Background: an optimization exercise with open tools, aiming at small area and a short achievable clock period. Do not read the settings as production practice.
Only simulation tests tie the RTL to the original design; equivalence was not proved.
Some runs may be left out. An edit can pass the tests and still lose a function that they never use.
In runs 7 to 10 the design's own scripts or RTL, not TritonCTS, make the clock network.
The clock port is modelled as an ideal driver, which makes a skipped or thinned clock tree look cheaper than it is; a real chip needs a root buffer or a tree.

<file path="design/flow/run.sh">
#!/bin/bash
# synth_recipe.tcl (not shown) runs the flow's synth.tcl, then flattens the netlist and writes it again
# the make line also repeats each setting of config.mk as NAME=value (left out here)
make -C /OpenROAD-flow-scripts/flow DESIGN_CONFIG=/design/flow/config.mk WORK_HOME=/design/flow/orfs CLKGATE_MAP_FILE= SYNTH_SCRIPT=/design/flow/synth_recipe.tcl finish
</file>
<file path="design/flow/config.mk">
export PLATFORM = sky130hd
export DESIGN_NAME = APB_Slave
export DESIGN_NICKNAME = APB_Slave
export VERILOG_FILES = /design/flow/design.v
export SDC_FILE = /design/flow/constraint.sdc
export NUM_CORES = 8
export LEC_CHECK = 0
export CAP_MARGIN = 20
export CORE_MARGIN = 2
export CORE_UTILIZATION = 40
export SLEW_MARGIN = 20
export SYNTH_MEMORY_MAX_BITS = 8192
</file>
<file path="design/flow/constraint.sdc">
create_clock -name core_clock -period 12.0 [get_ports {PCLK}]
set_input_delay 2.4000 -clock core_clock [delete_from_list [all_inputs] [get_ports {PCLK}]]
set_output_delay 2.4000 -clock core_clock [all_outputs]
set_load 0.01 [all_outputs]
</file>
<file path="design/flow/design.v">
`timescale 1ns/100ps
module APB_Slave
(
    input                         PCLK,
    input                         PRESETn,
    input                         PENABLE,
    input        [8-1:0] PADDR,
    input                         PWRITE,
    input                         PSEL,
    input        [32-1:0] PWDATA,
    output reg   [32-1:0] PRDATA,
    output reg                    PREADY
);
reg [32-1:0] RAM [0:2**8 -1];
reg [1:0] State;
reg [8-1:0] temp_addr;
reg [32-1:0] temp_data;
reg temp_write;
wire match = PSEL && PENABLE && PADDR==temp_addr && PWRITE==temp_write && PWDATA==temp_data;
always @(negedge PRESETn or negedge PCLK) begin
    if (PRESETn == 0) begin
        State <= 2'b00;
        PRDATA <= 0;
        PREADY <= 0;
    end
    else begin
        case (State)
            2'b00 : begin
                PRDATA <= 0;
                if (PSEL && !PENABLE)begin
                    State <= 2'b01;
                end
            end
            2'b01 : begin
                if (match) begin
                    if (PWRITE)begin
                        PREADY <= 1;
                    end else if (!PWRITE)begin
                        PREADY <= 1;
                        PRDATA <= RAM[PADDR];
                    end
                end
                State <= 2'b00;
            end
            default:State <= 2'b00;
        endcase
    end
end
always @(negedge PCLK) begin
    if (PRESETn) begin
        case (State)
            2'b00 : begin
                if (PSEL && !PENABLE)begin
                    temp_addr<=PADDR;
                    temp_data<=PWDATA;
                    temp_write<=PWRITE;
                end
            end
            2'b01 : begin
                if (match && PWRITE)
                    RAM[PADDR] <= PWDATA;
            end
            default: ;
        endcase
    end
end
endmodule
</file>
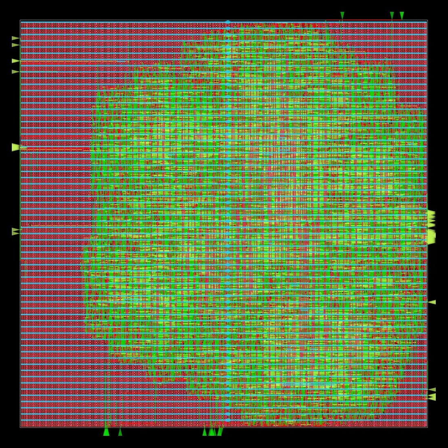
Fig. 1. Top view of the die (run 1).
Final Instance Area: 0.4069 mm²
Ports: 78
FP Rows: 325
final wirelength: 1022 mm
Die X: 891.4 µm

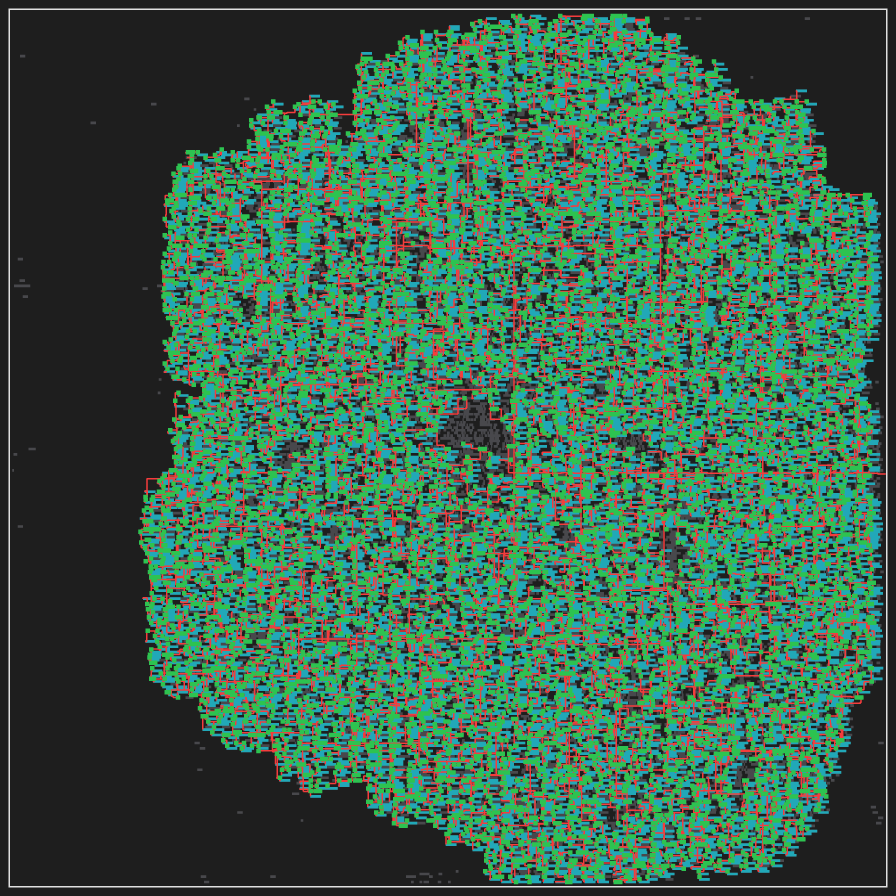
Fig. 2. Clock network drawn from the DEF (run 1).
Key: clock wires = red [length 134 mm]; cells driving clock nets = green [count 9066]; flip-flops = cyan [count 8267]
There are 9067 routed clock nets.
Clock Latency Late Sink: 1120 ps

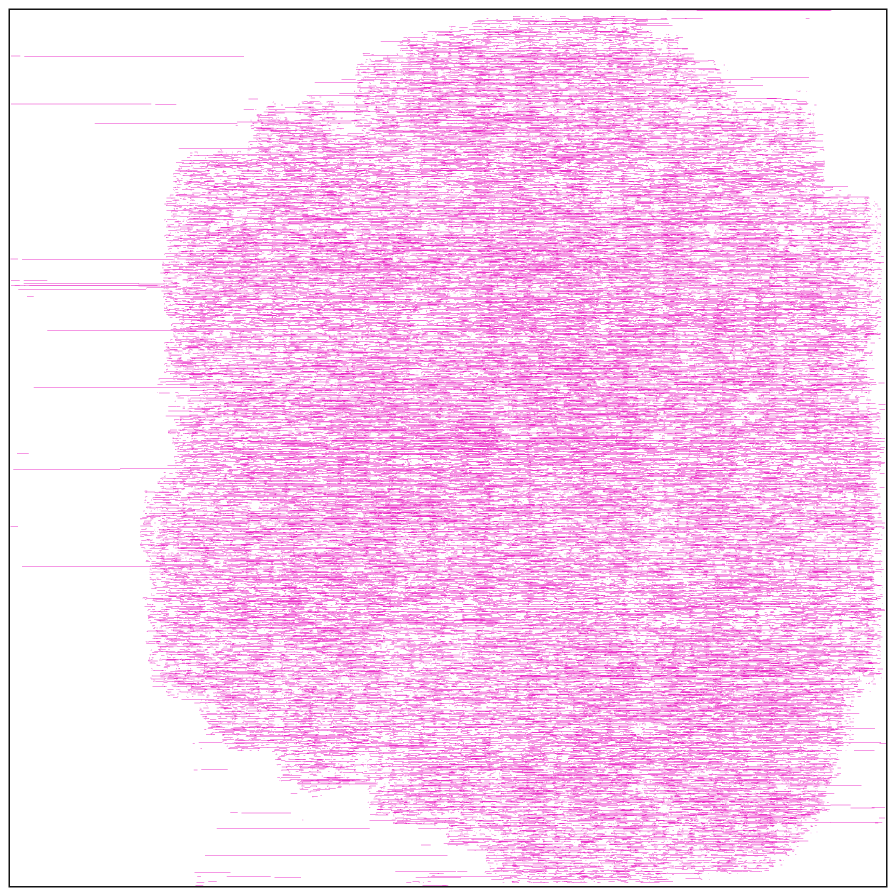
Fig. 3. The metal 1 layer (run 1).
The layer holds 37% of the routed length. The wires run mostly horizontal. The layer carries 381 mm of wire. The longest straight run is 247 µm. 24246 nets have wire on it.
DR vias: 195929
routing usage on met1: 0.3296

==> impl_metrics.ini, run 1 <==
[routing]
first_iter_violations = 30395
drc = 0
wl_per_cell_um = 28.60
antenna_left = 0
avgViaCountPerCell = 5.483
dr.pass1.iters = 7

[grt]
gr-total-overflow = 0
grt_max_degree = 144
antenna_found_initial = 98
grt_use_total = 0.2494
grt_pass1_wl_mm = 1406
grt_pass1_vias = 204738

[finish]
final_net_count = 24606
fillers = 63948
drive_gt1_frac = 0.1960
area_growth_syn_to_layout_pct = 29.17

[worst_hold_path]
min_path_type = reg2reg

[timing]
setup_viol = 0
report.final.slew_viol_count = 0
timing.final.ws_setup_ps = 290.6
rsz0062_at_grt = no
final.setup_skew_ps = 104.4
hold_viol = 0
worst_pin_slew_ps = 1442

[floorplanning]
coreArea_mm2 = 0.7840
start_util = 0.4018
die_area_mm2 = 0.7947

[setup_path]
crit_required_ps = 6880
crit_slowest_cell = o211ai_1
end_kind = register
critPathArrivalTime_ps = 6590
crit_fanout = 30
critPathMaxStageDelay_ps = 750
startpoint_type = primary input
crit_type = in2reg
worst-path-buf-inv = 5
worstPathCellList = buf_16, buf_12, buf_12, buf_4, mux4_2, o211ai_1, o2111ai_1, o221a_2, a2111oi_1, buf_4, o31ai_1
crit_family = compound AO/OA/AOI/OAI gates

[synthesis]
ys_warn_count = 1
synth_area_leaders = edfxtp_1 (78%), mux4_2 (11%), mux2i_1 (4.0%), a22oi_1 (1.1%), nor2_1 (0.55%)
ys.flop_type = edfxtp_1
postSynthCellCount = 14528
synth_common_cells = edfxtp_1 (8233), mux4_2 (1505), mux2i_1 (1250)
synthArstFlopShare = 0.004113
syn_avg_cell_area_um2 = 21.68
netlist.area_leader.share = 0.7848
ys_ff_latch = 8267
syn_nets = 14573
synthDistinctLibCells = 61
yosysSeqAreaShare = 0.7875
syn_area_mm2 = 0.3150
synth_area_leader_cell = edfxtp_1
yosysMostFrequentCell = edfxtp_1

[clocking]
cts_setup_buffers = 0
clkSinkCount = 8267
htreeDepth = 6
path_clk_slew_ps = 50
cts_resized = 0
clock-root-buffer = clkbuf_16
cts_tree = built
clk_path_buf_depth = 4
postCtsHoldBufs = 0
cts_made_buffers = 833

[run]
cap_violations = 0

[status]
status = timing/DRC/antenna clean

[place]
port_buffers = 77
place_congestion = 0.9138
dp_hpwl_mm = 635.2
place_area_mm2 = 0.3479
-- run 1: final timing paths --
path | start | end | slack, ps | cells after the start
worst max-delay path | PADDR[1] | PRDATA[24]$_DFFE_NN0P_ | 290 | 11
worst min-delay path | PRDATA[17]$_DFFE_NN0P_ | PRDATA[17]$_DFFE_NN0P_ | 430 | 2
worst max register to register | temp_data[18]$_DFFE_NP_ | RAM[154][0]$_DFFE_NP_ | 7490 | 11
worst min register to register | PRDATA[17]$_DFFE_NN0P_ | PRDATA[17]$_DFFE_NN0P_ | 430 | 2
max in group asynchronous | PRESETn | PRDATA[27]$_DFFE_NN0P_ | 3570 | 2
min in group asynchronous | PRESETn | PRDATA[11]$_DFFE_NN0P_ | 7820 | 2
-- run 1: cells by family (layout without fill, tap and decap cells) --
group           count (synthesis)  after routing  share of synthesized area
xor+xnor                       41             41                   0.001140
mux                          2816           2816                     0.1495
simple gates                 1117           1117                    0.01572
compound gates               1444           1444                    0.03304
other cells                     0             18                          0
buf+inv                       843          11567                    0.01310
flops                        8267           8267                     0.7875
-- run 1: through the flow --
stage	hold WS [ps]	utilization	std cells	setup TNS [ps]
after floorplan	464.5	-	14528	0
after global placement	436.2	0.4437	25956	-2710340
after detailed placement	433.9	0.4437	25956	-2773810
after CTS	433.8	0.5189	35714	0
after global routing	483.3	0.5189	35717	0
final	432.3	0.5190	35734	0
-- run 1: layout by cell type, fill, tap and decap left out, drive strengths merged, types with 35 or more instances in the layout --
cell / netlist / final
a21oi: 157 / 157
a221oi: 125 / 125
a22o: 65 / 65
a22oi: 451 / 451
a31oi: 35 / 35
buf: 490 / 1767
bufinv: 0 / 109
clkbuf: 348 / 865
clkdlybuf4s50: 0 / 37
clkinv: 1 / 62
clkinvlp: 0 / 217
edfxtp: 8233 / 8233
inv: 4 / 8510
mux2: 61 / 61
mux2i: 1250 / 1250
mux4: 1505 / 1505
nand2: 318 / 318
nand3: 138 / 138
nand4: 76 / 76
nor2: 467 / 467
nor4: 37 / 37
o2111ai: 61 / 61
o21ai: 96 / 96
o22ai: 256 / 256
xnor2: 41 / 41
-- run 1: final cells by class --
class	instances	area, µm²	area share
sequential	8267	248100	0.6097
multi-input combinational	5418	65100	0.1600
clock inverter	8894	37710	0.09268
timing repair buffer	1804	21640	0.05319
clock buffer	865	21200	0.05211
tap	10464	13090	0.03218
antenna	18	45.04	0.0001107
inverter	4	25.02	0.00006150
-- run 1: flip-flops by register name, indices dropped and copies added (netlist names) --
name and cells:
PREADY 1, RAM 8192, PRDATA 32, temp_addr 8, temp_write 1, State 1, temp_data 32
-- run 1: metal layers --
layer  vias to the layer above  wire length (µm)  GRT usage
li1                      81471                 -          -
met1                    100661            381200     0.3296
met2                     12294            478600     0.3751
met3                      1473            123200    0.07916
met4                        30             38560     0.1234
met5                         -               308          0
-- run 1: worst register-to-register path, stage by stage, from the launching register on --
cell and delay [ps]:
edfxtp_1 360, xnor2_1 880, nand4_1 400, nor4_2 410, buf_4 170, nand4_1 170
nor3_1 530, buf_4 260, nand2_4 160, buf_12 280, nor2_4 350, buf_12 210
==> inputs of run 2 (changes only) <==
==> design/flow/design.v (replaced) <==
`timescale 1ns/100ps
module APB_Slave
(
    input               PCLK,
    input               PRESETn,
    input               PENABLE,
    input        [7:0]  PADDR,
    input               PWRITE,
    input               PSEL,
    input        [31:0] PWDATA,
    output reg   [31:0] PRDATA,
    output reg          PREADY
);
reg         setup;         
reg  [7:0]  temp_addr;
reg  [31:0] temp_data;
reg         temp_write;
reg         wr_pend;       
reg         ph;            
reg  [8191:0] mem;         
wire match = setup && PSEL && PENABLE && PADDR == temp_addr &&
             PWRITE == temp_write && PWDATA == temp_data;
wire [15:0] dlo = 16'd1 << temp_addr[3:0];
wire [15:0] dhi = 16'd1 << temp_addr[7:4];
wire [255:0] sel_n;
wire [255:0] we;
genvar r, b;
generate
    for (r = 0; r < 256; r = r + 1) begin : dec
        apb_nand2 u_sel (.a(dlo[r % 16]), .b(dhi[r / 16]), .y(sel_n[r]));
        apb_nor2  u_we  (.a(sel_n[r]), .b(!wr_pend), .y(we[r]));
    end
endgenerate
wire [31:0] wd = wr_pend ? temp_data ^ {32{ph}} : 32'hFFFF_FFFF;
wire [8191:0] mem_d;
generate
    for (r = 0; r < 256; r = r + 1) begin : row
        for (b = 0; b < 32; b = b + 1) begin : col
            apb_o22ai u (.a1(mem[32*r+b]), .a2(we[r]), .b1(sel_n[r]), .b2(wd[b]), .y(mem_d[32*r+b]));
        end
    end
endgenerate
always @(negedge PCLK)
    mem <= mem_d;
wire [31:0] rd_n;
generate
    for (b = 0; b < 32; b = b + 1) begin : rdt
        wire [127:0] l1;    
        wire [31:0]  l2;    
        wire [7:0]   l3;    
        wire [1:0]   l4;    
        for (r = 0; r < 128; r = r + 1) begin : g1
            apb_o22ai u (.a1(mem[32*(2*r)+b]), .a2(sel_n[2*r]), .b1(mem[32*(2*r+1)+b]), .b2(sel_n[2*r+1]), .y(l1[r]));
        end
        for (r = 0; r < 32; r = r + 1) begin : g2
            apb_or4 u (.a(l1[4*r]), .b(l1[4*r+1]), .c(l1[4*r+2]), .d(l1[4*r+3]), .y(l2[r]));
        end
        for (r = 0; r < 8; r = r + 1) begin : g3
            apb_or4 u (.a(l2[4*r]), .b(l2[4*r+1]), .c(l2[4*r+2]), .d(l2[4*r+3]), .y(l3[r]));
        end
        for (r = 0; r < 2; r = r + 1) begin : g4
            apb_or4 u (.a(l3[4*r]), .b(l3[4*r+1]), .c(l3[4*r+2]), .d(l3[4*r+3]), .y(l4[r]));
        end
        assign rd_n[b] = l4[0] | l4[1];
    end
endgenerate
wire [31:0] rd = ~rd_n ^ {32{ph}};
always @(negedge PRESETn or negedge PCLK) begin
    if (!PRESETn) begin
        setup  <= 1'b0;
        PRDATA <= 32'd0;
        PREADY <= 1'b0;
    end else begin
        setup  <= !setup && PSEL && !PENABLE;
        PRDATA <= (match && !PWRITE) ? rd : 32'd0;
        if (match)
            PREADY <= 1'b1;
    end
end
always @(negedge PCLK) begin
    if (PRESETn && !setup && PSEL && !PENABLE) begin
        temp_addr  <= PADDR;
        temp_data  <= PWDATA;
        temp_write <= PWRITE;
    end
    wr_pend <= PRESETn && match && PWRITE;
    ph <= !ph;
end
endmodule
module apb_nand2 (input a, b, output y);
    assign y = ~(a & b);
endmodule
module apb_nor2 (input a, b, output y);
    assign y = ~(a | b);
endmodule
module apb_o22ai (input a1, a2, b1, b2, output y);
    assign y = ~((a1 | a2) & (b1 | b2));
endmodule
module apb_or4 (input a, b, c, d, output y);
    assign y = a | b | c | d;
endmodule
--- a/design/flow/config.mk
+++ b/design/flow/config.mk
@@ -7,6 +7,8 @@
 export LEC_CHECK = 0
 export CAP_MARGIN = 20
 export CORE_MARGIN = 2
-export CORE_UTILIZATION = 40
+export CORE_UTILIZATION = 55
 export SLEW_MARGIN = 20
+export SYNTH_HIERARCHICAL = 1
 export SYNTH_MEMORY_MAX_BITS = 8192
+export SYNTH_MINIMUM_KEEP_SIZE = 0
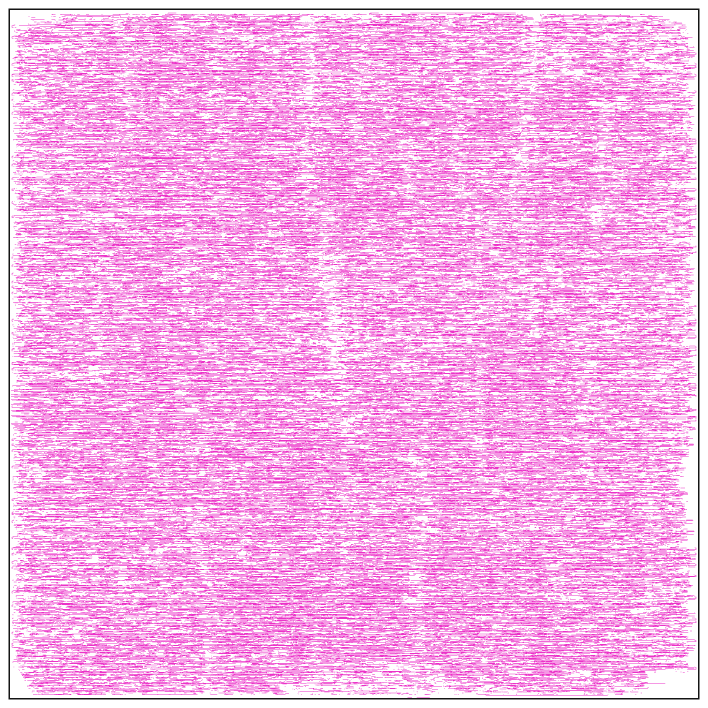
Fig. 4. The metal 1 layer (run 2).
Drawn at 1 px/µm.
The layer holds 39% of the routed length. The layer carries 407 mm of wire. 32224 nets have wire on it. The wires run mostly horizontal. The longest straight run is 122 µm.

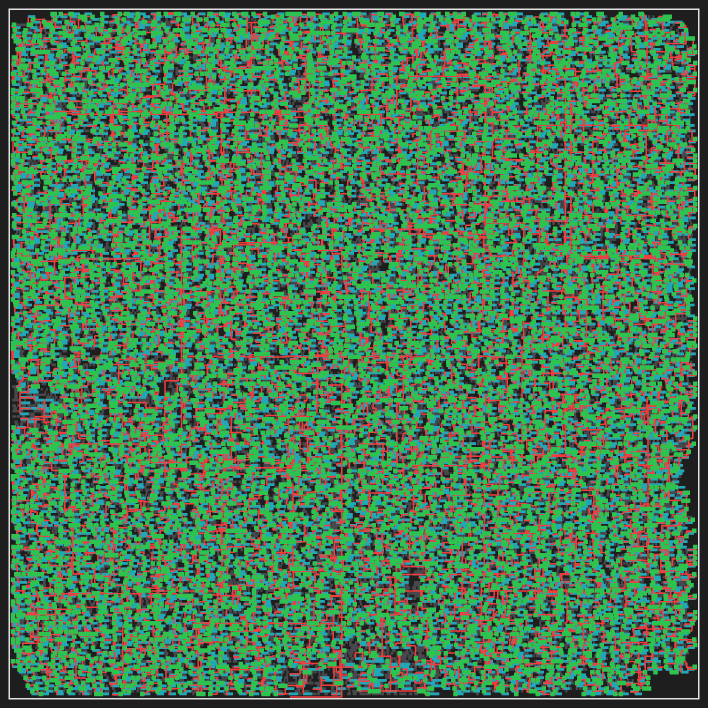
Fig. 5. Clock network drawn from the DEF (run 2).
Drawn at 1 px/µm.
Key: flip-flops = cyan [count 8269]; clock wires = red [length 130 mm]; cells driving clock nets = green [count 9070]
Position of the flops: spread over the die. There are 9071 routed clock nets.

==> impl_metrics.ini, run 2 <==
[status]
status = timing/DRC/antenna clean

[setup_path]
critPathArrivalTime_ps = 8000
startpoint_type = register
crit_family = buffers and inverters
worstPathCellList = clkdlybuf4s50_1
critPathMaxStageDelay_ps = 550
worst-path-buf-inv = 1
end_kind = output port
crit_fanout = 1
crit_slowest_cell = clkdlybuf4s50_1
crit_type = reg2out
crit_required_ps = 9600

[place]
place_congestion = 0.8865
post-place-ws_ps = 857.7
port_buffers = 77
dp_hpwl_mm = 585.7

[synthesis]
syn_area_mm2 = 0.2573
synth_area_leader_cell = dfxtp_1
synth_edf_count = 41
synth_area_leaders = dfxtp_1 (64%), o22ai_1 (30%), or4_1 (3.9%), edfxtp_1 (0.48%), nand2_1 (0.43%)
synth_common_cells = o22ai_1 (12288), dfxtp_1 (8194), or4_1 (1345)
netlist.area_leader.share = 0.6374
synthArstFlopShare = 0.004112
yosysMostFrequentCell = o22ai_1
postSynthCellCount = 22749
ys.flop_type = dfxtp_1
ys_ff_latch = 8269
yosysSeqAreaShare = 0.6455
syn_nets = 22794
syn_avg_cell_area_um2 = 11.31
ys_warn_count = 7
synthDistinctLibCells = 31

[timing]
final.setup_skew_ps = 86.89
relSlewSlack = 0.1474
tns_ps = 0
worst_pin_slew_ps = 1279
rsz0062_at_grt = no
report.final.slew_viol_count = 0
hold_ws_ps = 435.5
timing.final.ws_setup_ps = 1596
hold_viol = 0
setup_viol = 0

[grt]
gr-total-overflow = 0
grt_pass1_vias = 263786
grt_pass1_wl_mm = 1525
grt_max_degree = 146
antenna_found_initial = 157
grt_use_total = 0.4206

[clocking]
path_clk_slew_ps = 50
cts_made_buffers = 835
cts_tree = built
clkSinkCount = 8269
clk_path_buf_depth = 4
clock-root-buffer = clkbuf_16
htreeDepth = 6
cts_setup_buffers = 0
cts_resized = 0
postCtsHoldBufs = 0
insertion_delay_ps = 1090

[finish]
layout_commonest_cell = o22ai_1
top_regs = mem: 8192 flops, PRDATA: 32 flops, temp_data: 32 flops
final_net_count = 32584
layout_common_cells = o22ai_1 (12288), inv_1 (8511), dfxtp_1 (8192)
largest-register = mem
area_growth_syn_to_layout_pct = 28.73
largest_reg_flops = 8192
drive_gt1_frac = 0.07623

[floorplanning]
io_pins = 78
coreArea_mm2 = 0.4667
row_count = 251
start_util = 0.5514

[routing]
avgViaCountPerCell = 6.744
vias = 267150
antenna_left = 0
dr.pass1.iters = 12
wl_per_cell_um = 26.42
drc = 0
first_iter_violations = 30000

[run]
cap_violations = 0

[worst_hold_path]
min_path_type = reg2reg
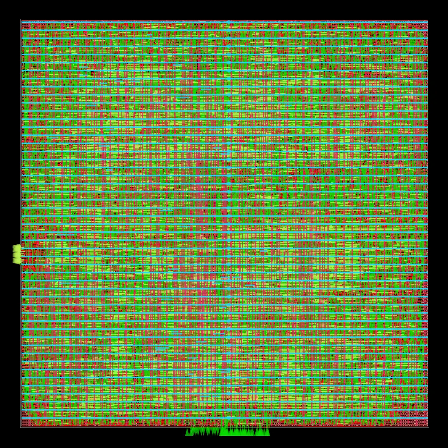
Fig. 6. Top view of the die (run 2).
die footprint: 0.4734 mm²
Final Instance Area: 0.3313 mm²
fin util: 0.7099
final wirelength: 1046 mm
Die X: 688.0 µm

==> run 2: cell count changes in the layout (fill, tap and decap cells not counted), sizes merged, moves of 137 or more <==
cell,before,now
nor2,467,274
a22oi,451,0
mux4,1505,0
diode,18,201
o22ai,256,12288
buf,1767,680
mux2i,1250,0
or4,30,1345
dfxtp,0,8194
nand3,138,1
edfxtp,8233,41
==> run 2: kinds of logic (layout without fill, tap and decap cells) <==
kind of cell / after synthesis / in the layout / share of synthesized area
xor gates and xnor gates: 73 / 73 / 0.002514
DFF: 8269 / 8269 / 0.6455
and+or+nand+nor: 2014 / 2014 / 0.05108
buffers and inverters: 40 / 10506 / 0.0008897
other: 0 / 201 / 0
AOI/OAI and AO/OA: 12353 / 12353 / 0.3000
==> run 2: cell type report <==
cell class / count / area, µm²
Sequential cell: 8269 / 166100
Fill cell: 37093 / 135400
Multi-Input combinational cell: 14440 / 92730
Clock inverter: 8882 / 36460
Clock buffer: 866 / 21660
Tap cell: 6198 / 7755
Timing Repair Buffer: 755 / 6033
Antenna cell: 201 / 503.0
Inverter: 3 / 18.77
==> run 2: path summary, 6_finish.rpt <==
check                      depth (start not counted)                    to                    from  slack (ps)
max reg2reg                                       13  PRDATA[24]$_DFF_NN0_  temp_addr[3]$_DFFE_NP_        4840
min in group asynchronous                          2   PRDATA[4]$_DFF_NN0_                 PRESETn        7390
min reg2reg                                        2    PREADY$_DFFE_NN0P_      PREADY$_DFFE_NN0P_         440
max in group asynchronous                          2  PRDATA[29]$_DFF_NN0_                 PRESETn        4020
min                                                2    PREADY$_DFFE_NN0P_      PREADY$_DFFE_NN0P_         440
max                                                1            PRDATA[15]    PRDATA[15]$_DFF_NN0_        1600
==> run 2: metal layers <==
| metal | GRT usage | routed length, µm | up-vias |
|---|---|---|---|
| li1 | - | - | 117995 |
| met1 | 0.5200 | 407400 | 131549 |
| met4 | 0.2762 | 60320 | 84 |
| met2 | 0.6163 | 452000 | 15055 |
| met3 | 0.1544 | 126100 | 2467 |
| met5 | 0 | 580 | - |
==> run 2: modules after synthesis, one instance, submodules excluded <==
module     cell area [µm²]  copies in the design  flip-flops and latches  cells inside
apb_nor2             3.754                   256                       0             1
apb_nand2            3.754                   256                       0             1
APB_Slave           168500                     1                    8269          8605
apb_o22ai            6.256                 12288                       0             1
apb_or4              7.507                  1344                       0             1
==> run 2: per-stage QoR <==
stage	cell area, µm²	std cells
2_1_floorplan	257300	22749
3_3_place_gp	272600	29665
3_5_place_dp	272600	29665
4_1_cts	330700	39412
5_1_grt	330800	39420
6_report	331300	39614
--- run 3 (changed files replaced; the others as in run 2) ---
==> design/flow/design.v <==
`timescale 1ns/100ps
module APB_Slave
(
    input               PCLK,
    input               PRESETn,
    input               PENABLE,
    input        [7:0]  PADDR,
    input               PWRITE,
    input               PSEL,
    input        [31:0] PWDATA,
    output reg   [31:0] PRDATA,
    output reg          PREADY
);
reg         setup;         
reg  [7:0]  temp_addr;
reg  [31:0] temp_data;
reg         temp_write;
reg         wr_pend;       
reg  [8191:0] mem;         
genvar r, b;
wire [43:0] eq;
generate
    for (b = 0; b < 32; b = b + 1) begin : eqd
        apb_xnor2 u (.a(PWDATA[b]), .b(temp_data[b]), .y(eq[b]));
    end
    for (b = 0; b < 8; b = b + 1) begin : eqa
        apb_xnor2 u (.a(PADDR[b]), .b(temp_addr[b]), .y(eq[32+b]));
    end
endgenerate
apb_xnor2 eqw (.a(PWRITE), .b(temp_write), .y(eq[40]));
assign eq[41] = PSEL;
assign eq[42] = PENABLE;
assign eq[43] = setup;
wire [10:0] m1;    
wire [2:0]  m2;    
wire        match_n;
generate
    for (b = 0; b < 11; b = b + 1) begin : mt1
        apb_nand4 u (.a(eq[4*b]), .b(eq[4*b+1]), .c(eq[4*b+2]), .d(eq[4*b+3]), .y(m1[b]));
    end
endgenerate
apb_nor4 mt2a (.a(m1[0]), .b(m1[1]), .c(m1[2]), .d(m1[3]), .y(m2[0]));
apb_nor4 mt2b (.a(m1[4]), .b(m1[5]), .c(m1[6]), .d(m1[7]), .y(m2[1]));
apb_nor3 mt2c (.a(m1[8]), .b(m1[9]), .c(m1[10]), .y(m2[2]));
apb_nand3 mt3 (.a(m2[0]), .b(m2[1]), .c(m2[2]), .y(match_n));
wire match = !match_n;
wire [15:0] dlo = 16'd1 << temp_addr[3:0];
wire [15:0] dhi = 16'd1 << temp_addr[7:4];
wire [15:0] dlo_n = ~dlo;
wire [15:0] dhi_n = ~dhi;
wire [15:0] dhi_w = dhi & {16{wr_pend}};
wire [255:0] sel_n;
wire [255:0] we;
generate
    for (r = 0; r < 256; r = r + 1) begin : dec
        apb_or2  u_sel (.a(dlo_n[r % 16]), .b(dhi_n[r / 16]), .y(sel_n[r]));
        apb_and2 u_we  (.a(dlo[r % 16]), .b(dhi_w[r / 16]), .y(we[r]));
    end
endgenerate
wire [31:0] wd = wr_pend ? temp_data : 32'hFFFF_FFFF;
wire [8191:0] mem_d;
generate
    for (r = 0; r < 256; r = r + 1) begin : row
        for (b = 0; b < 32; b = b + 1) begin : col
            apb_o22a u (.a1(mem[32*r+b]), .a2(we[r]), .b1(sel_n[r]), .b2(wd[b]), .y(mem_d[32*r+b]));
        end
    end
endgenerate
always @(negedge PCLK)
    mem <= mem_d;
wire [31:0] rd_n;
generate
    for (b = 0; b < 32; b = b + 1) begin : rdt
        wire [127:0] l1;    
        wire [31:0]  l2;    
        wire [7:0]   l3;    
        wire [1:0]   l4;    
        for (r = 0; r < 128; r = r + 1) begin : g1
            apb_o22ai u (.a1(mem[32*(2*r)+b]), .a2(sel_n[2*r]), .b1(mem[32*(2*r+1)+b]), .b2(sel_n[2*r+1]), .y(l1[r]));
        end
        for (r = 0; r < 32; r = r + 1) begin : g2
            apb_nor4 u (.a(l1[4*r]), .b(l1[4*r+1]), .c(l1[4*r+2]), .d(l1[4*r+3]), .y(l2[r]));
        end
        for (r = 0; r < 8; r = r + 1) begin : g3
            apb_nand4 u (.a(l2[4*r]), .b(l2[4*r+1]), .c(l2[4*r+2]), .d(l2[4*r+3]), .y(l3[r]));
        end
        for (r = 0; r < 2; r = r + 1) begin : g4
            apb_nor4 u (.a(l3[4*r]), .b(l3[4*r+1]), .c(l3[4*r+2]), .d(l3[4*r+3]), .y(l4[r]));
        end
        apb_nand2 u5 (.a(l4[0]), .b(l4[1]), .y(rd_n[b]));
    end
endgenerate
wire [31:0] rd = ~rd_n;
wire [31:0] rdg_n = ~(rd & {32{!temp_write}});
wire [31:0] prdata_d;
generate
    for (b = 0; b < 32; b = b + 1) begin : prd
        apb_nor2 u (.a(match_n), .b(rdg_n[b]), .y(prdata_d[b]));
    end
endgenerate
always @(negedge PRESETn or negedge PCLK) begin
    if (!PRESETn) begin
        setup  <= 1'b0;
        PRDATA <= 32'd0;
        PREADY <= 1'b0;
    end else begin
        setup  <= !setup && PSEL && !PENABLE;
        PRDATA <= prdata_d;
        if (match)
            PREADY <= 1'b1;
    end
end
always @(negedge PCLK) begin
    if (PRESETn && !setup && PSEL && !PENABLE) begin
        temp_addr  <= PADDR;
        temp_data  <= PWDATA;
        temp_write <= PWRITE;
    end
    wr_pend <= PRESETn && match && temp_write;
end
endmodule
module apb_or2 (input a, b, output y);
    assign y = a | b;
endmodule
module apb_and2 (input a, b, output y);
    assign y = a & b;
endmodule
module apb_nand2 (input a, b, output y);
    assign y = ~(a & b);
endmodule
module apb_nor2 (input a, b, output y);
    assign y = ~(a | b);
endmodule
module apb_nor3 (input a, b, c, output y);
    assign y = ~(a | b | c);
endmodule
module apb_nand3 (input a, b, c, output y);
    assign y = ~(a & b & c);
endmodule
module apb_xnor2 (input a, b, output y);
    assign y = ~(a ^ b);
endmodule
module apb_o22ai (input a1, a2, b1, b2, output y);
    assign y = ~((a1 | a2) & (b1 | b2));
endmodule
module apb_nor4 (input a, b, c, d, output y);
    assign y = ~(a | b | c | d);
endmodule
module apb_nand4 (input a, b, c, d, output y);
    assign y = ~(a & b & c & d);
endmodule
module apb_o22a (input a1, a2, b1, b2, output y);
    assign y = (a1 | a2) & (b1 | b2);
endmodule
==> design/flow/config.mk <==
export PLATFORM = sky130hd
export DESIGN_NAME = APB_Slave
export DESIGN_NICKNAME = APB_Slave
export VERILOG_FILES = /design/flow/design.v
export SDC_FILE = /design/flow/constraint.sdc
export NUM_CORES = 8
export LEC_CHECK = 0
export CAP_MARGIN = 20
export CORE_MARGIN = 2
export CORE_UTILIZATION = 55
export SETUP_SLACK_MARGIN = 3.0
export SLEW_MARGIN = 20
export SYNTH_HIERARCHICAL = 1
export SYNTH_MEMORY_MAX_BITS = 8192
export SYNTH_MINIMUM_KEEP_SIZE = 0
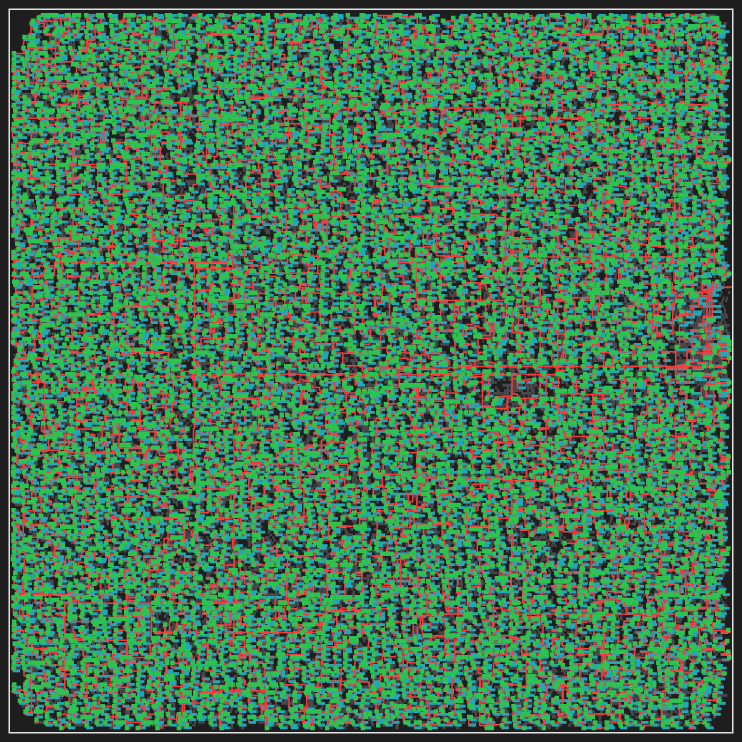
Fig. 7. Clock network drawn from the DEF (run 3).
Drawn at 1 px/µm.
Key: cells driving clock nets = green [count 9085]; flip-flops = cyan [count 8268]; clock wires = red [length 126 mm]
There are 9086 routed clock nets.

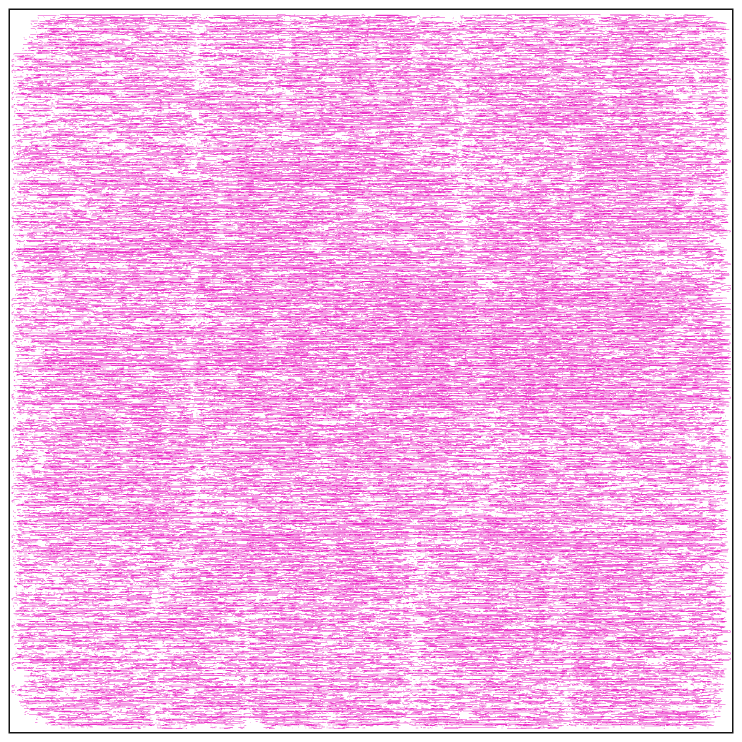
Fig. 8. The metal 1 layer (run 3).
Drawn at 1 px/µm.
The longest straight run is 224 µm. 32242 nets have wire on it.

==> impl_metrics.ini, run 3 <==
[status]
status = failed layout checks
violations = antenna rules

[finish]
top_regs = mem: 8192 flops, PRDATA: 32 flops, temp_data: 32 flops
drive_gt1_frac = 0.1062
largest_reg_flops = 8192
layout_commonest_cell = inv_1
final_net_count = 32636
instances_no_fill = 40284
largest-register = mem
area_growth_syn_to_layout_pct = 26.39
final_util = 0.6981
layout_common_cells = inv_1 (8535), o22a_1 (8192), dfxtp_1 (8192)

[routing]
drt-total-wl_mm = 1116
antenna_left = 1
wl_per_cell_um = 27.69
drc = 0
vias = 270197
first_iter_violations = 27064
avgViaCountPerCell = 6.707
dr.pass1.iters = 8

[synthesis]
synthArstFlopShare = 0.004112
syn_nets = 22750
synthDistinctLibCells = 28
syn_area_mm2 = 0.2835
yosysSeqAreaShare = 0.5858
ys_warn_count = 7
synth_area_leader_cell = dfxtp_1
ys.flop_type = dfxtp_1
ys_ff_latch = 8268
yosysMostFrequentCell = dfxtp_1
synth_edf_count = 41
postSynthCellCount = 22705
syn_avg_cell_area_um2 = 12.49
synth_area_leaders = dfxtp_1 (58%), o22a_1 (25%), o22ai_1 (9.0%), nor4_2 (4.8%), nand4_1 (0.59%)
synth_common_cells = dfxtp_1 (8193), o22a_1 (8192), o22ai_1 (4096)
netlist.area_leader.share = 0.5785

[setup_path]
worst-path-buf-inv = 1
critPathMaxStageDelay_ps = 420
crit_type = reg2out
crit_required_ps = 9600
crit_slowest_cell = dfrtn_1
crit_fanout = 1
crit_family = flip-flops
end_kind = output port
startpoint_type = register
critPathArrivalTime_ps = 7580
worstPathCellList = buf_2

[place]
post-place-ws_ps = 1012
dp_hpwl_mm = 635.5
port_buffers = 77
dp.cells = 30238
place_congestion = 0.9171

[timing]
report.final.slew_viol_count = 0
final.setup_skew_ps = 84.10
hold_viol = 0
relSlewSlack = 0.01645
tns_ps = 0
timing.final.ws_setup_ps = 2019
rsz0062_at_grt = yes
setup_viol = 0
worst_pin_slew_ps = 1463

[grt]
grt_pass1_vias = 267853
grt_use_total = 0.4085
antenna_found_initial = 94
grt_pass1_wl_mm = 1601
grt_max_degree = 168
gr-total-overflow = 0

[clocking]
clkSinkCount = 8268
insertion_delay_ps = 1100
cts_made_buffers = 851
path_clk_slew_ps = 50
clk_path_buf_depth = 4
clock-root-buffer = clkbuf_16
postCtsHoldBufs = 0
htreeDepth = 6
cts_tree = built

[floorplanning]
coreArea_mm2 = 0.5133
io_pins = 78
start_util = 0.5523

[worst_hold_path]
min_path_type = reg2reg

[run]
cap_violations = 1
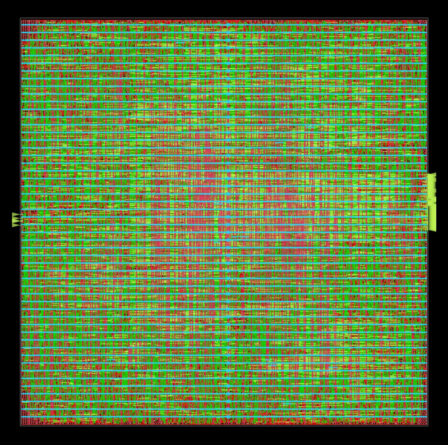
Fig. 9. Top view of the die (run 3).
Die X: 722 µm
Die H: 722 µm
FP Rows: 263
die footprint: 0.5213 mm²

[run 3: cell count changes after synthesis, moves of 29 or more]
cell and change:
nand2_1 -240, or2_1 +256, nand4_1 +264, o21ai_0 -32, or2_2 +32, a21oi_1 -32
nor4_2 +1091, o22ai_1 -8192, nand2b_1 +29, nor2_1 -217, or3_1 -32, o22a_1 +8192
or4_1 -1345, and2_1 +256
[run 3: final timing paths]
check	startpoint	endpoint	slack (ps)	depth (start not counted)
worst max-delay path	PRDATA[25]$_DFF_NN0_	PRDATA[25]	2020	1
worst min-delay path	mem[563]$_DFF_N_	mem[563]$_DFF_N_	460	1
worst max register to register	temp_addr[2]$_DFFE_NP_	PRDATA[17]$_DFF_NN0_	4360	14
worst min register to register	mem[563]$_DFF_N_	mem[563]$_DFF_N_	460	1
max in group asynchronous	PRESETn	PRDATA[25]$_DFF_NN0_	4350	2
min in group asynchronous	PRESETn	PRDATA[1]$_DFF_NN0_	7300	2
[run 3: through the flow]
stage / area (µm²) / hold WS, ps
global placement: 298800 / 432.1
finish: 358400 / 464.2
detailed placement: 298800 / 422.3
CTS: 357400 / 468.2
global route: 358000 / 473.1
floorplan: 283600 / 448.6
[run 3: area by class of cell]
cell class	count	area, µm²
Clock inverter	8928	36980
Sequential cell	8268	166100
Timing Repair Buffer	807	6450
Tap cell	6757	8454
Multi-Input combinational cell	14427	118300
Fill cell	41344	155000
Clock buffer	859	21500
Inverter	2	7.507
Antenna cell	236	590.6
[run 3: logic make-up (layout without fill, tap and decap cells)]
group                  count (synthesis)  in the layout  share of synthesized area
AND/OR/NAND/NOR                     2091           2098                    0.06923
buffers and inverters                 17          10596                  0.0002736
XOR/XNOR                              41             41                   0.001266
other                                  0            236                          0
flip-flops                          8268           8268                     0.5858
AO/OA/AOI/OAI                      12288          12288                     0.3434
[run 3: metal layers]
layer | wire length (µm) | global-route usage | vias up
met1 | 431400 | 0.4834 | 136708
met4 | 71190 | 0.2862 | 22
met3 | 119800 | 0.1484 | 2571
met5 | 151 | 0 | -
met2 | 493000 | 0.6164 | 13359
li1 | - | - | 117537
[run 3: what timing repair did]
item	CTS	global route
resized for setup	193	36
endpoints found under the setup margin	108	87
cloned	6	1
pin swaps	12	9
buffers inserted	9	5
hold endpoints to repair	0	0
[run 3: per-module statistics from Yosys (local to each module, per instance)]
| module | flops+latches | area [µm²] |
|---|---|---|
| APB_Slave | 8268 | 167000 |
| apb_and2 | 0 | 6.256 |
| apb_nand2 | 0 | 3.754 |
| apb_nand3 | 0 | 5.005 |
| apb_nand4 | 0 | 6.256 |
| apb_nor2 | 0 | 3.754 |
| apb_nor3 | 0 | 10.01 |
| apb_nor4 | 0 | 12.51 |
| apb_o22a | 0 | 8.758 |
| apb_o22ai | 0 | 6.256 |
| apb_or2 | 0 | 6.256 |
| apb_xnor2 | 0 | 8.758 |
==> inputs of run 4 (changes only) <==
--- a/design/flow/config.mk
+++ b/design/flow/config.mk
@@ -7,7 +7,7 @@
 export LEC_CHECK = 0
 export CAP_MARGIN = 20
 export CORE_MARGIN = 2
-export CORE_UTILIZATION = 55
+export CORE_UTILIZATION = 50
 export SETUP_SLACK_MARGIN = 3.0
 export SLEW_MARGIN = 20
 export SYNTH_HIERARCHICAL = 1
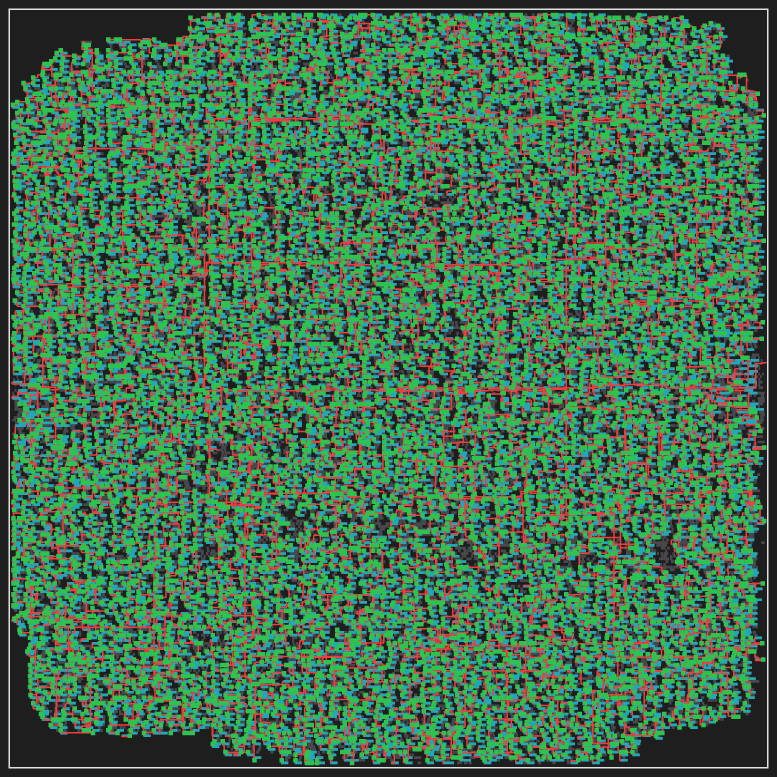
Fig. 10. Clock network drawn from the DEF (run 4).
Drawn at 1 px/µm.
Key: cells driving clock nets = green [count 9099]; clock wires = red [length 127 mm]; flip-flops = cyan [count 8268]
There are 9100 routed clock nets. Position of the flops: spread over the die.
Clock Latency Late Sink: 1110 ps
clk_skew: 93.59 ps

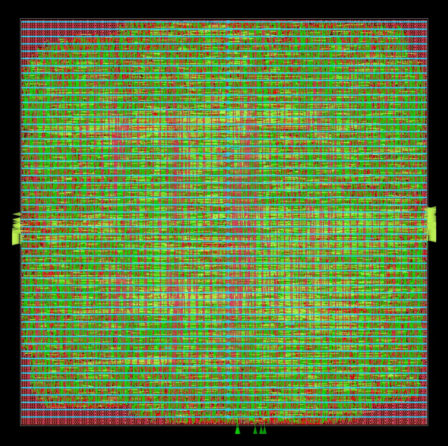
Fig. 11. Top view of the die (run 4).
Die X: 757.0 µm
final wirelength: 1099 mm
Die H: 757.0 µm
fin util: 0.6371

==> impl_metrics.ini, run 4 <==
[status]
status = failed layout checks
violations = antenna rules

[setup_path]
crit_fanout = 6
critPathMaxStageDelay_ps = 820
crit_top_cell = buf_4
crit_slowest_cell = clkdlybuf4s50_1
startpoint_type = primary input
end_kind = register
critPathArrivalTime_ps = 5770
regToRegSetupSlack_ps = 4690
crit_required_ps = 7050
crit_type = in2reg
worstPathCellList = clkdlybuf4s50_1, xnor2_2, buf_4, nand4_1, buf_4, nor3_2, nand3_4, buf_12, buf_16, nor2_1

[clocking]
path_clk_slew_ps = 50
postCtsHoldBufs = 0
htreeDepth = 6
cts_made_buffers = 865
clk_path_buf_depth = 4
cts_tree = built
clock-root-buffer = clkbuf_16
clkSinkCount = 8268

[timing]
worst_pin_slew_ps = 1274
report.final.slew_viol_count = 0
hold_ws_ps = 433.5
hold_viol = 0
setup_viol = 0
rsz0062_at_grt = yes
relSlewSlack = 0.1504

[finish]
top_regs = mem: 8192 flops, PRDATA: 32 flops, temp_data: 32 flops
final_net_count = 32637
largest_reg_flops = 8192
area_growth_syn_to_layout_pct = 26.95
fillers = 48051
largest-register = mem
layout_common_cells = inv_1 (8471), o22a_1 (8192), dfxtp_1 (8192)
drive_gt1_frac = 0.1085
layout_commonest_cell = inv_1

[worst_hold_path]
min_path_type = reg2reg

[routing]
antenna_left = 1
first_iter_violations = 25557
dr.pass1.iters = 8
drc = 0
avgViaCountPerCell = 6.514
vias = 267111
wl_per_cell_um = 26.80

[synthesis]
ys.flop_type = dfxtp_1
syn_avg_cell_area_um2 = 12.49
syn_nets = 22750
netlist.area_leader.share = 0.5785
synthArstFlopShare = 0.004112
postSynthCellCount = 22705
synth_edf_count = 41
ys_ff_latch = 8268
ys_warn_count = 7
synth_area_leaders = dfxtp_1 (58%), o22a_1 (25%), o22ai_1 (9.0%), nor4_2 (4.8%), nand4_1 (0.59%)
synth_common_cells = dfxtp_1 (8193), o22a_1 (8192), o22ai_1 (4096)
yosysMostFrequentCell = dfxtp_1
yosysSeqAreaShare = 0.5858
syn_area_mm2 = 0.2835
synthDistinctLibCells = 28
synth_area_leader_cell = dfxtp_1

[grt]
grt_pass1_vias = 264729
grt_pass1_wl_mm = 1579
gr-total-overflow = 0
grt_use_total = 0.3655
antenna_found_initial = 96
grt_max_degree = 137

[place]
port_buffers = 77
dp_hpwl_mm = 632.8
place_congestion = 0.8776

[floorplanning]
start_util = 0.5019
die_area_mm2 = 0.5731
row_count = 276
io_pins = 78
coreArea_mm2 = 0.5650

[run]
cap_violations = 0
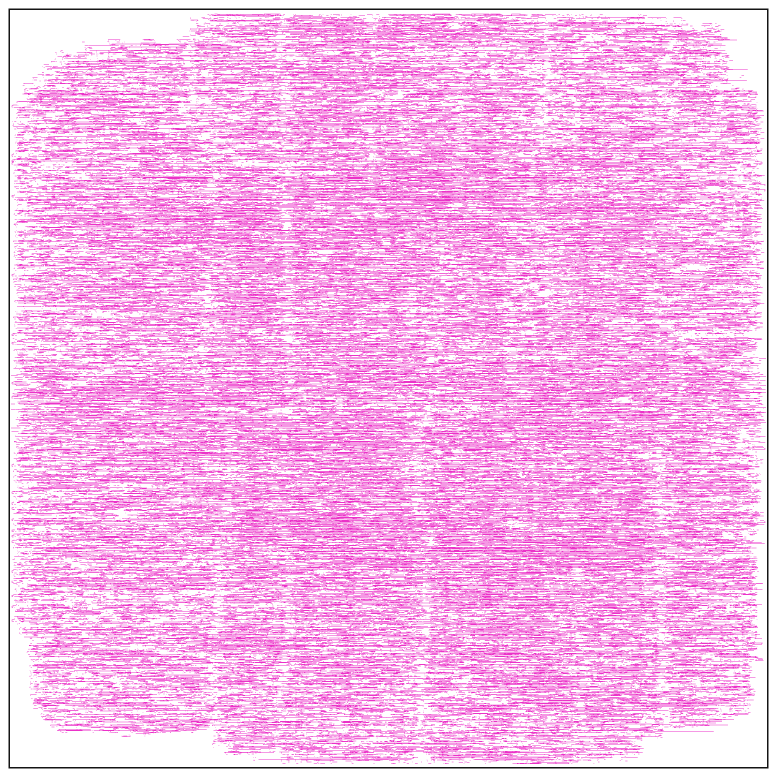
Fig. 12. The metal 1 layer (run 4).
Drawn at 1 px/µm.
32299 nets have wire on it. The layer holds 41% of the routed length. The longest straight run is 221 µm.

## run 4: worst max-delay path: cells and delay by family
family	cells	cell delay, ps
AND/OR/NAND/NOR	4	990
XOR/XNOR	1	580
buffers and inverters	5	1730
## run 4: final timing paths
kind / startpoint / depth (start not counted) / to
min in group asynchronous: PRESETn / 2 / setup$_DFF_NN0_
worst min-delay path: PREADY$_DFFE_NN0N_ / 1 / PREADY$_DFFE_NN0N_
max in group asynchronous: PRESETn / 2 / PRDATA[16]$_DFF_NN0_
worst max register to register: temp_addr[2]$_DFFE_NP_ / 13 / PRDATA[13]$_DFF_NN0_
worst max-delay path: PADDR[0] / 10 / PRDATA[13]$_DFF_NN0_
worst min register to register: PREADY$_DFFE_NN0N_ / 1 / PREADY$_DFFE_NN0N_
## run 4: Yosys stat by module, one instance, submodules excluded, excerpt
module	flip-flops and latches	cells inside
apb_nor4	0	1
apb_or2	0	1
apb_nand4	0	1
apb_xnor2	0	1
apb_nor2	0	1
apb_nand3	0	1
apb_nor3	0	1
apb_o22a	0	1
apb_o22ai	0	1
apb_nand2	0	1
## run 4: stage by stage
step,cell area (µm²),setup TNS [ps],worst slack [ps],instances
final,360000,0,1278,41004
after global routing,359600,0,1360,40848
after CTS,359200,0,1479,40803
after detailed placement,299600,-28950,-904.8,30986
after global placement,299600,-30720,-979.8,30986
after floorplan,283600,0,2538,22705
## run 4: final cells by class
class / instances / area (µm²) / area share
sequential: 8268 / 166100 / 0.4615
multi-input combinational: 14421 / 118200 / 0.3284
clock inverter: 8925 / 37300 / 0.1036
clock buffer: 884 / 22080 / 0.06134
tap: 7506 / 9392 / 0.02609
timing repair buffer: 800 / 6389 / 0.01775
antenna: 198 / 495.5 / 0.001376
inverter: 2 / 7.507 / 0.00002086
## run 4: routing by layer
layer,GRT usage,wire length (µm)
met1,0.4521,447300
met4,0.2086,48570
met5,0,69
met3,0.1289,113400
met2,0.5529,489600
## run 4: logic make-up after synthesis
family / Yosys count / share of synthesized area
DFF: 8268 / 0.5858
and+or+nand+nor: 2091 / 0.06923
buffers and inverters: 17 / 0.0002736
AOI/OAI and AO/OA: 12288 / 0.3434
xor gates and xnor gates: 41 / 0.001266
## run 4: repair_timing
action / 4_1_cts / 5_1_grt
pin swaps: 8 / 5
setup endpoints to repair: 98 / 68
hold endpoints to repair: 0 / 0
setup buffers: 5 / 0
gates cloned: 4 / 1
gates resized for setup: 196 / 34
==> inputs of run 5 (changes only) <==
--- a/design/flow/config.mk
+++ b/design/flow/config.mk
@@ -7,8 +7,8 @@
 export LEC_CHECK = 0
 export CAP_MARGIN = 20
 export CORE_MARGIN = 2
-export CORE_UTILIZATION = 50
-export SETUP_SLACK_MARGIN = 3.0
+export CORE_UTILIZATION = 60
+export SETUP_SLACK_MARGIN = 2.0
 export SLEW_MARGIN = 20
 export SYNTH_HIERARCHICAL = 1
 export SYNTH_MEMORY_MAX_BITS = 8192
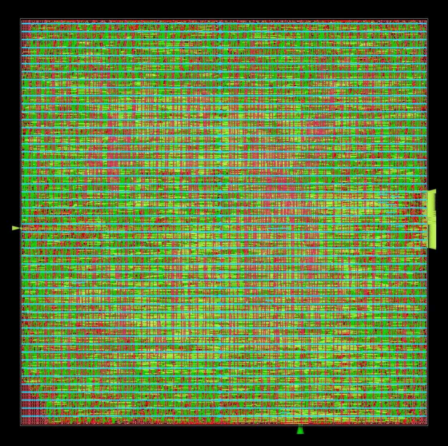
Fig. 13. Top view of the die (run 5).
FP Rows: 252
fin util: 0.7579

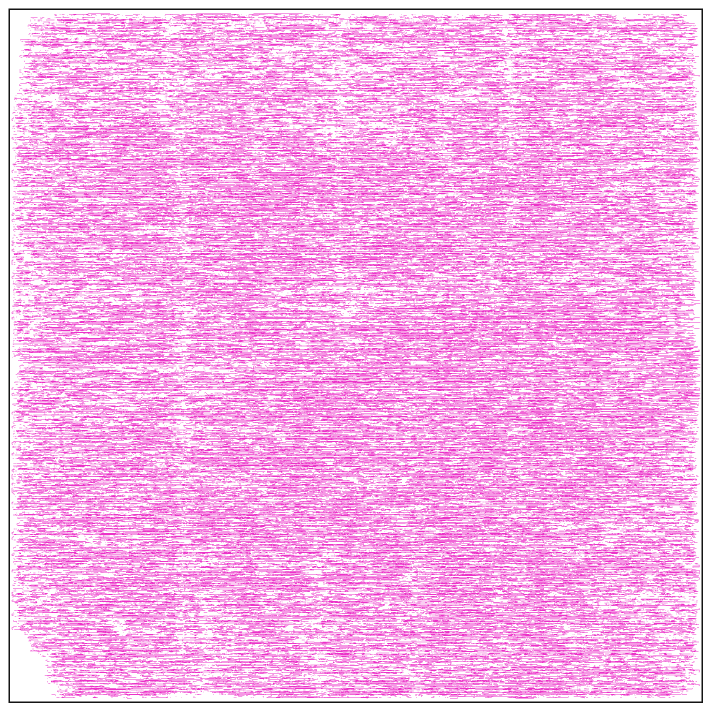
Fig. 14. The metal 1 layer (run 5).
Drawn at 1 px/µm.
The layer carries 403 mm of wire. The wires run mostly horizontal. The longest straight run is 178 µm. 32218 nets have wire on it. The layer holds 38% of the routed length.
final wirelength: 1067 mm
DR vias: 270741
routing usage on met1: 0.5057

==> impl_metrics.ini, run 5 <==
[status]
status = failed layout checks
violations = antenna rules, slew limit

[synthesis]
ys.flop_type = dfxtp_1
ys_warn_count = 7
synthArstFlopShare = 0.004112
synth_edf_count = 41
yosysMostFrequentCell = dfxtp_1
syn_nets = 22750
synth_area_leader_cell = dfxtp_1
postSynthCellCount = 22705
netlist.area_leader.share = 0.5785
syn_avg_cell_area_um2 = 12.49

[clocking]
htreeDepth = 6
cts_tree = built
cts_setup_buffers = 0
cts_made_buffers = 834
insertion_delay_ps = 1110
clkSinkCount = 8268
path_clk_slew_ps = 40

[worst_hold_path]
min_path_cells = 1
min_path_type = reg2reg

[grt]
grt_pass1_wl_mm = 1547
gr-total-overflow = 0
grt_max_degree = 177
grt_pass1_vias = 269135
grt_use_total = 0.4242
antenna_found_initial = 91

[floorplanning]
coreArea_mm2 = 0.4707
die_y_um = 691.4
die_area_mm2 = 0.4781

[setup_path]
crit_type = in2reg
crit_fanout = 34
critPathArrivalTime_ps = 5010
end_kind = register
startpoint_type = primary input

[finish]
largest_reg_flops = 8192
largest-register = mem
layout_common_cells = inv_1 (8487), o22a_1 (8192), dfxtp_1 (8192)
fillers = 33919
layout_commonest_cell = inv_1

[routing]
avgViaCountPerCell = 6.825
antenna_left = 5
dr.pass1.iters = 8
wl_met1_mm = 403.2
dr_wl_met2_mm = 468.8
wl_per_cell_um = 26.89
first_iter_violations = 30404

[timing]
tns_ps = 0
report.final.slew_viol_count = 24
relSlewSlack = -0.04352
rsz0062_at_grt = no
setup_viol = 0
worst_pin_slew_ps = 1565

[place]
port_buffers = 77
dp.cells = 29689

[run]
cap_violations = 0
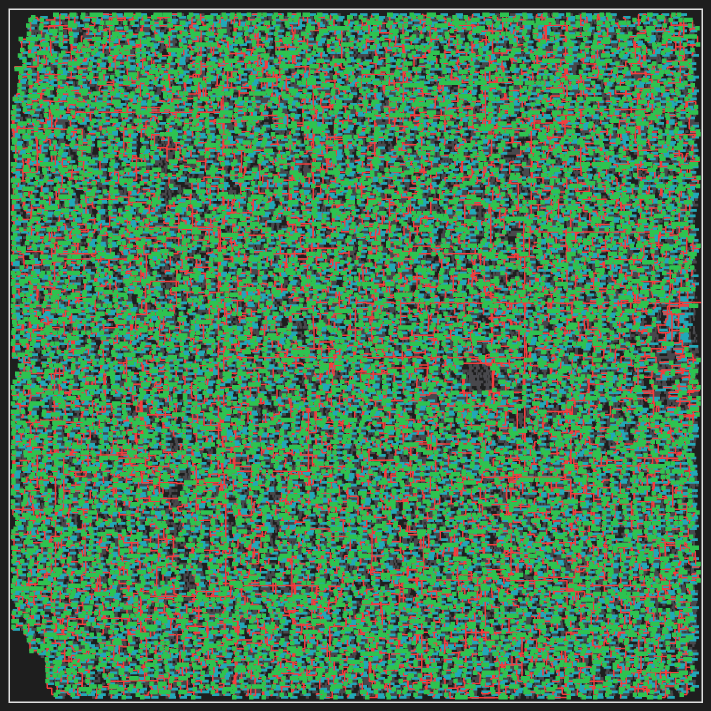
Fig. 15. Clock network drawn from the DEF (run 5).
Drawn at 1 px/µm.
Key: cells driving clock nets = green [count 9068]; flip-flops = cyan [count 8268]; clock wires = red [length 125 mm]
Position of the flops: spread over the die. There are 9069 routed clock nets.
clk_skew: 89.85 ps

==> run 5: cell types whose count changed in the layout (fill, tap and decap cells not counted), sizes merged, moves of 5 or more <==
| cell | before | now |
|---|---|---|
| clkinvlp | 272 | 224 |
| diode | 198 | 241 |
| buf | 756 | 734 |
| clkbuf | 885 | 868 |
| clkinv | 23 | 11 |
| clkdlybuf4s50 | 33 | 43 |
| inv | 8520 | 8528 |
| dlymetal6s2s | 5 | 0 |
==> run 5: cell families after synthesis <==
family	synth area share
compound gates	0.3434
flops	0.5858
simple gates	0.06923
xor+xnor	0.001266
buf+inv	0.0002736
==> run 5: worst max-delay path: stages <==
cell and delay, ps:
clkdlybuf4s50_1 500, xnor2_1 150, nand4_1 690, buf_4 440, nor4_4 330, nand3_2 150, buf_12 190, nor2_1 130
==> run 5: path summary, 6_finish.rpt <==
path / start / to / slack [ps]
setup / recovery: PWDATA[6] / wr_pend$_DFF_N_ / 1990
hold / removal: PREADY$_DFFE_NN0N_ / PREADY$_DFFE_NN0N_ / 420
setup reg to reg: temp_addr[3]$_DFFE_NP_ / PRDATA[6]$_DFF_NN0_ / 4270
hold reg to reg: PREADY$_DFFE_NN0N_ / PREADY$_DFFE_NN0N_ / 420
max in group asynchronous: PRESETn / PRDATA[11]$_DFF_NN0_ / 4340
min in group asynchronous: PRESETn / PRDATA[1]$_DFF_NN0_ / 7330
==> run 5: layout make-up <==
class                   instances  area [µm²]  share of cell area
diodes                        241       603.1            0.001690
clock buffers                 868       21700             0.06082
clock inverters              8872       36740              0.1030
inverters                       2       7.507          0.00002104
multi-input cells           14420      117800              0.3301
flip-flops and latches       8268      166100              0.4656
well taps                    6223        7786             0.02182
repair buffers                777        6062             0.01699
==> run 5: per-module statistics from Yosys (local to each module, per instance) <==
module     area (µm²)  cells inside
apb_o22ai       6.256             1
apb_xnor2       8.758             1
apb_nand4       6.256             1
apb_or2         6.256             1
apb_and2        6.256             1
apb_o22a        8.758             1
APB_Slave      167000          8441
apb_nand2       3.754             1
apb_nor4        12.51             1
apb_nor2        3.754             1
apb_nand3       5.005             1
apb_nor3        10.01             1
==> run 5: repair_timing <==
item	4_1_cts	5_1_grt
hold buffers	0	0
setup endpoints to repair	36	11
resized for setup	133	4
cloned	0	0
pin swaps	1	1
==> run 5: per-stage QoR <==
stage	setup WS (ps)	util	cell area (µm²)
floorplan	2190	-	283500
global placement	882.1	0.6326	297800
detailed placement	879.6	0.6326	297800
CTS	1999	0.7564	356100
global route	1993	0.7568	356300
finish	1992	0.7579	356800
==> run 5: metal layers <==
layer	vias up	track usage
met2	15127	0.6358
met4	22	0.2901
li1	117383	-
met3	2881	0.1589
met5	-	0
met1	135328	0.5057
==> inputs of run 6 (changes only) <==
==> design/flow/config.mk (replaced) <==
export PLATFORM = sky130hd
export DESIGN_NAME = APB_Slave
export DESIGN_NICKNAME = APB_Slave
export VERILOG_FILES = /design/flow/design.v
export SDC_FILE = /design/flow/constraint.sdc
export NUM_CORES = 8
export LEC_CHECK = 0
export CAP_MARGIN = 30
export CORE_MARGIN = 2
export CORE_UTILIZATION = 55
export SETUP_SLACK_MARGIN = 2.0
export SLEW_MARGIN = 35
export SYNTH_HIERARCHICAL = 1
export SYNTH_MEMORY_MAX_BITS = 8192
export SYNTH_MINIMUM_KEEP_SIZE = 0
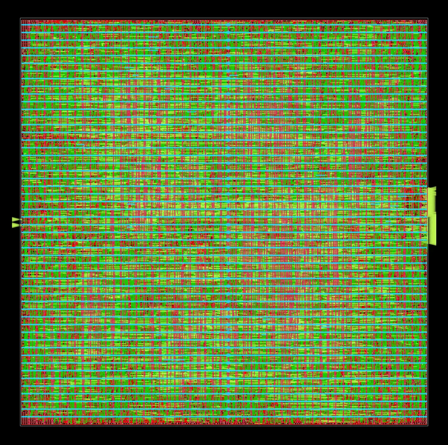
Fig. 16. Top view of the die (run 6).
Die H: 722 µm
Non-Filler Instances: 40334

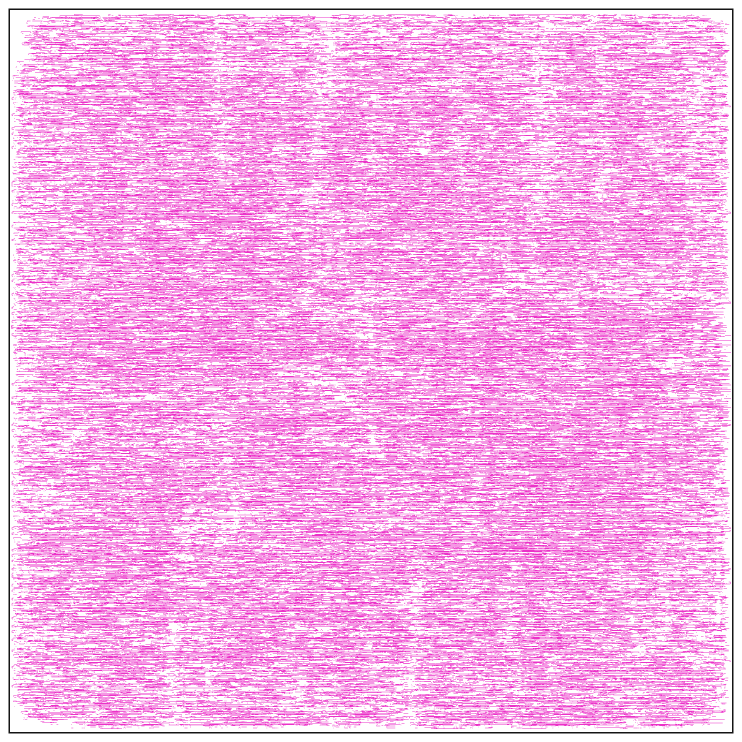
Fig. 17. The metal 1 layer (run 6).
Drawn at 1 px/µm.
The layer holds 40% of the routed length. The longest straight run is 200 µm. 32341 nets have wire on it. The wires run mostly horizontal. The layer carries 449 mm of wire.
DR vias: 273023
routing usage on met1: 0.5180
final wirelength: 1129 mm

==> impl_metrics.ini, run 6 <==
[clocking]
htreeDepth = 6
cts_setup_buffers = 0
path_clk_slew_ps = 50
clkSinkCount = 8268
cts_made_buffers = 850
postCtsHoldBufs = 0
cts_tree = built

[worst_hold_path]
hp-start = PREADY$_DFFE_NN0N_
min_path_type = reg2reg
min_path_cells = 1

[setup_path]
crit_slowest_cell = dfrtn_1
end_kind = output port
crit_fanout = 1
worstPathCellList = buf_2
worst-path-buf-inv = 1
critPathArrivalTime_ps = 7570
critPathMaxStageDelay_ps = 410
crit-reg2reg-capture = PRDATA[12]$_DFF_NN0_
worst_r2r_startpoint = temp_addr[1]$_DFFE_NP_
crit_path_end = PRDATA[0]
startpoint_type = register
crit_type = reg2out
critPathLaunch = PRDATA[0]$_DFF_NN0_
crit_family = flip-flops
critical_path_cell_count = 1

[timing]
tns_ps = 0
setup_viol = 0
relSlewSlack = 0.1223
report.final.slew_viol_count = 0
worst_pin_slew_ps = 1306
final.setup_skew_ps = 107.8
rsz0062_at_grt = no

[finish]
largest-register = mem
layout_common_cells = inv_1 (8507), o22a_1 (8192), dfxtp_1 (8192)
largest_reg_flops = 8192
layout_commonest_cell = inv_1
final_net_count = 32720

[synthesis]
synth_area_leader_cell = dfxtp_1
syn_avg_cell_area_um2 = 12.49
synthArstFlopShare = 0.004112
netlist.area_leader.share = 0.5785
ys.flop_type = dfxtp_1
yosysMostFrequentCell = dfxtp_1
postSynthCellCount = 22705
synth-simple-area-share = 0.06923
synth-adder-area-share = 0
synth_compound_area_frac = 0.3434
syn_nets = 22750
synth_mux_area_frac = 0
synth_edf_count = 41
yosys.area_share.xor_xnor = 0.001266
synth_top_family_by_area = compound AO/OA/AOI/OAI gates

[routing]
avgViaCountPerCell = 6.769
dr.pass1.iters = 10
first_iter_violations = 30507
antenna_left = 0

[floorplanning]
die_area_mm2 = 0.5213
coreArea_mm2 = 0.5133
io_pins = 78
row_count = 263

[status]
status = timing/DRC/antenna clean

[grt]
grt_max_degree = 153
gr-total-overflow = 0
grt_pass1_vias = 268156
grt_pass1_wl_mm = 1618
grt_use_total = 0.4132
antenna_found_initial = 98

[run]
cap_violations = 0
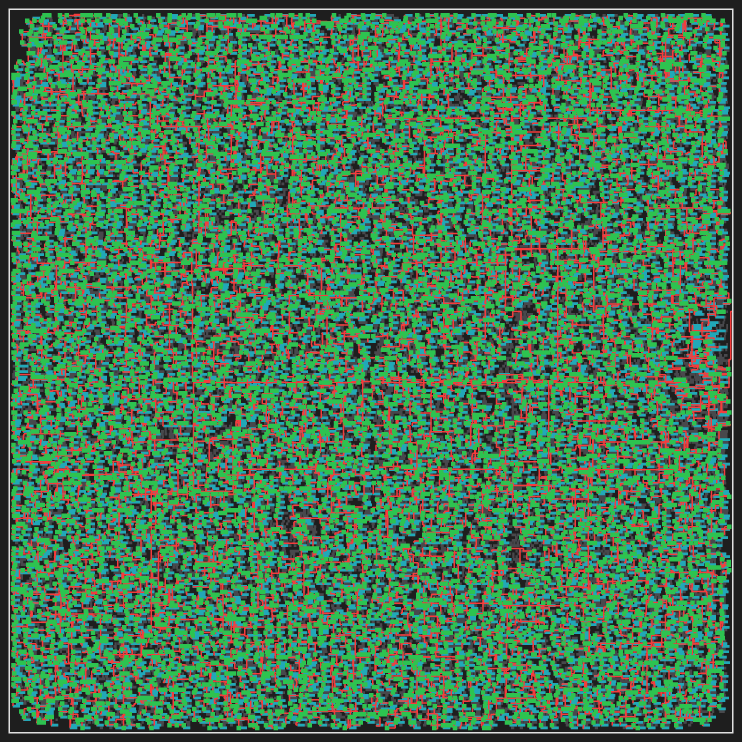
Fig. 18. Clock network drawn from the DEF (run 6).
Drawn at 1 px/µm.
Key: clock wires = red [length 126 mm]; cells driving clock nets = green [count 9084]; flip-flops = cyan [count 8268]
There are 9085 routed clock nets. Position of the flops: spread over the die.

==> run 6: cell families (layout without fill, tap and decap cells) <==
logic type,count (synthesis),after routing
AOI/OAI and AO/OA,12288,12288
xor gates and xnor gates,41,41
buffers and inverters,17,10676
DFF,8268,8268
other,0,213
and+or+nand+nor,2091,2091
==> run 6: how the worst min path moves through the flow <==
stage	to	slack, ps
floorplan	mem[1000]$_DFF_N_	450
global placement	PREADY$_DFFE_NN0N_	420
detailed placement	PREADY$_DFFE_NN0N_	420
CTS	PREADY$_DFFE_NN0N_	420
global route	PREADY$_DFFE_NN0N_	460
finish	PREADY$_DFFE_NN0N_	430
==> run 6: layout make-up <==
cell class	instances	area (µm²)
repair buffers	899	7548
multi-input cells	14420	118200
clock inverters	8915	37190
inverters	2	7.507
diodes	213	533.0
clock buffers	860	21470
well taps	6757	8454
flip-flops and latches	8268	166100
fillers	41108	153800
==> run 6: through the flow <==
step | worst slack, ps | std cells | hold WS (ps) | cell area [µm²] | utilization
6_report | 2034 | 40334 | 426.1 | 359500 | 0.7003
5_1_grt | 2009 | 40169 | 456.7 | 359100 | 0.6995
4_1_cts | 1914 | 40099 | 421.4 | 358500 | 0.6983
3_5_place_dp | 1498 | 30325 | 424.7 | 300000 | 0.5843
3_3_place_gp | 1460 | 30300 | 422.7 | 299100 | 0.5827
2_1_floorplan | 2190 | 22705 | 448.6 | 283500 | -
==> run 6: timing repair <==
| action | CTS | global route |
|---|---|---|
| pin swaps | 0 | 0 |
| setup endpoints to repair | 33 | 1 |
| resized for setup | 131 | 1 |
==> run 6: routing by layer <==
metal / wire, µm / GRT usage / vias to the layer above
met4: 58870 / 0.2540 / 42
met2: 487800 / 0.6071 / 14792
met1: 448700 / 0.5180 / 137868
li1: - / - / 117643
met5: 268 / 0 / -
met3: 132900 / 0.1481 / 2678
==> run 6: per-module statistics from Yosys, one instance, submodules excluded, excerpt <==
module / cells inside / cell area, µm²
apb_or2: 1 / 6.256
apb_o22a: 1 / 8.758
apb_nand3: 1 / 5.005
apb_nor2: 1 / 3.754
apb_and2: 1 / 6.256
apb_nand2: 1 / 3.754
apb_nor4: 1 / 12.51
apb_xnor2: 1 / 8.758
apb_nor3: 1 / 10.01
## Run 7: files that changed since run 6, shown whole
removed: design/flow/run.sh
==> design/flow/design.v <==
`timescale 1ns/100ps
module APB_Slave
(
    input               PCLK,
    input               PRESETn,
    input               PENABLE,
    input        [7:0]  PADDR,
    input               PWRITE,
    input               PSEL,
    input        [31:0] PWDATA,
    output reg   [31:0] PRDATA,
    output reg          PREADY
);
reg         setup;         
reg  [7:0]  temp_addr;
reg  [31:0] temp_data;
reg         temp_write;
reg         wr_pend;       
reg         ph;            
reg  [8191:0] mem;         
wire match = setup && PSEL && PENABLE && PADDR == temp_addr &&
             PWRITE == temp_write && PWDATA == temp_data;
wire [15:0] dlo = 16'd1 << temp_addr[3:0];
wire [15:0] dhi = 16'd1 << temp_addr[7:4];
wire [255:0] sel_n;
wire [255:0] we;
genvar r, b;
generate
    for (r = 0; r < 256; r = r + 1) begin : dec
        apb_nand2 u_sel (.a(dlo[r % 16]), .b(dhi[r / 16]), .y(sel_n[r]));
        apb_nor2  u_we  (.a(sel_n[r]), .b(!wr_pend), .y(we[r]));
    end
endgenerate
wire [31:0] wd = wr_pend ? temp_data ^ {32{ph}} : 32'hFFFF_FFFF;
wire [8191:0] mem_d;
generate
    for (r = 0; r < 256; r = r + 1) begin : row
        for (b = 0; b < 32; b = b + 1) begin : col
            apb_o22ai u (.a1(mem[32*r+b]), .a2(we[r]), .b1(sel_n[r]), .b2(wd[b]), .y(mem_d[32*r+b]));
        end
    end
endgenerate
always @(negedge PCLK)
    mem <= mem_d;
wire [31:0] rd_n;
generate
    for (b = 0; b < 32; b = b + 1) begin : rdt
        wire [127:0] l1;    
        wire [31:0]  l2;    
        wire [7:0]   l3;    
        wire [1:0]   l4;    
        for (r = 0; r < 128; r = r + 1) begin : g1
            apb_o22ai u (.a1(mem[32*(2*r)+b]), .a2(sel_n[2*r]), .b1(mem[32*(2*r+1)+b]), .b2(sel_n[2*r+1]), .y(l1[r]));
        end
        for (r = 0; r < 32; r = r + 1) begin : g2
            apb_nor4 u (.a(l1[4*r]), .b(l1[4*r+1]), .c(l1[4*r+2]), .d(l1[4*r+3]), .y(l2[r]));
        end
        for (r = 0; r < 8; r = r + 1) begin : g3
            apb_nand4 u (.a(l2[4*r]), .b(l2[4*r+1]), .c(l2[4*r+2]), .d(l2[4*r+3]), .y(l3[r]));
        end
        for (r = 0; r < 2; r = r + 1) begin : g4
            apb_nor4 u (.a(l3[4*r]), .b(l3[4*r+1]), .c(l3[4*r+2]), .d(l3[4*r+3]), .y(l4[r]));
        end
        apb_nand2 u5 (.a(l4[0]), .b(l4[1]), .y(rd_n[b]));
    end
endgenerate
wire [31:0] rd = ~rd_n ^ {32{ph}};
always @(negedge PRESETn or negedge PCLK) begin
    if (!PRESETn) begin
        setup  <= 1'b0;
        PRDATA <= 32'd0;
        PREADY <= 1'b0;
    end else begin
        setup  <= !setup && PSEL && !PENABLE;
        PRDATA <= (match && !PWRITE) ? rd : 32'd0;
        if (match)
            PREADY <= 1'b1;
    end
end
always @(negedge PCLK) begin
    if (PRESETn && !setup && PSEL && !PENABLE) begin
        temp_addr  <= PADDR;
        temp_data  <= PWDATA;
        temp_write <= PWRITE;
    end
    wr_pend <= PRESETn && match && PWRITE;
    ph <= !ph;
end
endmodule
module apb_nand2 (input a, b, output y);
    assign y = ~(a & b);
endmodule
module apb_nor2 (input a, b, output y);
    assign y = ~(a | b);
endmodule
module apb_o22ai (input a1, a2, b1, b2, output y);
    assign y = ~((a1 | a2) & (b1 | b2));
endmodule
module apb_nor4 (input a, b, c, d, output y);
    assign y = ~(a | b | c | d);
endmodule
module apb_nand4 (input a, b, c, d, output y);
    assign y = ~(a & b & c & d);
endmodule
==> design/flow/flow/run.sh <==
#!/bin/bash
# Own layout flow: ORFS's standard steps, except
# * the clock tree is built by flow/ctsgen.py (one balanced tree whose leaf
#   drivers invert the clock for the posedge flip-flops), in place of one
#   cloned clock inverter per register plus TritonCTS;
# * the read tree's nor4 cells are sized down before floorplan;
# * port buffers are buf_4 cells; outputs on the bottom edge, inputs on top;
# * registers that drive outputs sit next to their port buffers (ctsgen.py).
set -euo pipefail
here=$(pwd)
res=$here/orfs/results/sky130hd/APB_Slave/base
export CTS_SPLIT=4,4,4,2 CTS_DRV=clkinv_16,inv_16,inv_12,inv_6 CTS_K=22 CTS_KN=12 \
       CTS_LEAF_INV=clkinv_8 CTS_LEAF_BUF=clkbuf_8 CTS_LEAFN_INV=clkinv_4 CTS_LEAFN_BUF=clkbuf_16
bash standard.sh synth > synth.log 2>&1
bash standard.sh PRE_FLOORPLAN_TCL=$here/flow/pre_floorplan.tcl \
  BUFFER_PORTS_ARGS="-buffer_cell sky130_fd_sc_hd__buf_4" PRE_IO_PLACEMENT_TCL=$here/flow/io.tcl floorplan place > floorplan_place.log 2>&1
cp $res/3_place.odb $res/3_place_noclk.odb
openroad -python -no_init -exit $here/flow/ctsgen.py $res/3_place_noclk.odb $res/3_place.odb > ctsgen.log 2>&1
bash standard.sh PRE_CTS_TCL=$here/flow/pre_cts.tcl finish > cts_route_finish.log 2>&1
==> design/flow/flow/ctsgen.py <==
"""Clock tree for this design, built in place of ORFS's clock-inverter cloning
and TritonCTS.

Synthesis leaves the registers in two groups: posedge flip-flops clocked by one
inverter on PCLK (the falling-edge registers), and native negedge flip-flops on
PCLK.  This script removes that inverter and builds one balanced tree:
  PCLK -> up to 4 top drivers -> levels of drivers -> leaf drivers -> flip-flops
built top down by splitting the flip-flops into regions geometrically, with a
driver at the centre of each region.  Every flip-flop is at the same depth, and
the polarity of each leaf driver (inverter or buffer) is chosen so that the
posedge flip-flops see ~PCLK and the negedge ones PCLK.

Before that it moves each register that drives an output port next to that
port's buffer, so the half-cycle register-to-output paths have no long wire.

usage: openroad -python ctsgen.py IN.odb OUT.odb
settings (environment): see P below.
"""
import os, sys, math
from openroad import Design, Tech
import odb

HD = "sky130_fd_sc_hd__"
E = os.environ.get
P = dict(
    SPLIT=[int(x) for x in E("CTS_SPLIT", "4,8,8").split(",")],  # regions per level, top down
    DRV=E("CTS_DRV", "clkinv_16,inv_16,inv_16").split(","),       # driver per level, top down
    K=int(E("CTS_K", "20")),        # max posedge flip-flops per leaf
    KN=int(E("CTS_KN", "12")),      # max negedge flip-flops per leaf
    LEAF_INV=E("CTS_LEAF_INV", "clkinv_8"),
    LEAF_BUF=E("CTS_LEAF_BUF", "clkbuf_8"),
    LEAFN_INV=E("CTS_LEAFN_INV", "clkinv_4"),
    LEAFN_BUF=E("CTS_LEAFN_BUF", "clkbuf_16"),
    PULL=int(E("CTS_PULL_OUTPUT_REGS", "1")),
)
assert P["SPLIT"][0] <= 4 and len(P["DRV"]) == len(P["SPLIT"])
print("ctsgen settings", P)

tech = Tech()
design = Design(tech)
design.readDb(sys.argv[1])
block = design.getBlock()
db = design.getDb()


def master(name):
    m = db.findMaster(HD + name)
    assert m, name
    return m


def inverting(name):
    return "inv" in name


if P["PULL"]:
    moved = 0
    for bt in block.getBTerms():
        if bt.getIoType() != "OUTPUT":
            continue
        drv = [i for i in bt.getNet().getITerms() if i.isOutputSignal()]
        if len(drv) != 1:
            continue
        buf = drv[0].getInst()
        ins = [i for i in buf.getITerms() if i.isInputSignal()]
        if len(ins) != 1 or ins[0].getNet() is None:
            continue
        src = [i for i in ins[0].getNet().getITerms() if i.isOutputSignal()]
        if len(src) != 1 or not src[0].getInst().getMaster().isSequential():
            continue
        bx, by = buf.getLocation()
        src[0].getInst().setLocation(bx, by)
        moved += 1
    print("output registers moved next to their port buffers:", moved)

clk_net = block.findBTerm("PCLK").getNet()
inv = None
neg_sinks = []
for it in clk_net.getITerms():
    if inverting(it.getInst().getMaster().getName()):
        assert inv is None, "more than one clock inverter"
        inv = it.getInst()
    else:
        neg_sinks.append(it)
assert inv is not None
inv_in = [i for i in inv.getITerms() if i.isInputSignal()][0]
inv_out = [i for i in inv.getITerms() if i.isOutputSignal()][0]
inv_net = inv_out.getNet()
pos_sinks = [i for i in inv_net.getITerms() if i.getInst() != inv]
for it in pos_sinks + neg_sinks:
    assert it.getInst().getMaster().isSequential(), it.getInst().getName()
print("clock inverter", inv.getName(), "posedge sinks", len(pos_sinks), "negedge sinks", len(neg_sinks))


def loc(it):
    b = it.getInst().getBBox()
    return (b.xMin() + b.xMax()) // 2, (b.yMin() + b.yMax()) // 2


def bisect(points, kmax):
    """Groups of at most kmax points (x, y, ...) by recursive bisection along
    the longer side, the counts split in proportion to the groups each half
    needs."""
    n = len(points)
    if n <= kmax:
        return [points]
    ngroups = math.ceil(n / kmax)
    nl = round(n * (ngroups // 2) / ngroups)
    xs = [p[0] for p in points]
    ys = [p[1] for p in points]
    key = (lambda p: (p[0], p[1])) if max(xs) - min(xs) >= max(ys) - min(ys) else (lambda p: (p[1], p[0]))
    pts = sorted(points, key=key)
    return bisect(pts[:nl], kmax) + bisect(pts[nl:], kmax)


def split(points, k):
    return bisect(points, math.ceil(len(points) / k))


def centroid(g):
    return sum(p[0] for p in g) / len(g), sum(p[1] for p in g) / len(g)


# disconnect the synthesized inverter and the flip-flops
for it in pos_sinks + neg_sinks:
    it.disconnect()
inv_in.disconnect()
inv_out.disconnect()
odb.dbInst_destroy(inv)
odb.dbNet_destroy(inv_net)

count = [0]
area = [0.0]
used = {}


def make(cell, x, y, prefix, in_net):
    count[0] += 1
    name = "%s_%d" % (prefix, count[0])
    m = master(cell)
    inst = odb.dbInst_create(block, m, name)
    inst.setLocation(int(x - m.getWidth() / 2), int(y - m.getHeight() / 2))
    inst.setPlacementStatus("PLACED")
    net = odb.dbNet_create(block, "clknet_" + name)
    net.setSigType("CLOCK")
    [i for i in inst.getITerms() if i.isOutputSignal()][0].connect(net)
    [i for i in inst.getITerms() if i.isInputSignal()][0].connect(in_net)
    area[0] += m.getWidth() * m.getHeight() / 1e6
    used[cell] = used.get(cell, 0) + 1
    return net


def leaves(points, in_net, parity):
    """points: (x, y, iterm, kind); in_net has polarity PCLK xor parity."""
    for kind, kmax in (("pos", P["K"]), ("neg", P["KN"])):
        pts = [p for p in points if p[3] == kind]
        if not pts:
            continue
        want = 1 if kind == "pos" else 0   # posedge flops want ~PCLK
        need_inv = (parity ^ want) == 1
        if kind == "pos":
            cell = P["LEAF_INV"] if need_inv else P["LEAF_BUF"]
        else:
            cell = P["LEAFN_INV"] if need_inv else P["LEAFN_BUF"]
        for g in bisect(pts, kmax):
            cx, cy = centroid(g)
            net = make(cell, cx, cy, "cts_leaf", in_net)
            for p in g:
                p[2].connect(net)


def build(points, level, in_net, parity):
    if level == len(P["SPLIT"]):
        leaves(points, in_net, parity)
        return
    cell = P["DRV"][level]
    for g in split(points, P["SPLIT"][level]):
        cx, cy = centroid(g)
        net = make(cell, cx, cy, "cts_l%d" % level, in_net)
        build(g, level + 1, net, parity ^ inverting(cell))


points = [(*loc(it), it, "pos") for it in pos_sinks] + [(*loc(it), it, "neg") for it in neg_sinks]
build(points, 0, clk_net, 0)
print("clock tree cells", used, "area %.1f" % area[0])
design.writeDb(sys.argv[2])
==> design/flow/flow/io.tcl <==
# Output ports together on the bottom edge, inputs on the top edge.
set_io_pin_constraint -pin_names {PRDATA* PREADY} -region bottom:*
set_io_pin_constraint -pin_names {PWDATA* PADDR* PWRITE PSEL PENABLE PRESETn} -region top:*
==> design/flow/flow/pre_cts.tcl <==
# The clock tree was built before this step (flow/ctsgen.py): skip ORFS's own
# clock-inverter cloning and tree synthesis, keep the rest of the CTS step
# (legalization and timing repair).
proc repair_clock_inverters { args } { puts "pre_cts: repair_clock_inverters skipped" }
proc clock_tree_synthesis { args } { puts "pre_cts: clock_tree_synthesis skipped (tree built by flow/ctsgen.py)" }
==> design/flow/flow/pre_floorplan.tcl <==
# The read tree's nor4 gates sit on full-cycle paths with plenty of slack:
# use the smallest size (synthesis maps each one alone and picks nor4_2).
set db [ord::get_db]
set block [[$db getChip] getBlock]
set small [$db findMaster sky130_fd_sc_hd__nor4_1]
set n 0
foreach inst [$block getInsts] {
  if { [[$inst getMaster] getName] != "sky130_fd_sc_hd__nor4_2" } { continue }
  set y [$inst findITerm Y]
  set net [$y getNet]
  if { $net != "NULL" && [string match "rdt*" [$net getName]] } {
    $inst swapMaster $small
    incr n
  }
}
puts "pre_floorplan: $n read-tree nor4_2 cells resized to nor4_1"
==> design/flow/standard.sh <==
#!/bin/bash
# synth_recipe.tcl (not shown) runs the flow's synth.tcl, then flattens the netlist and writes it again
# the make line also repeats each setting of config.mk as NAME=value (left out here)
make -C /OpenROAD-flow-scripts/flow DESIGN_CONFIG=/design/flow/config.mk WORK_HOME=/design/flow/orfs CLKGATE_MAP_FILE= SYNTH_SCRIPT=/design/flow/synth_recipe.tcl "${@:-finish}"
==> design/flow/config.mk <==
export PLATFORM = sky130hd
export DESIGN_NAME = APB_Slave
export DESIGN_NICKNAME = APB_Slave
export VERILOG_FILES = /design/flow/design.v
export SDC_FILE = /design/flow/constraint.sdc
export NUM_CORES = 8
export LEC_CHECK = 0
export CAP_MARGIN = 20
export CORE_MARGIN = 2
export CORE_UTILIZATION = 65
export SETUP_SLACK_MARGIN = 3.0
export SLEW_MARGIN = 20
export SYNTH_HIERARCHICAL = 1
export SYNTH_MEMORY_MAX_BITS = 8192
export SYNTH_MINIMUM_KEEP_SIZE = 0
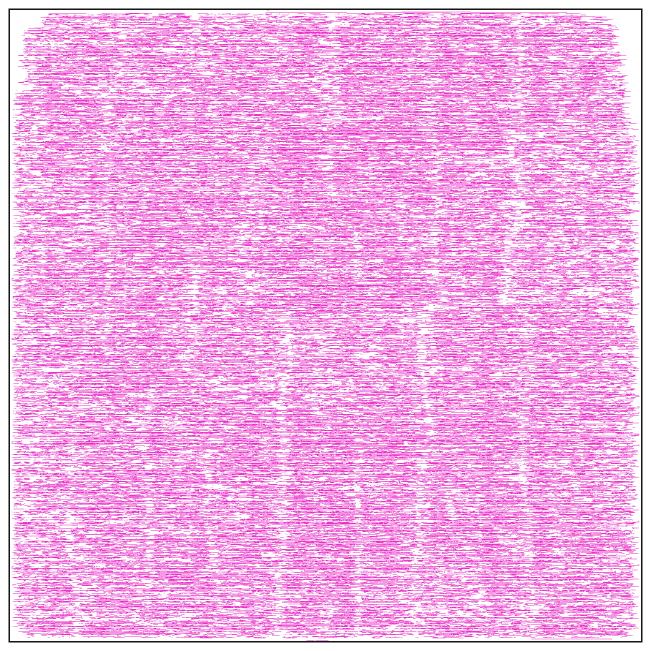
Fig. 19. The metal 1 layer (run 7).
Drawn at 1 px/µm.
The layer carries 349 mm of wire. The wires run mostly horizontal. The layer holds 36% of the routed length. The longest straight run is 117 µm. 23862 nets have wire on it.

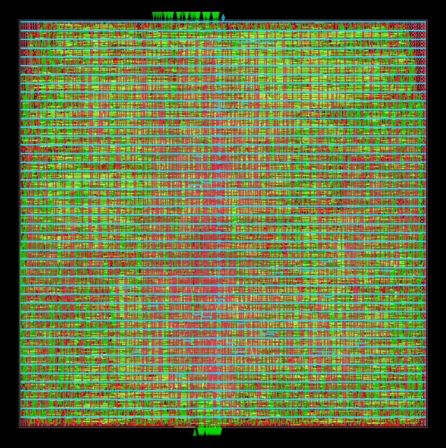
Fig. 20. Top view of the die (run 7).
final wirelength: 956.1 mm
Die H: 631.1 µm
Die X: 631.1 µm

==> impl_metrics.ini, run 7 <==
[status]
status = failed layout checks
violations = slew limit

[setup_path]
startpoint_type = primary input
crit_family = simple AND/OR/NAND/NOR gates
worst-path-buf-inv = 4
crit_fanout = 8
end_kind = register
crit_slowest_cell = or4_4
critPathMaxStageDelay_ps = 520
worstPathCellList = buf_6, xnor2_2, nand4_1, buf_12, buf_4, or4_4, clkbuf_16, nor4b_4
critPathArrivalTime_ps = 4390
crit_type = in2reg

[grt]
grt_max_degree = 163
grt_pass1_wl_mm = 1380
gr-total-overflow = 0
busiest_layer = met2
grt_use_total = 0.4555
grtUsageMet3 = 0.1410
antenna_found_initial = 79
grt_pass1_vias = 209642
gr-usage-met2 = 0.6445
met1_usage = 0.5829

[timing]
report.final.slew_viol_count = 72
rsz0062_at_grt = yes
final.setup_skew_ps = 111.3
tns_ps = 0
setup_viol = 0
relSlewSlack = -0.1424
worst_pin_slew_ps = 1714

[floorplanning]
io_pins = 78
coreArea_mm2 = 0.3920
die_area_mm2 = 0.3983

[finish]
largest-register = mem
layout_commonest_cell = o22ai_1
multi_input_area_mm2 = 0.09238
fillers = 29171
regArea_mm2 = 0.1661
final_net_count = 24348
instances_no_fill = 29567

[routing]
dr.pass1.iters = 8
vias = 232422
antenna_left = 0

[place]
dp.cells = 28880
place_area_mm2 = 0.2716

[run]
cap_violations = 1

[worst_hold_path]
min_path_type = reg2reg

[clocking]
postCtsHoldBufs = 0
path_clk_slew_ps = 70

[synthesis]
postSynthCellCount = 22746
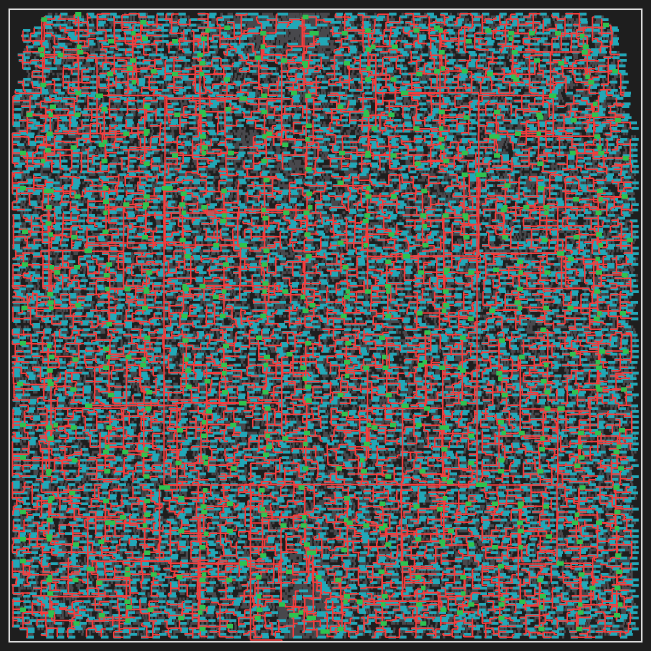
Fig. 21. Clock network drawn from the DEF (run 7).
Drawn at 1 px/µm.
Key: cells driving clock nets = green [count 600]; clock wires = red [length 74.1 mm]; flip-flops = cyan [count 8269]
There are 601 routed clock nets. Position of the flops: spread over the die.

## run 7: routing by layer
layer | share of wire | wire length, µm
met1 | 0.36 | 348700
met2 | 0.41 | 391400
met3 | 0.14 | 129100
met4 | 0.090 | 86520
met5 | 0.00045 | 435
## run 7: timing repair
item / 4_1_cts / 5_1_grt
buffers inserted: 22 / 3
pin swaps: 22 / 17
gates resized for setup: 52 / 52
gates cloned: 7 / 2
setup endpoints to repair: 76 / 108
## run 7: area by class of cell
type / instances / area share
antenna: 46 / 0.0004081
inverter: 598 / 0.03138
multi-input combinational: 14446 / 0.3276
buffer: 5 / 0.0004436
tap: 5220 / 0.02316
timing repair buffer: 983 / 0.02802
sequential: 8269 / 0.5890
## run 7: through the flow
step | hold WS (ps) | setup slack (ps)
finish | 444.2 | 2120
global route | 453.8 | 2171
CTS | 437.7 | 1832
detailed placement | 437.7 | 1112
global placement | 429.4 | 1129
floorplan | 422.5 | 2339
## run 7: worst paths after layout
kind	cells past startpoint	startpoint	end
hold / removal	1	mem[7058]$_DFF_N_	mem[7058]$_DFF_N_
min in group asynchronous	1	PRESETn	setup$_DFF_NN0_
setup reg to reg	13	temp_addr[1]$_DFFE_NP_	PRDATA[11]$_DFF_NN0_
setup / recovery	8	PADDR[6]	PRDATA[8]$_DFF_NN0_
max in group asynchronous	1	PRESETn	PRDATA[10]$_DFF_NN0_
hold reg to reg	1	mem[7058]$_DFF_N_	mem[7058]$_DFF_N_
==> inputs of run 8 (changes only) <==
--- a/design/flow/design.v
+++ b/design/flow/design.v
@@ -18,13 +18,37 @@
 reg         wr_pend;       
 reg         ph;            
 reg  [8191:0] mem;         
-wire match = setup && PSEL && PENABLE && PADDR == temp_addr &&
-             PWRITE == temp_write && PWDATA == temp_data;
+genvar r, b;
+wire [43:0] eq;
+generate
+    for (b = 0; b < 32; b = b + 1) begin : eqd
+        apb_xnor2 u (.a(PWDATA[b]), .b(temp_data[b]), .y(eq[b]));
+    end
+    for (b = 0; b < 8; b = b + 1) begin : eqa
+        apb_xnor2 u (.a(PADDR[b]), .b(temp_addr[b]), .y(eq[32+b]));
+    end
+endgenerate
+apb_xnor2 eqw (.a(PWRITE), .b(temp_write), .y(eq[40]));
+assign eq[41] = PSEL;
+assign eq[42] = PENABLE;
+assign eq[43] = setup;
+wire [10:0] m1;    
+wire [2:0]  m2;    
+wire        match_n;
+generate
+    for (b = 0; b < 11; b = b + 1) begin : mt1
+        apb_nand4 u (.a(eq[4*b]), .b(eq[4*b+1]), .c(eq[4*b+2]), .d(eq[4*b+3]), .y(m1[b]));
+    end
+endgenerate
+apb_nor4 mt2a (.a(m1[0]), .b(m1[1]), .c(m1[2]), .d(m1[3]), .y(m2[0]));
+apb_nor4 mt2b (.a(m1[4]), .b(m1[5]), .c(m1[6]), .d(m1[7]), .y(m2[1]));
+apb_nor3 mt2c (.a(m1[8]), .b(m1[9]), .c(m1[10]), .y(m2[2]));
+apb_nand3 mt3 (.a(m2[0]), .b(m2[1]), .c(m2[2]), .y(match_n));
+wire match = !match_n;
 wire [15:0] dlo = 16'd1 << temp_addr[3:0];
 wire [15:0] dhi = 16'd1 << temp_addr[7:4];
 wire [255:0] sel_n;
 wire [255:0] we;
-genvar r, b;
 generate
     for (r = 0; r < 256; r = r + 1) begin : dec
         apb_nand2 u_sel (.a(dlo[r % 16]), .b(dhi[r / 16]), .y(sel_n[r]));
@@ -65,6 +89,13 @@
     end
 endgenerate
 wire [31:0] rd = ~rd_n ^ {32{ph}};
+wire [31:0] rdg_n = ~(rd & {32{!temp_write}});
+wire [31:0] prdata_d;
+generate
+    for (b = 0; b < 32; b = b + 1) begin : prd
+        apb_nor2 u (.a(match_n), .b(rdg_n[b]), .y(prdata_d[b]));
+    end
+endgenerate
 always @(negedge PRESETn or negedge PCLK) begin
     if (!PRESETn) begin
         setup  <= 1'b0;
@@ -72,7 +103,7 @@
         PREADY <= 1'b0;
     end else begin
         setup  <= !setup && PSEL && !PENABLE;
-        PRDATA <= (match && !PWRITE) ? rd : 32'd0;
+        PRDATA <= prdata_d;
         if (match)
             PREADY <= 1'b1;
     end
@@ -83,7 +114,7 @@
         temp_data  <= PWDATA;
         temp_write <= PWRITE;
     end
-    wr_pend <= PRESETn && match && PWRITE;
+    wr_pend <= PRESETn && match && temp_write;
     ph <= !ph;
 end
 endmodule
@@ -92,6 +123,15 @@
 endmodule
 module apb_nor2 (input a, b, output y);
     assign y = ~(a | b);
+endmodule
+module apb_nor3 (input a, b, c, output y);
+    assign y = ~(a | b | c);
+endmodule
+module apb_nand3 (input a, b, c, output y);
+    assign y = ~(a & b & c);
+endmodule
+module apb_xnor2 (input a, b, output y);
+    assign y = ~(a ^ b);
 endmodule
 module apb_o22ai (input a1, a2, b1, b2, output y);
     assign y = ~((a1 | a2) & (b1 | b2));
==> design/flow/flow/run.sh (replaced) <==
#!/bin/bash
# Own layout flow: ORFS's standard steps, except
# * the clock tree is built by flow/ctsgen.py (one balanced tree whose leaf
#   drivers invert the clock for the posedge flip-flops), in place of one
#   cloned clock inverter per register plus TritonCTS;
# * the read tree's nor4 cells are sized down before floorplan;
# * port buffers are buf_4 cells; all ports on the bottom edge;
# * registers that drive outputs sit next to their port buffers, and wr_pend
#   next to its D logic (ctsgen.py).
set -euo pipefail
here=$(pwd)
res=$here/orfs/results/sky130hd/APB_Slave/base
export CTS_PULL_D=wr_pend CTS_SPLIT=4,4,4,2 CTS_DRV=clkinv_16,inv_12,inv_8,inv_4 CTS_K=22 CTS_KN=8 \
       CTS_LEAF_INV=inv_8 CTS_LEAF_BUF=clkbuf_8 CTS_LEAFN_INV=clkinv_4 CTS_LEAFN_BUF=buf_8
bash standard.sh synth > synth.log 2>&1
bash standard.sh PRE_FLOORPLAN_TCL=$here/flow/pre_floorplan.tcl \
  BUFFER_PORTS_ARGS="-buffer_cell sky130_fd_sc_hd__buf_4" PRE_IO_PLACEMENT_TCL=$here/flow/io.tcl floorplan place > floorplan_place.log 2>&1
cp $res/3_place.odb $res/3_place_noclk.odb
openroad -python -no_init -exit $here/flow/ctsgen.py $res/3_place_noclk.odb $res/3_place.odb > ctsgen.log 2>&1
bash standard.sh PRE_CTS_TCL=$here/flow/pre_cts.tcl finish > cts_route_finish.log 2>&1
--- a/design/flow/flow/ctsgen.py
+++ b/design/flow/flow/ctsgen.py
@@ -32,6 +32,10 @@
     LEAFN_INV=E("CTS_LEAFN_INV", "clkinv_4"),
     LEAFN_BUF=E("CTS_LEAFN_BUF", "clkbuf_16"),
     PULL=int(E("CTS_PULL_OUTPUT_REGS", "1")),
+    # 1: the negedge flip-flops' leaves hang one level up (below the last
+    # level of drivers), with LEAFN_INV/LEAFN_BUF sized so that they are not
+    # earlier than the posedge flip-flops
+    NEG_UP=int(E("CTS_NEG_UP", "0")),
 )
 assert P["SPLIT"][0] <= 4 and len(P["DRV"]) == len(P["SPLIT"])
 print("ctsgen settings", P)
@@ -72,6 +76,20 @@
         src[0].getInst().setLocation(bx, by)
         moved += 1
     print("output registers moved next to their port buffers:", moved)
+
+# Registers named in CTS_PULL_D (comma separated prefixes) move next to the
+# cell that drives their D pin: their D paths start at the inputs (half a
+# cycle), their Q paths are full-cycle paths.
+for prefix in [x for x in E("CTS_PULL_D", "").split(",") if x]:
+    for inst in block.getInsts():
+        if not inst.getName().startswith(prefix) or not inst.getMaster().isSequential():
+            continue
+        d = inst.findITerm("D")
+        src = [i for i in d.getNet().getITerms() if i.isOutputSignal()] if d and d.getNet() else []
+        if len(src) == 1:
+            x, y = src[0].getInst().getLocation()
+            inst.setLocation(x, y)
+            print("moved", inst.getName(), "next to", src[0].getInst().getName())
 
 clk_net = block.findBTerm("PCLK").getNet()
 inv = None
@@ -150,9 +168,11 @@
     return net
 
 
-def leaves(points, in_net, parity):
+def leaves(points, in_net, parity, kinds=("pos", "neg")):
     """points: (x, y, iterm, kind); in_net has polarity PCLK xor parity."""
     for kind, kmax in (("pos", P["K"]), ("neg", P["KN"])):
+        if kind not in kinds:
+            continue
         pts = [p for p in points if p[3] == kind]
         if not pts:
             continue
@@ -171,8 +191,13 @@
 
 def build(points, level, in_net, parity):
     if level == len(P["SPLIT"]):
-        leaves(points, in_net, parity)
+        leaves(points, in_net, parity, ("pos",) if P["NEG_UP"] else ("pos", "neg"))
         return
+    if level == len(P["SPLIT"]) - 1 and P["NEG_UP"]:
+        leaves(points, in_net, parity, ("neg",))
+        points = [p for p in points if p[3] == "pos"]
+        if not points:
+            return
     cell = P["DRV"][level]
     for g in split(points, P["SPLIT"][level]):
         cx, cy = centroid(g)
==> design/flow/flow/io.tcl (replaced) <==
# All signal ports on the bottom edge, the outputs in the middle: the ports'
# half-cycle paths then stay short.
set_io_pin_constraint -pin_names {PRDATA* PREADY} -region bottom:250-450
set_io_pin_constraint -pin_names {PWDATA* PADDR* PWRITE PSEL PENABLE PRESETn PCLK} -region bottom:*
==> design/flow/config.mk (replaced) <==
export PLATFORM = sky130hd
export DESIGN_NAME = APB_Slave
export DESIGN_NICKNAME = APB_Slave
export VERILOG_FILES = /design/flow/design.v
export SDC_FILE = /design/flow/constraint.sdc
export NUM_CORES = 8
export LEC_CHECK = 0
export CAP_MARGIN = 30
export CORE_MARGIN = 2
export CORE_UTILIZATION = 70
export SETUP_SLACK_MARGIN = 3.0
export SLEW_MARGIN = 40
export SYNTH_HIERARCHICAL = 1
export SYNTH_MEMORY_MAX_BITS = 8192
export SYNTH_MINIMUM_KEEP_SIZE = 0
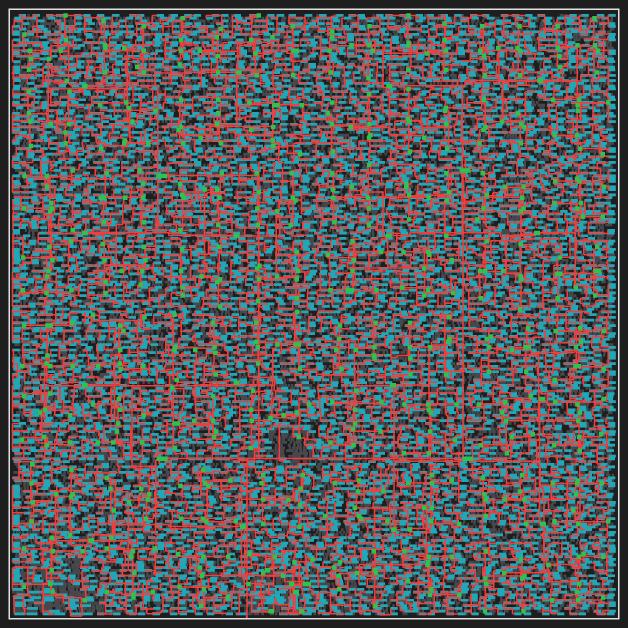
Fig. 22. Clock network drawn from the DEF (run 8).
Drawn at 1 px/µm.
Key: cells driving clock nets = green [count 601]; clock wires = red [length 71.8 mm]; flip-flops = cyan [count 8269]
Position of the flops: spread over the die.

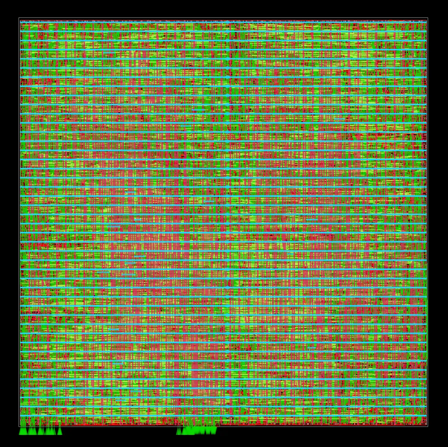
Fig. 23. Top view of the die (run 8).
die footprint: 0.3696 mm²
Final Instance Area: 0.2799 mm²
fin util: 0.7715
Non-Filler Instances: 29089
FP Rows: 221

==> impl_metrics.ini, run 8 <==
[status]
status = timing/DRC/antenna clean

[timing]
worst_pin_slew_ps = 1160
report.final.slew_viol_count = 0
final.setup_skew_ps = 93.08
rsz0062_at_grt = yes
hold_ws_ps = 447.5
relSlewSlack = 0.2199
tns_ps = 0
setup_viol = 0

[routing]
vias = 232333
dr.pass1.iters = 9
antenna_left = 0

[floorplanning]
die_w_um = 607.9
die_y_um = 607.9
io_pins = 78
coreArea_mm2 = 0.3628

[finish]
largest-register = mem
fillers = 24813
layout_commonest_cell = o22ai_1
final_net_count = 24316
regArea_mm2 = 0.1661

[setup_path]
crit_type = reg2out
startpoint_type = register
worstPathCellList = buf_6
critPathLaunch = PRDATA[30]$_DFF_NN0_
crit_family = flip-flops
critPathArrivalTime_ps = 7130
critPathMaxStageDelay_ps = 450
end_kind = output port
crit_slowest_cell = dfrtn_1
worst_r2r_startpoint = temp_addr[3]$_DFFE_NP_
worst-path-buf-inv = 1
crit_fanout = 1

[grt]
grt_use_total = 0.4661
gr-total-overflow = 0
grt_pass1_wl_mm = 1334
grt_max_degree = 146
antenna_found_initial = 46

[clocking]
path_clk_slew_ps = 100

[run]
cap_violations = 0

[worst_hold_path]
hp-start = mem[671]$_DFF_N_
min_path_type = reg2reg

[place]
place_area_mm2 = 0.2722

[synthesis]
postSynthCellCount = 22727
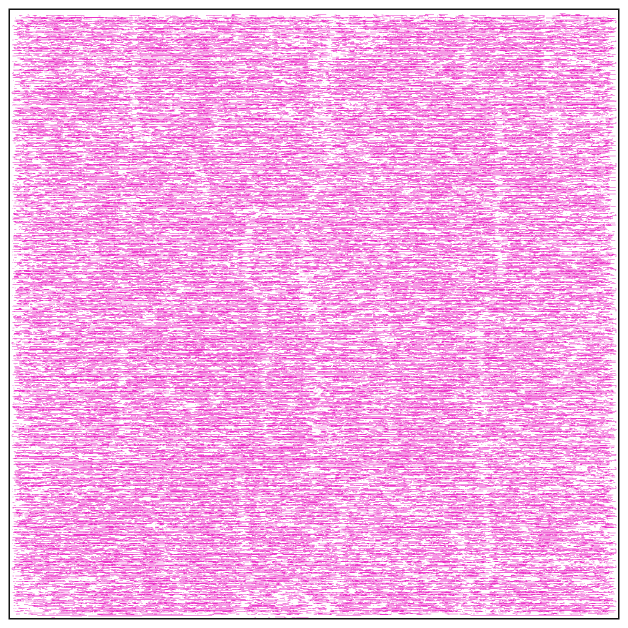
Fig. 24. The metal 1 layer (run 8).
Drawn at 1 px/µm.
The longest straight run is 116 µm. 23801 nets have wire on it. The wires run mostly horizontal. The layer holds 36% of the routed length. The layer carries 333 mm of wire.
final wirelength: 912.0 mm
routing usage on met1: 0.6107

==> run 8: per-layer routing <==
layer | wire length, µm | track usage
met2 | 376000 | 0.6661
met1 | 332700 | 0.6107
met4 | 84040 | 0.3624
met5 | 264 | 0
met3 | 119000 | 0.1118
==> run 8: through the flow <==
stage | cells | util | setup WS [ps]
floorplan | 22727 | - | 2538
global placement | 28420 | 0.7446 | 1498
detailed placement | 28429 | 0.7502 | 1651
CTS | 29044 | 0.7685 | 2294
global route | 29063 | 0.7713 | 2457
finish | 29089 | 0.7715 | 2470
==> run 8: worst reg2reg max path: cells and delay by family, from the launching register on <==
family	cells	cell delay (ps)
simple gates	9	4400
buf+inv	3	1170
flops	1	810
xor+xnor	1	560
compound gates	1	190
==> run 8: layout make-up <==
type                       instances  area share
sequential                      8269      0.5936
inverter                         598     0.02230
multi-input combinational      14453      0.3343
timing repair buffer             944     0.02787
antenna                           26   0.0002325
tap                             4794     0.02143
buffer                             5   0.0002682
==> run 8: path summary, 6_finish.rpt <==
kind | end | cells after the start
max | PRDATA[30] | 1
min | mem[671]$_DFF_N_ | 1
max reg2reg | PRDATA[28]$_DFF_NN0_ | 14
min in group asynchronous | PRDATA[21]$_DFF_NN0_ | 1
max in group asynchronous | PRDATA[0]$_DFF_NN0_ | 1
min reg2reg | mem[671]$_DFF_N_ | 1
==> run 8: timing repair <==
| item | 4_1_cts | 5_1_grt |
|---|---|---|
| buffers inserted | 4 | 8 |
| gates resized for setup | 36 | 61 |
| setup endpoints to repair | 75 | 73 |
| pin swaps | 19 | 8 |
| hold buffers | 0 | 0 |
| gates cloned | 11 | 1 |
==> inputs of run 9 (changes only) <==
--- a/design/flow/config.mk
+++ b/design/flow/config.mk
@@ -9,7 +9,7 @@
 export CORE_MARGIN = 2
 export CORE_UTILIZATION = 70
 export SETUP_SLACK_MARGIN = 3.0
-export SLEW_MARGIN = 40
+export SLEW_MARGIN = 25
 export SYNTH_HIERARCHICAL = 1
 export SYNTH_MEMORY_MAX_BITS = 8192
 export SYNTH_MINIMUM_KEEP_SIZE = 0
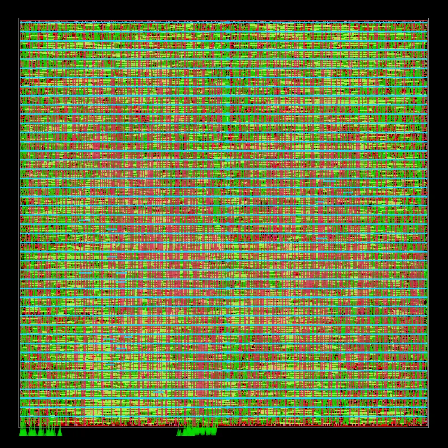
Fig. 25. Top view of the die (run 9).
Die X: 607.9 µm
Non-Filler Instances: 29160

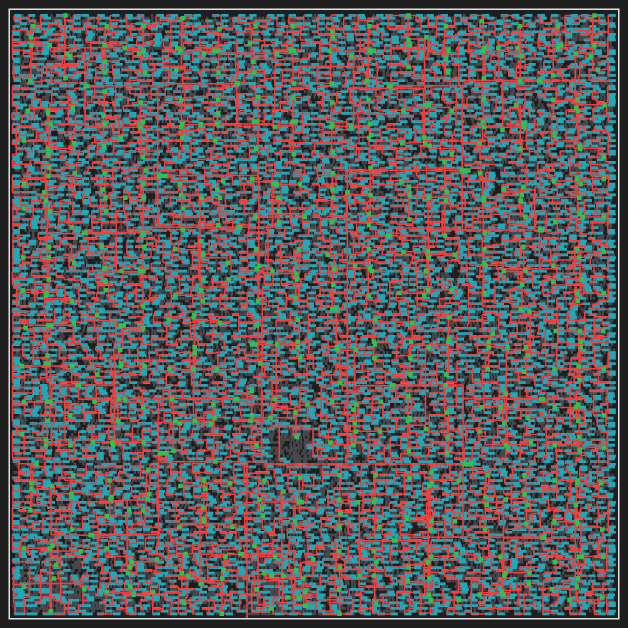
Fig. 26. Clock network drawn from the DEF (run 9).
Drawn at 1 px/µm.
Key: clock wires = red [length 71.8 mm]; flip-flops = cyan [count 8269]; cells driving clock nets = green [count 601]
Position of the flops: spread over the die. There are 602 routed clock nets.

==> impl_metrics.ini, run 9 <==
[status]
status = timing/DRC/antenna clean

[setup_path]
end_kind = output port
startpoint_type = register
worst-path-buf-inv = 1
worstPathCellList = buf_6
crit_family = flip-flops
crit_slowest_cell = dfrtn_1
critPathMaxStageDelay_ps = 430
crit_fanout = 1
crit_type = reg2out
critPathArrivalTime_ps = 7120
crit_required_ps = 9600

[finish]
final_util = 0.7671
fin_area_mm2 = 0.2783
layout_commonest_cell = o22ai_1
drive_gt1_frac = 0.09708
largest-register = mem
layout_common_cells = o22ai_1 (12288), dfxtp_1 (8192), nor4_1 (984)
top_regs = mem: 8192 flops, PRDATA: 32 flops, temp_data: 32 flops
fillers = 25281
largest_reg_flops = 8192
final_net_count = 24388

[grt]
grt_max_degree = 160
antenna_found_initial = 42
grt_pass1_vias = 211250
grt_pass1_wl_mm = 1331
gr-total-overflow = 0
grt_use_total = 0.4653

[timing]
worst_pin_slew_ps = 1290
relSlewSlack = 0.1402
hold_viol = 0
report.final.slew_viol_count = 0
setup_viol = 0
rsz0062_at_grt = yes
tns_ps = 0
final.setup_skew_ps = 82.70

[routing]
wl_per_cell_um = 31.27
dr.pass1.iters = 8
avgViaCountPerCell = 7.976
antenna_left = 0
drc = 0
first_iter_violations = 31423

[run]
cap_violations = 0

[floorplanning]
die_area_mm2 = 0.3696
start_util = 0.7037
row_count = 221
coreArea_mm2 = 0.3628
io_pins = 78

[worst_hold_path]
min_path_type = reg2reg

[synthesis]
postSynthCellCount = 22727
ys_warn_count = 7
syn_nets = 22772

[clocking]
insertion_delay_ps = 570
path_clk_slew_ps = 100

[place]
place_congestion = 0.9557
place_area_mm2 = 0.2707
port_buffers = 77
dp_hpwl_mm = 559.0
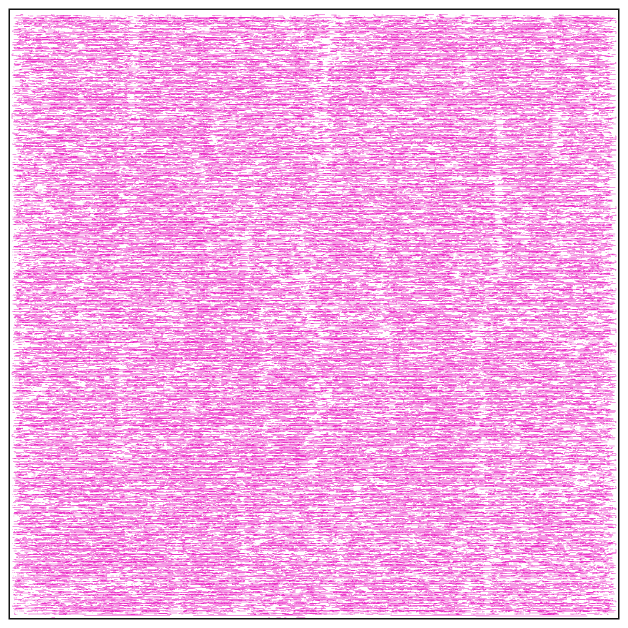
Fig. 27. The metal 1 layer (run 9).
Drawn at 1 px/µm.
The longest straight run is 134 µm. The layer carries 333 mm of wire.
final wirelength: 911.9 mm
DR vias: 232594
routing usage on met1: 0.6089

-- run 9: changes by cell type in the layout (fill, tap and decap cells not counted), sizes merged --
cell / change
buf: +53
clkbuf: +19
diode: -1
-- run 9: worst paths after layout --
check / from / to / slack [ps] / cells after the start
min in group asynchronous: PRESETn / PRDATA[21]$_DFF_NN0_ / 7630 / 1
min: mem[2981]$_DFF_N_ / mem[2981]$_DFF_N_ / 450 / 1
max in group asynchronous: PRESETn / PRDATA[16]$_DFF_NN0_ / 4040 / 1
max: PRDATA[15]$_DFF_NN0_ / PRDATA[15] / 2480 / 1
min reg2reg: mem[2981]$_DFF_N_ / mem[2981]$_DFF_N_ / 450 / 1
max reg2reg: temp_addr[4]$_DFFE_NP_ / PRDATA[1]$_DFF_NN0_ / 4790 / 13
-- run 9: what timing repair did --
item,CTS,global route
gates resized for setup,46,49
setup endpoints to repair,75,67
cloned,12,0
setup buffers,6,7
hold buffers,0,0
pin swaps,12,5
-- run 9: final cells by class --
cell class / count / area [µm²] / share of cell area
Tap cell: 4794 / 5998 / 0.02155
Buffer: 5 / 75.07 / 0.0002698
Antenna cell: 25 / 62.56 / 0.0002248
Sequential cell: 8269 / 166100 / 0.5969
Multi-Input combinational cell: 14453 / 91900 / 0.3302
Inverter: 598 / 6241 / 0.02243
Timing Repair Buffer: 1016 / 7886 / 0.02834
-- run 9: per-stage QoR --
step           worst slack (ps)  std cells  hold WS, ps
2_1_floorplan              2538      22727        422.5
3_3_place_gp               1498      28420        427.2
3_5_place_dp               1517      28471        421.7
4_1_cts                    2280      29089        431.5
5_1_grt                    2484      29135        457.8
6_report                   2485      29160        447.5
-- run 9: layer usage --
| metal | global-route usage | wire length (µm) | up-vias |
|---|---|---|---|
| met5 | 0 | 202 | - |
| met4 | 0.3573 | 83910 | 30 |
| met2 | 0.6662 | 375700 | 15470 |
| met1 | 0.6089 | 333400 | 113437 |
| met3 | 0.1138 | 118700 | 2997 |
| li1 | - | - | 100660 |
==> inputs of run 10 (changes only) <==
--- a/design/flow/design.v
+++ b/design/flow/design.v
@@ -16,7 +16,6 @@
 reg  [31:0] temp_data;
 reg         temp_write;
 reg         wr_pend;       
-reg         ph;            
 reg  [8191:0] mem;         
 genvar r, b;
 wire [43:0] eq;
@@ -55,12 +54,12 @@
         apb_nor2  u_we  (.a(sel_n[r]), .b(!wr_pend), .y(we[r]));
     end
 endgenerate
-wire [31:0] wd = wr_pend ? temp_data ^ {32{ph}} : 32'hFFFF_FFFF;
+wire [31:0] wd = wr_pend ? temp_data : 32'hFFFF_FFFF;
 wire [8191:0] mem_d;
 generate
     for (r = 0; r < 256; r = r + 1) begin : row
         for (b = 0; b < 32; b = b + 1) begin : col
-            apb_o22ai u (.a1(mem[32*r+b]), .a2(we[r]), .b1(sel_n[r]), .b2(wd[b]), .y(mem_d[32*r+b]));
+            apb_o22a u (.a1(mem[32*r+b]), .a2(we[r]), .b1(sel_n[r]), .b2(wd[b]), .y(mem_d[32*r+b]));
         end
     end
 endgenerate
@@ -88,7 +87,7 @@
         apb_nand2 u5 (.a(l4[0]), .b(l4[1]), .y(rd_n[b]));
     end
 endgenerate
-wire [31:0] rd = ~rd_n ^ {32{ph}};
+wire [31:0] rd = ~rd_n;
 wire [31:0] rdg_n = ~(rd & {32{!temp_write}});
 wire [31:0] prdata_d;
 generate
@@ -115,7 +114,6 @@
         temp_write <= PWRITE;
     end
     wr_pend <= PRESETn && match && temp_write;
-    ph <= !ph;
 end
 endmodule
 module apb_nand2 (input a, b, output y);
@@ -142,3 +140,6 @@
 module apb_nand4 (input a, b, c, d, output y);
     assign y = ~(a & b & c & d);
 endmodule
+module apb_o22a (input a1, a2, b1, b2, output y);
+    assign y = (a1 | a2) & (b1 | b2);
+endmodule
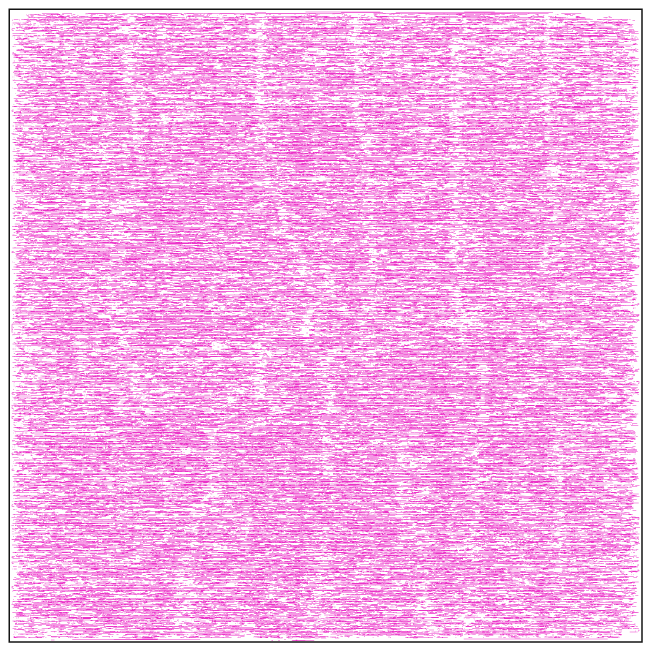
Fig. 28. The metal 1 layer (run 10).
Drawn at 1 px/µm.
The wires run mostly horizontal. 23846 nets have wire on it. The longest straight run is 157 µm. The layer holds 37% of the routed length. The layer carries 350 mm of wire.
DR vias: 233044
routing usage on met1: 0.5845
final wirelength: 934.8 mm

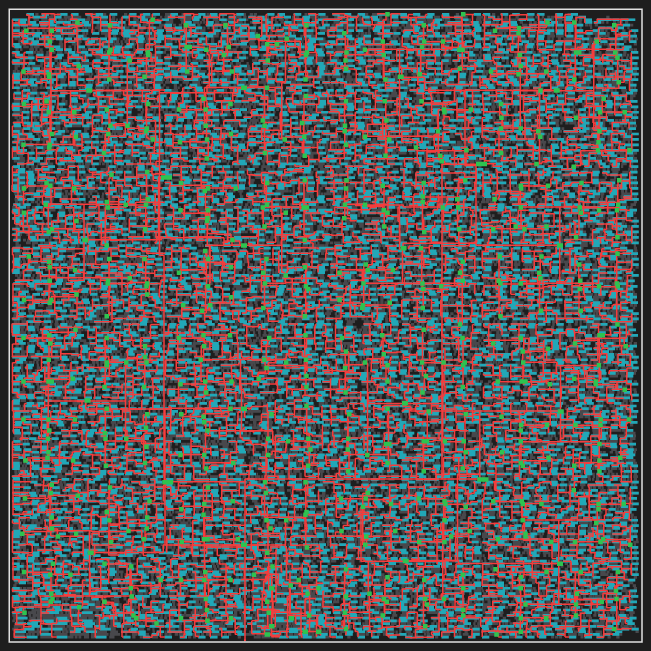
Fig. 29. Clock network drawn from the DEF (run 10).
Drawn at 1 px/µm.
Key: clock wires = red [length 74.3 mm]; cells driving clock nets = green [count 602]; flip-flops = cyan [count 8268]
There are 603 routed clock nets. Position of the flops: spread over the die.
Clock Latency Late Sink: 570 ps
clk_skew: 90.86 ps

==> impl_metrics.ini, run 10 <==
[grt]
grt_pass1_vias = 214803
antenna_found_initial = 38
gr-total-overflow = 0
grt_max_degree = 159
grt_pass1_wl_mm = 1360
grt_use_total = 0.4451

[run]
cap_violations = 0

[routing]
dr.pass1.iters = 9
met3WireLength_mm = 124.4
antenna_left = 0
drc = 0
wl_met1_mm = 349.5
dr_wl_met2_mm = 394.0
avgViaCountPerCell = 7.895
top_layer_used = met5
first_iter_violations = 29315
wl_per_cell_um = 31.67

[finish]
largest-register = mem
drive_gt1_frac = 0.1006
layout_common_cells = o22a_1 (8192), dfxtp_1 (8192), o22ai_1 (4096)
top_regs = mem: 8192 flops, PRDATA: 32 flops, temp_data: 32 flops
largest_reg_flops = 8192
final_net_count = 24320

[floorplanning]
io_pins = 78
coreArea_mm2 = 0.3920
die_area_mm2 = 0.3985
row_count = 230
start_util = 0.7027

[setup_path]
regToRegSetupSlack_ps = 5480
crit-reg2reg-capture = PRDATA[21]$_DFF_NN0_
startpoint_type = register
worstPathCellList = buf_6
end_kind = output port
worst_r2r_startpoint = temp_addr[7]$_DFFE_NP_
crit_slowest_cell = dfrtn_1
critPathMaxStageDelay_ps = 480
critPathArrivalTime_ps = 7180
crit_type = reg2out
crit_family = flip-flops
worst-path-buf-inv = 1
crit_required_ps = 9600
r2r_cells = 12
crit_fanout = 1

[place]
port_buffers = 77
dp_hpwl_mm = 573.6
place_congestion = 0.9421

[timing]
rsz0062_at_grt = yes
hold_viol = 0
relSlewSlack = 0.1294
tns_ps = 0
report.final.slew_viol_count = 0
worst_pin_slew_ps = 1294
setup_viol = 0

[status]
status = timing/DRC/antenna clean

[worst_hold_path]
min_path_cells = 1
min_path_type = reg2reg
hp-start = mem[1455]$_DFF_N_
min_to = mem[1455]$_DFF_N_

[synthesis]
postSynthCellCount = 22648
ys_warn_count = 7
syn_nets = 22693

[clocking]
path_clk_slew_ps = 100

[pwr]
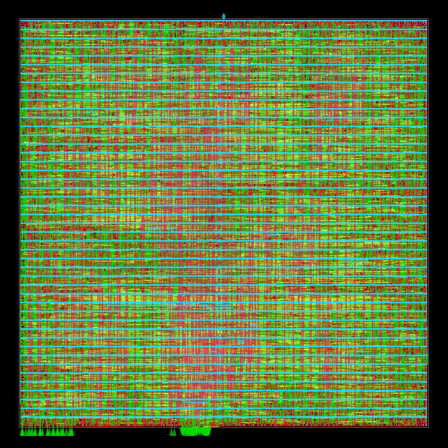
Fig. 30. Top view of the die (run 10).
Die X: 631.3 µm
Final Instance Area: 0.2997 mm²

run 10: cell count changes in the layout (fill, tap and decap cells not counted), sizes merged, moves of 12 or more:
cell,previous run,this run
nand2,325,288
xnor2,105,41
buf,1001,1026
or2,0,32
nor3,13,1
o22ai,12288,4096
nor2,307,288
and4bb,0,12
o22a,0,8192
run 10: what timing repair did:
| action | 4_1_cts | 5_1_grt |
|---|---|---|
| pin swaps | 9 | 7 |
| setup buffers | 11 | 9 |
| hold buffers | 0 | 0 |
| resized for setup | 40 | 64 |
| cloned | 6 | 2 |
| setup endpoints to repair | 75 | 99 |
run 10: per-stage QoR:
step	hold slack (ps)	setup slack (ps)	cell area, µm²	std cells	utilization
6_report	480.9	2423	299700	29517	0.7645
5_1_grt	491.4	2456	299600	29494	0.7644
4_1_cts	456.1	2210	298700	29447	0.7620
3_5_place_dp	425.1	1339	291900	28829	0.7447
3_3_place_gp	421.2	1432	291100	28774	0.7427
2_1_floorplan	448.6	1719	275500	22648	-
run 10: how the worst max path moves through the flow:
stage                        startpoint                      to  slack (ps)  cells past startpoint
floorplan                          PSEL  temp_addr[0]$_DFFE_NP_        1720                      1
global placement             PWDATA[26]         wr_pend$_DFF_N_        1430                      6
detailed placement           PWDATA[18]         wr_pend$_DFF_N_        1340                      6
CTS                           PWDATA[7]         wr_pend$_DFF_N_        2210                      7
global route        PRDATA[7]$_DFF_NN0_               PRDATA[7]        2460                      1
finish              PRDATA[7]$_DFF_NN0_               PRDATA[7]        2420                      1
run 10: final cells by class:
type                    count  area [µm²]
multi-input cells       14368      112300
well taps                5220        6531
flip-flops and latches   8268      166100
fillers                 27150       92300
plain buffers               6       90.09
repair buffers           1034        8378
inverters                 597        6237
diodes                     24       60.06
run 10: layer usage:
metal / vias to the layer above / track usage
li1: 99950 / -
met1: 117182 / 0.5845
met2: 13358 / 0.6559
met3: 2524 / 0.1212
met4: 30 / 0.2720
met5: - / 0
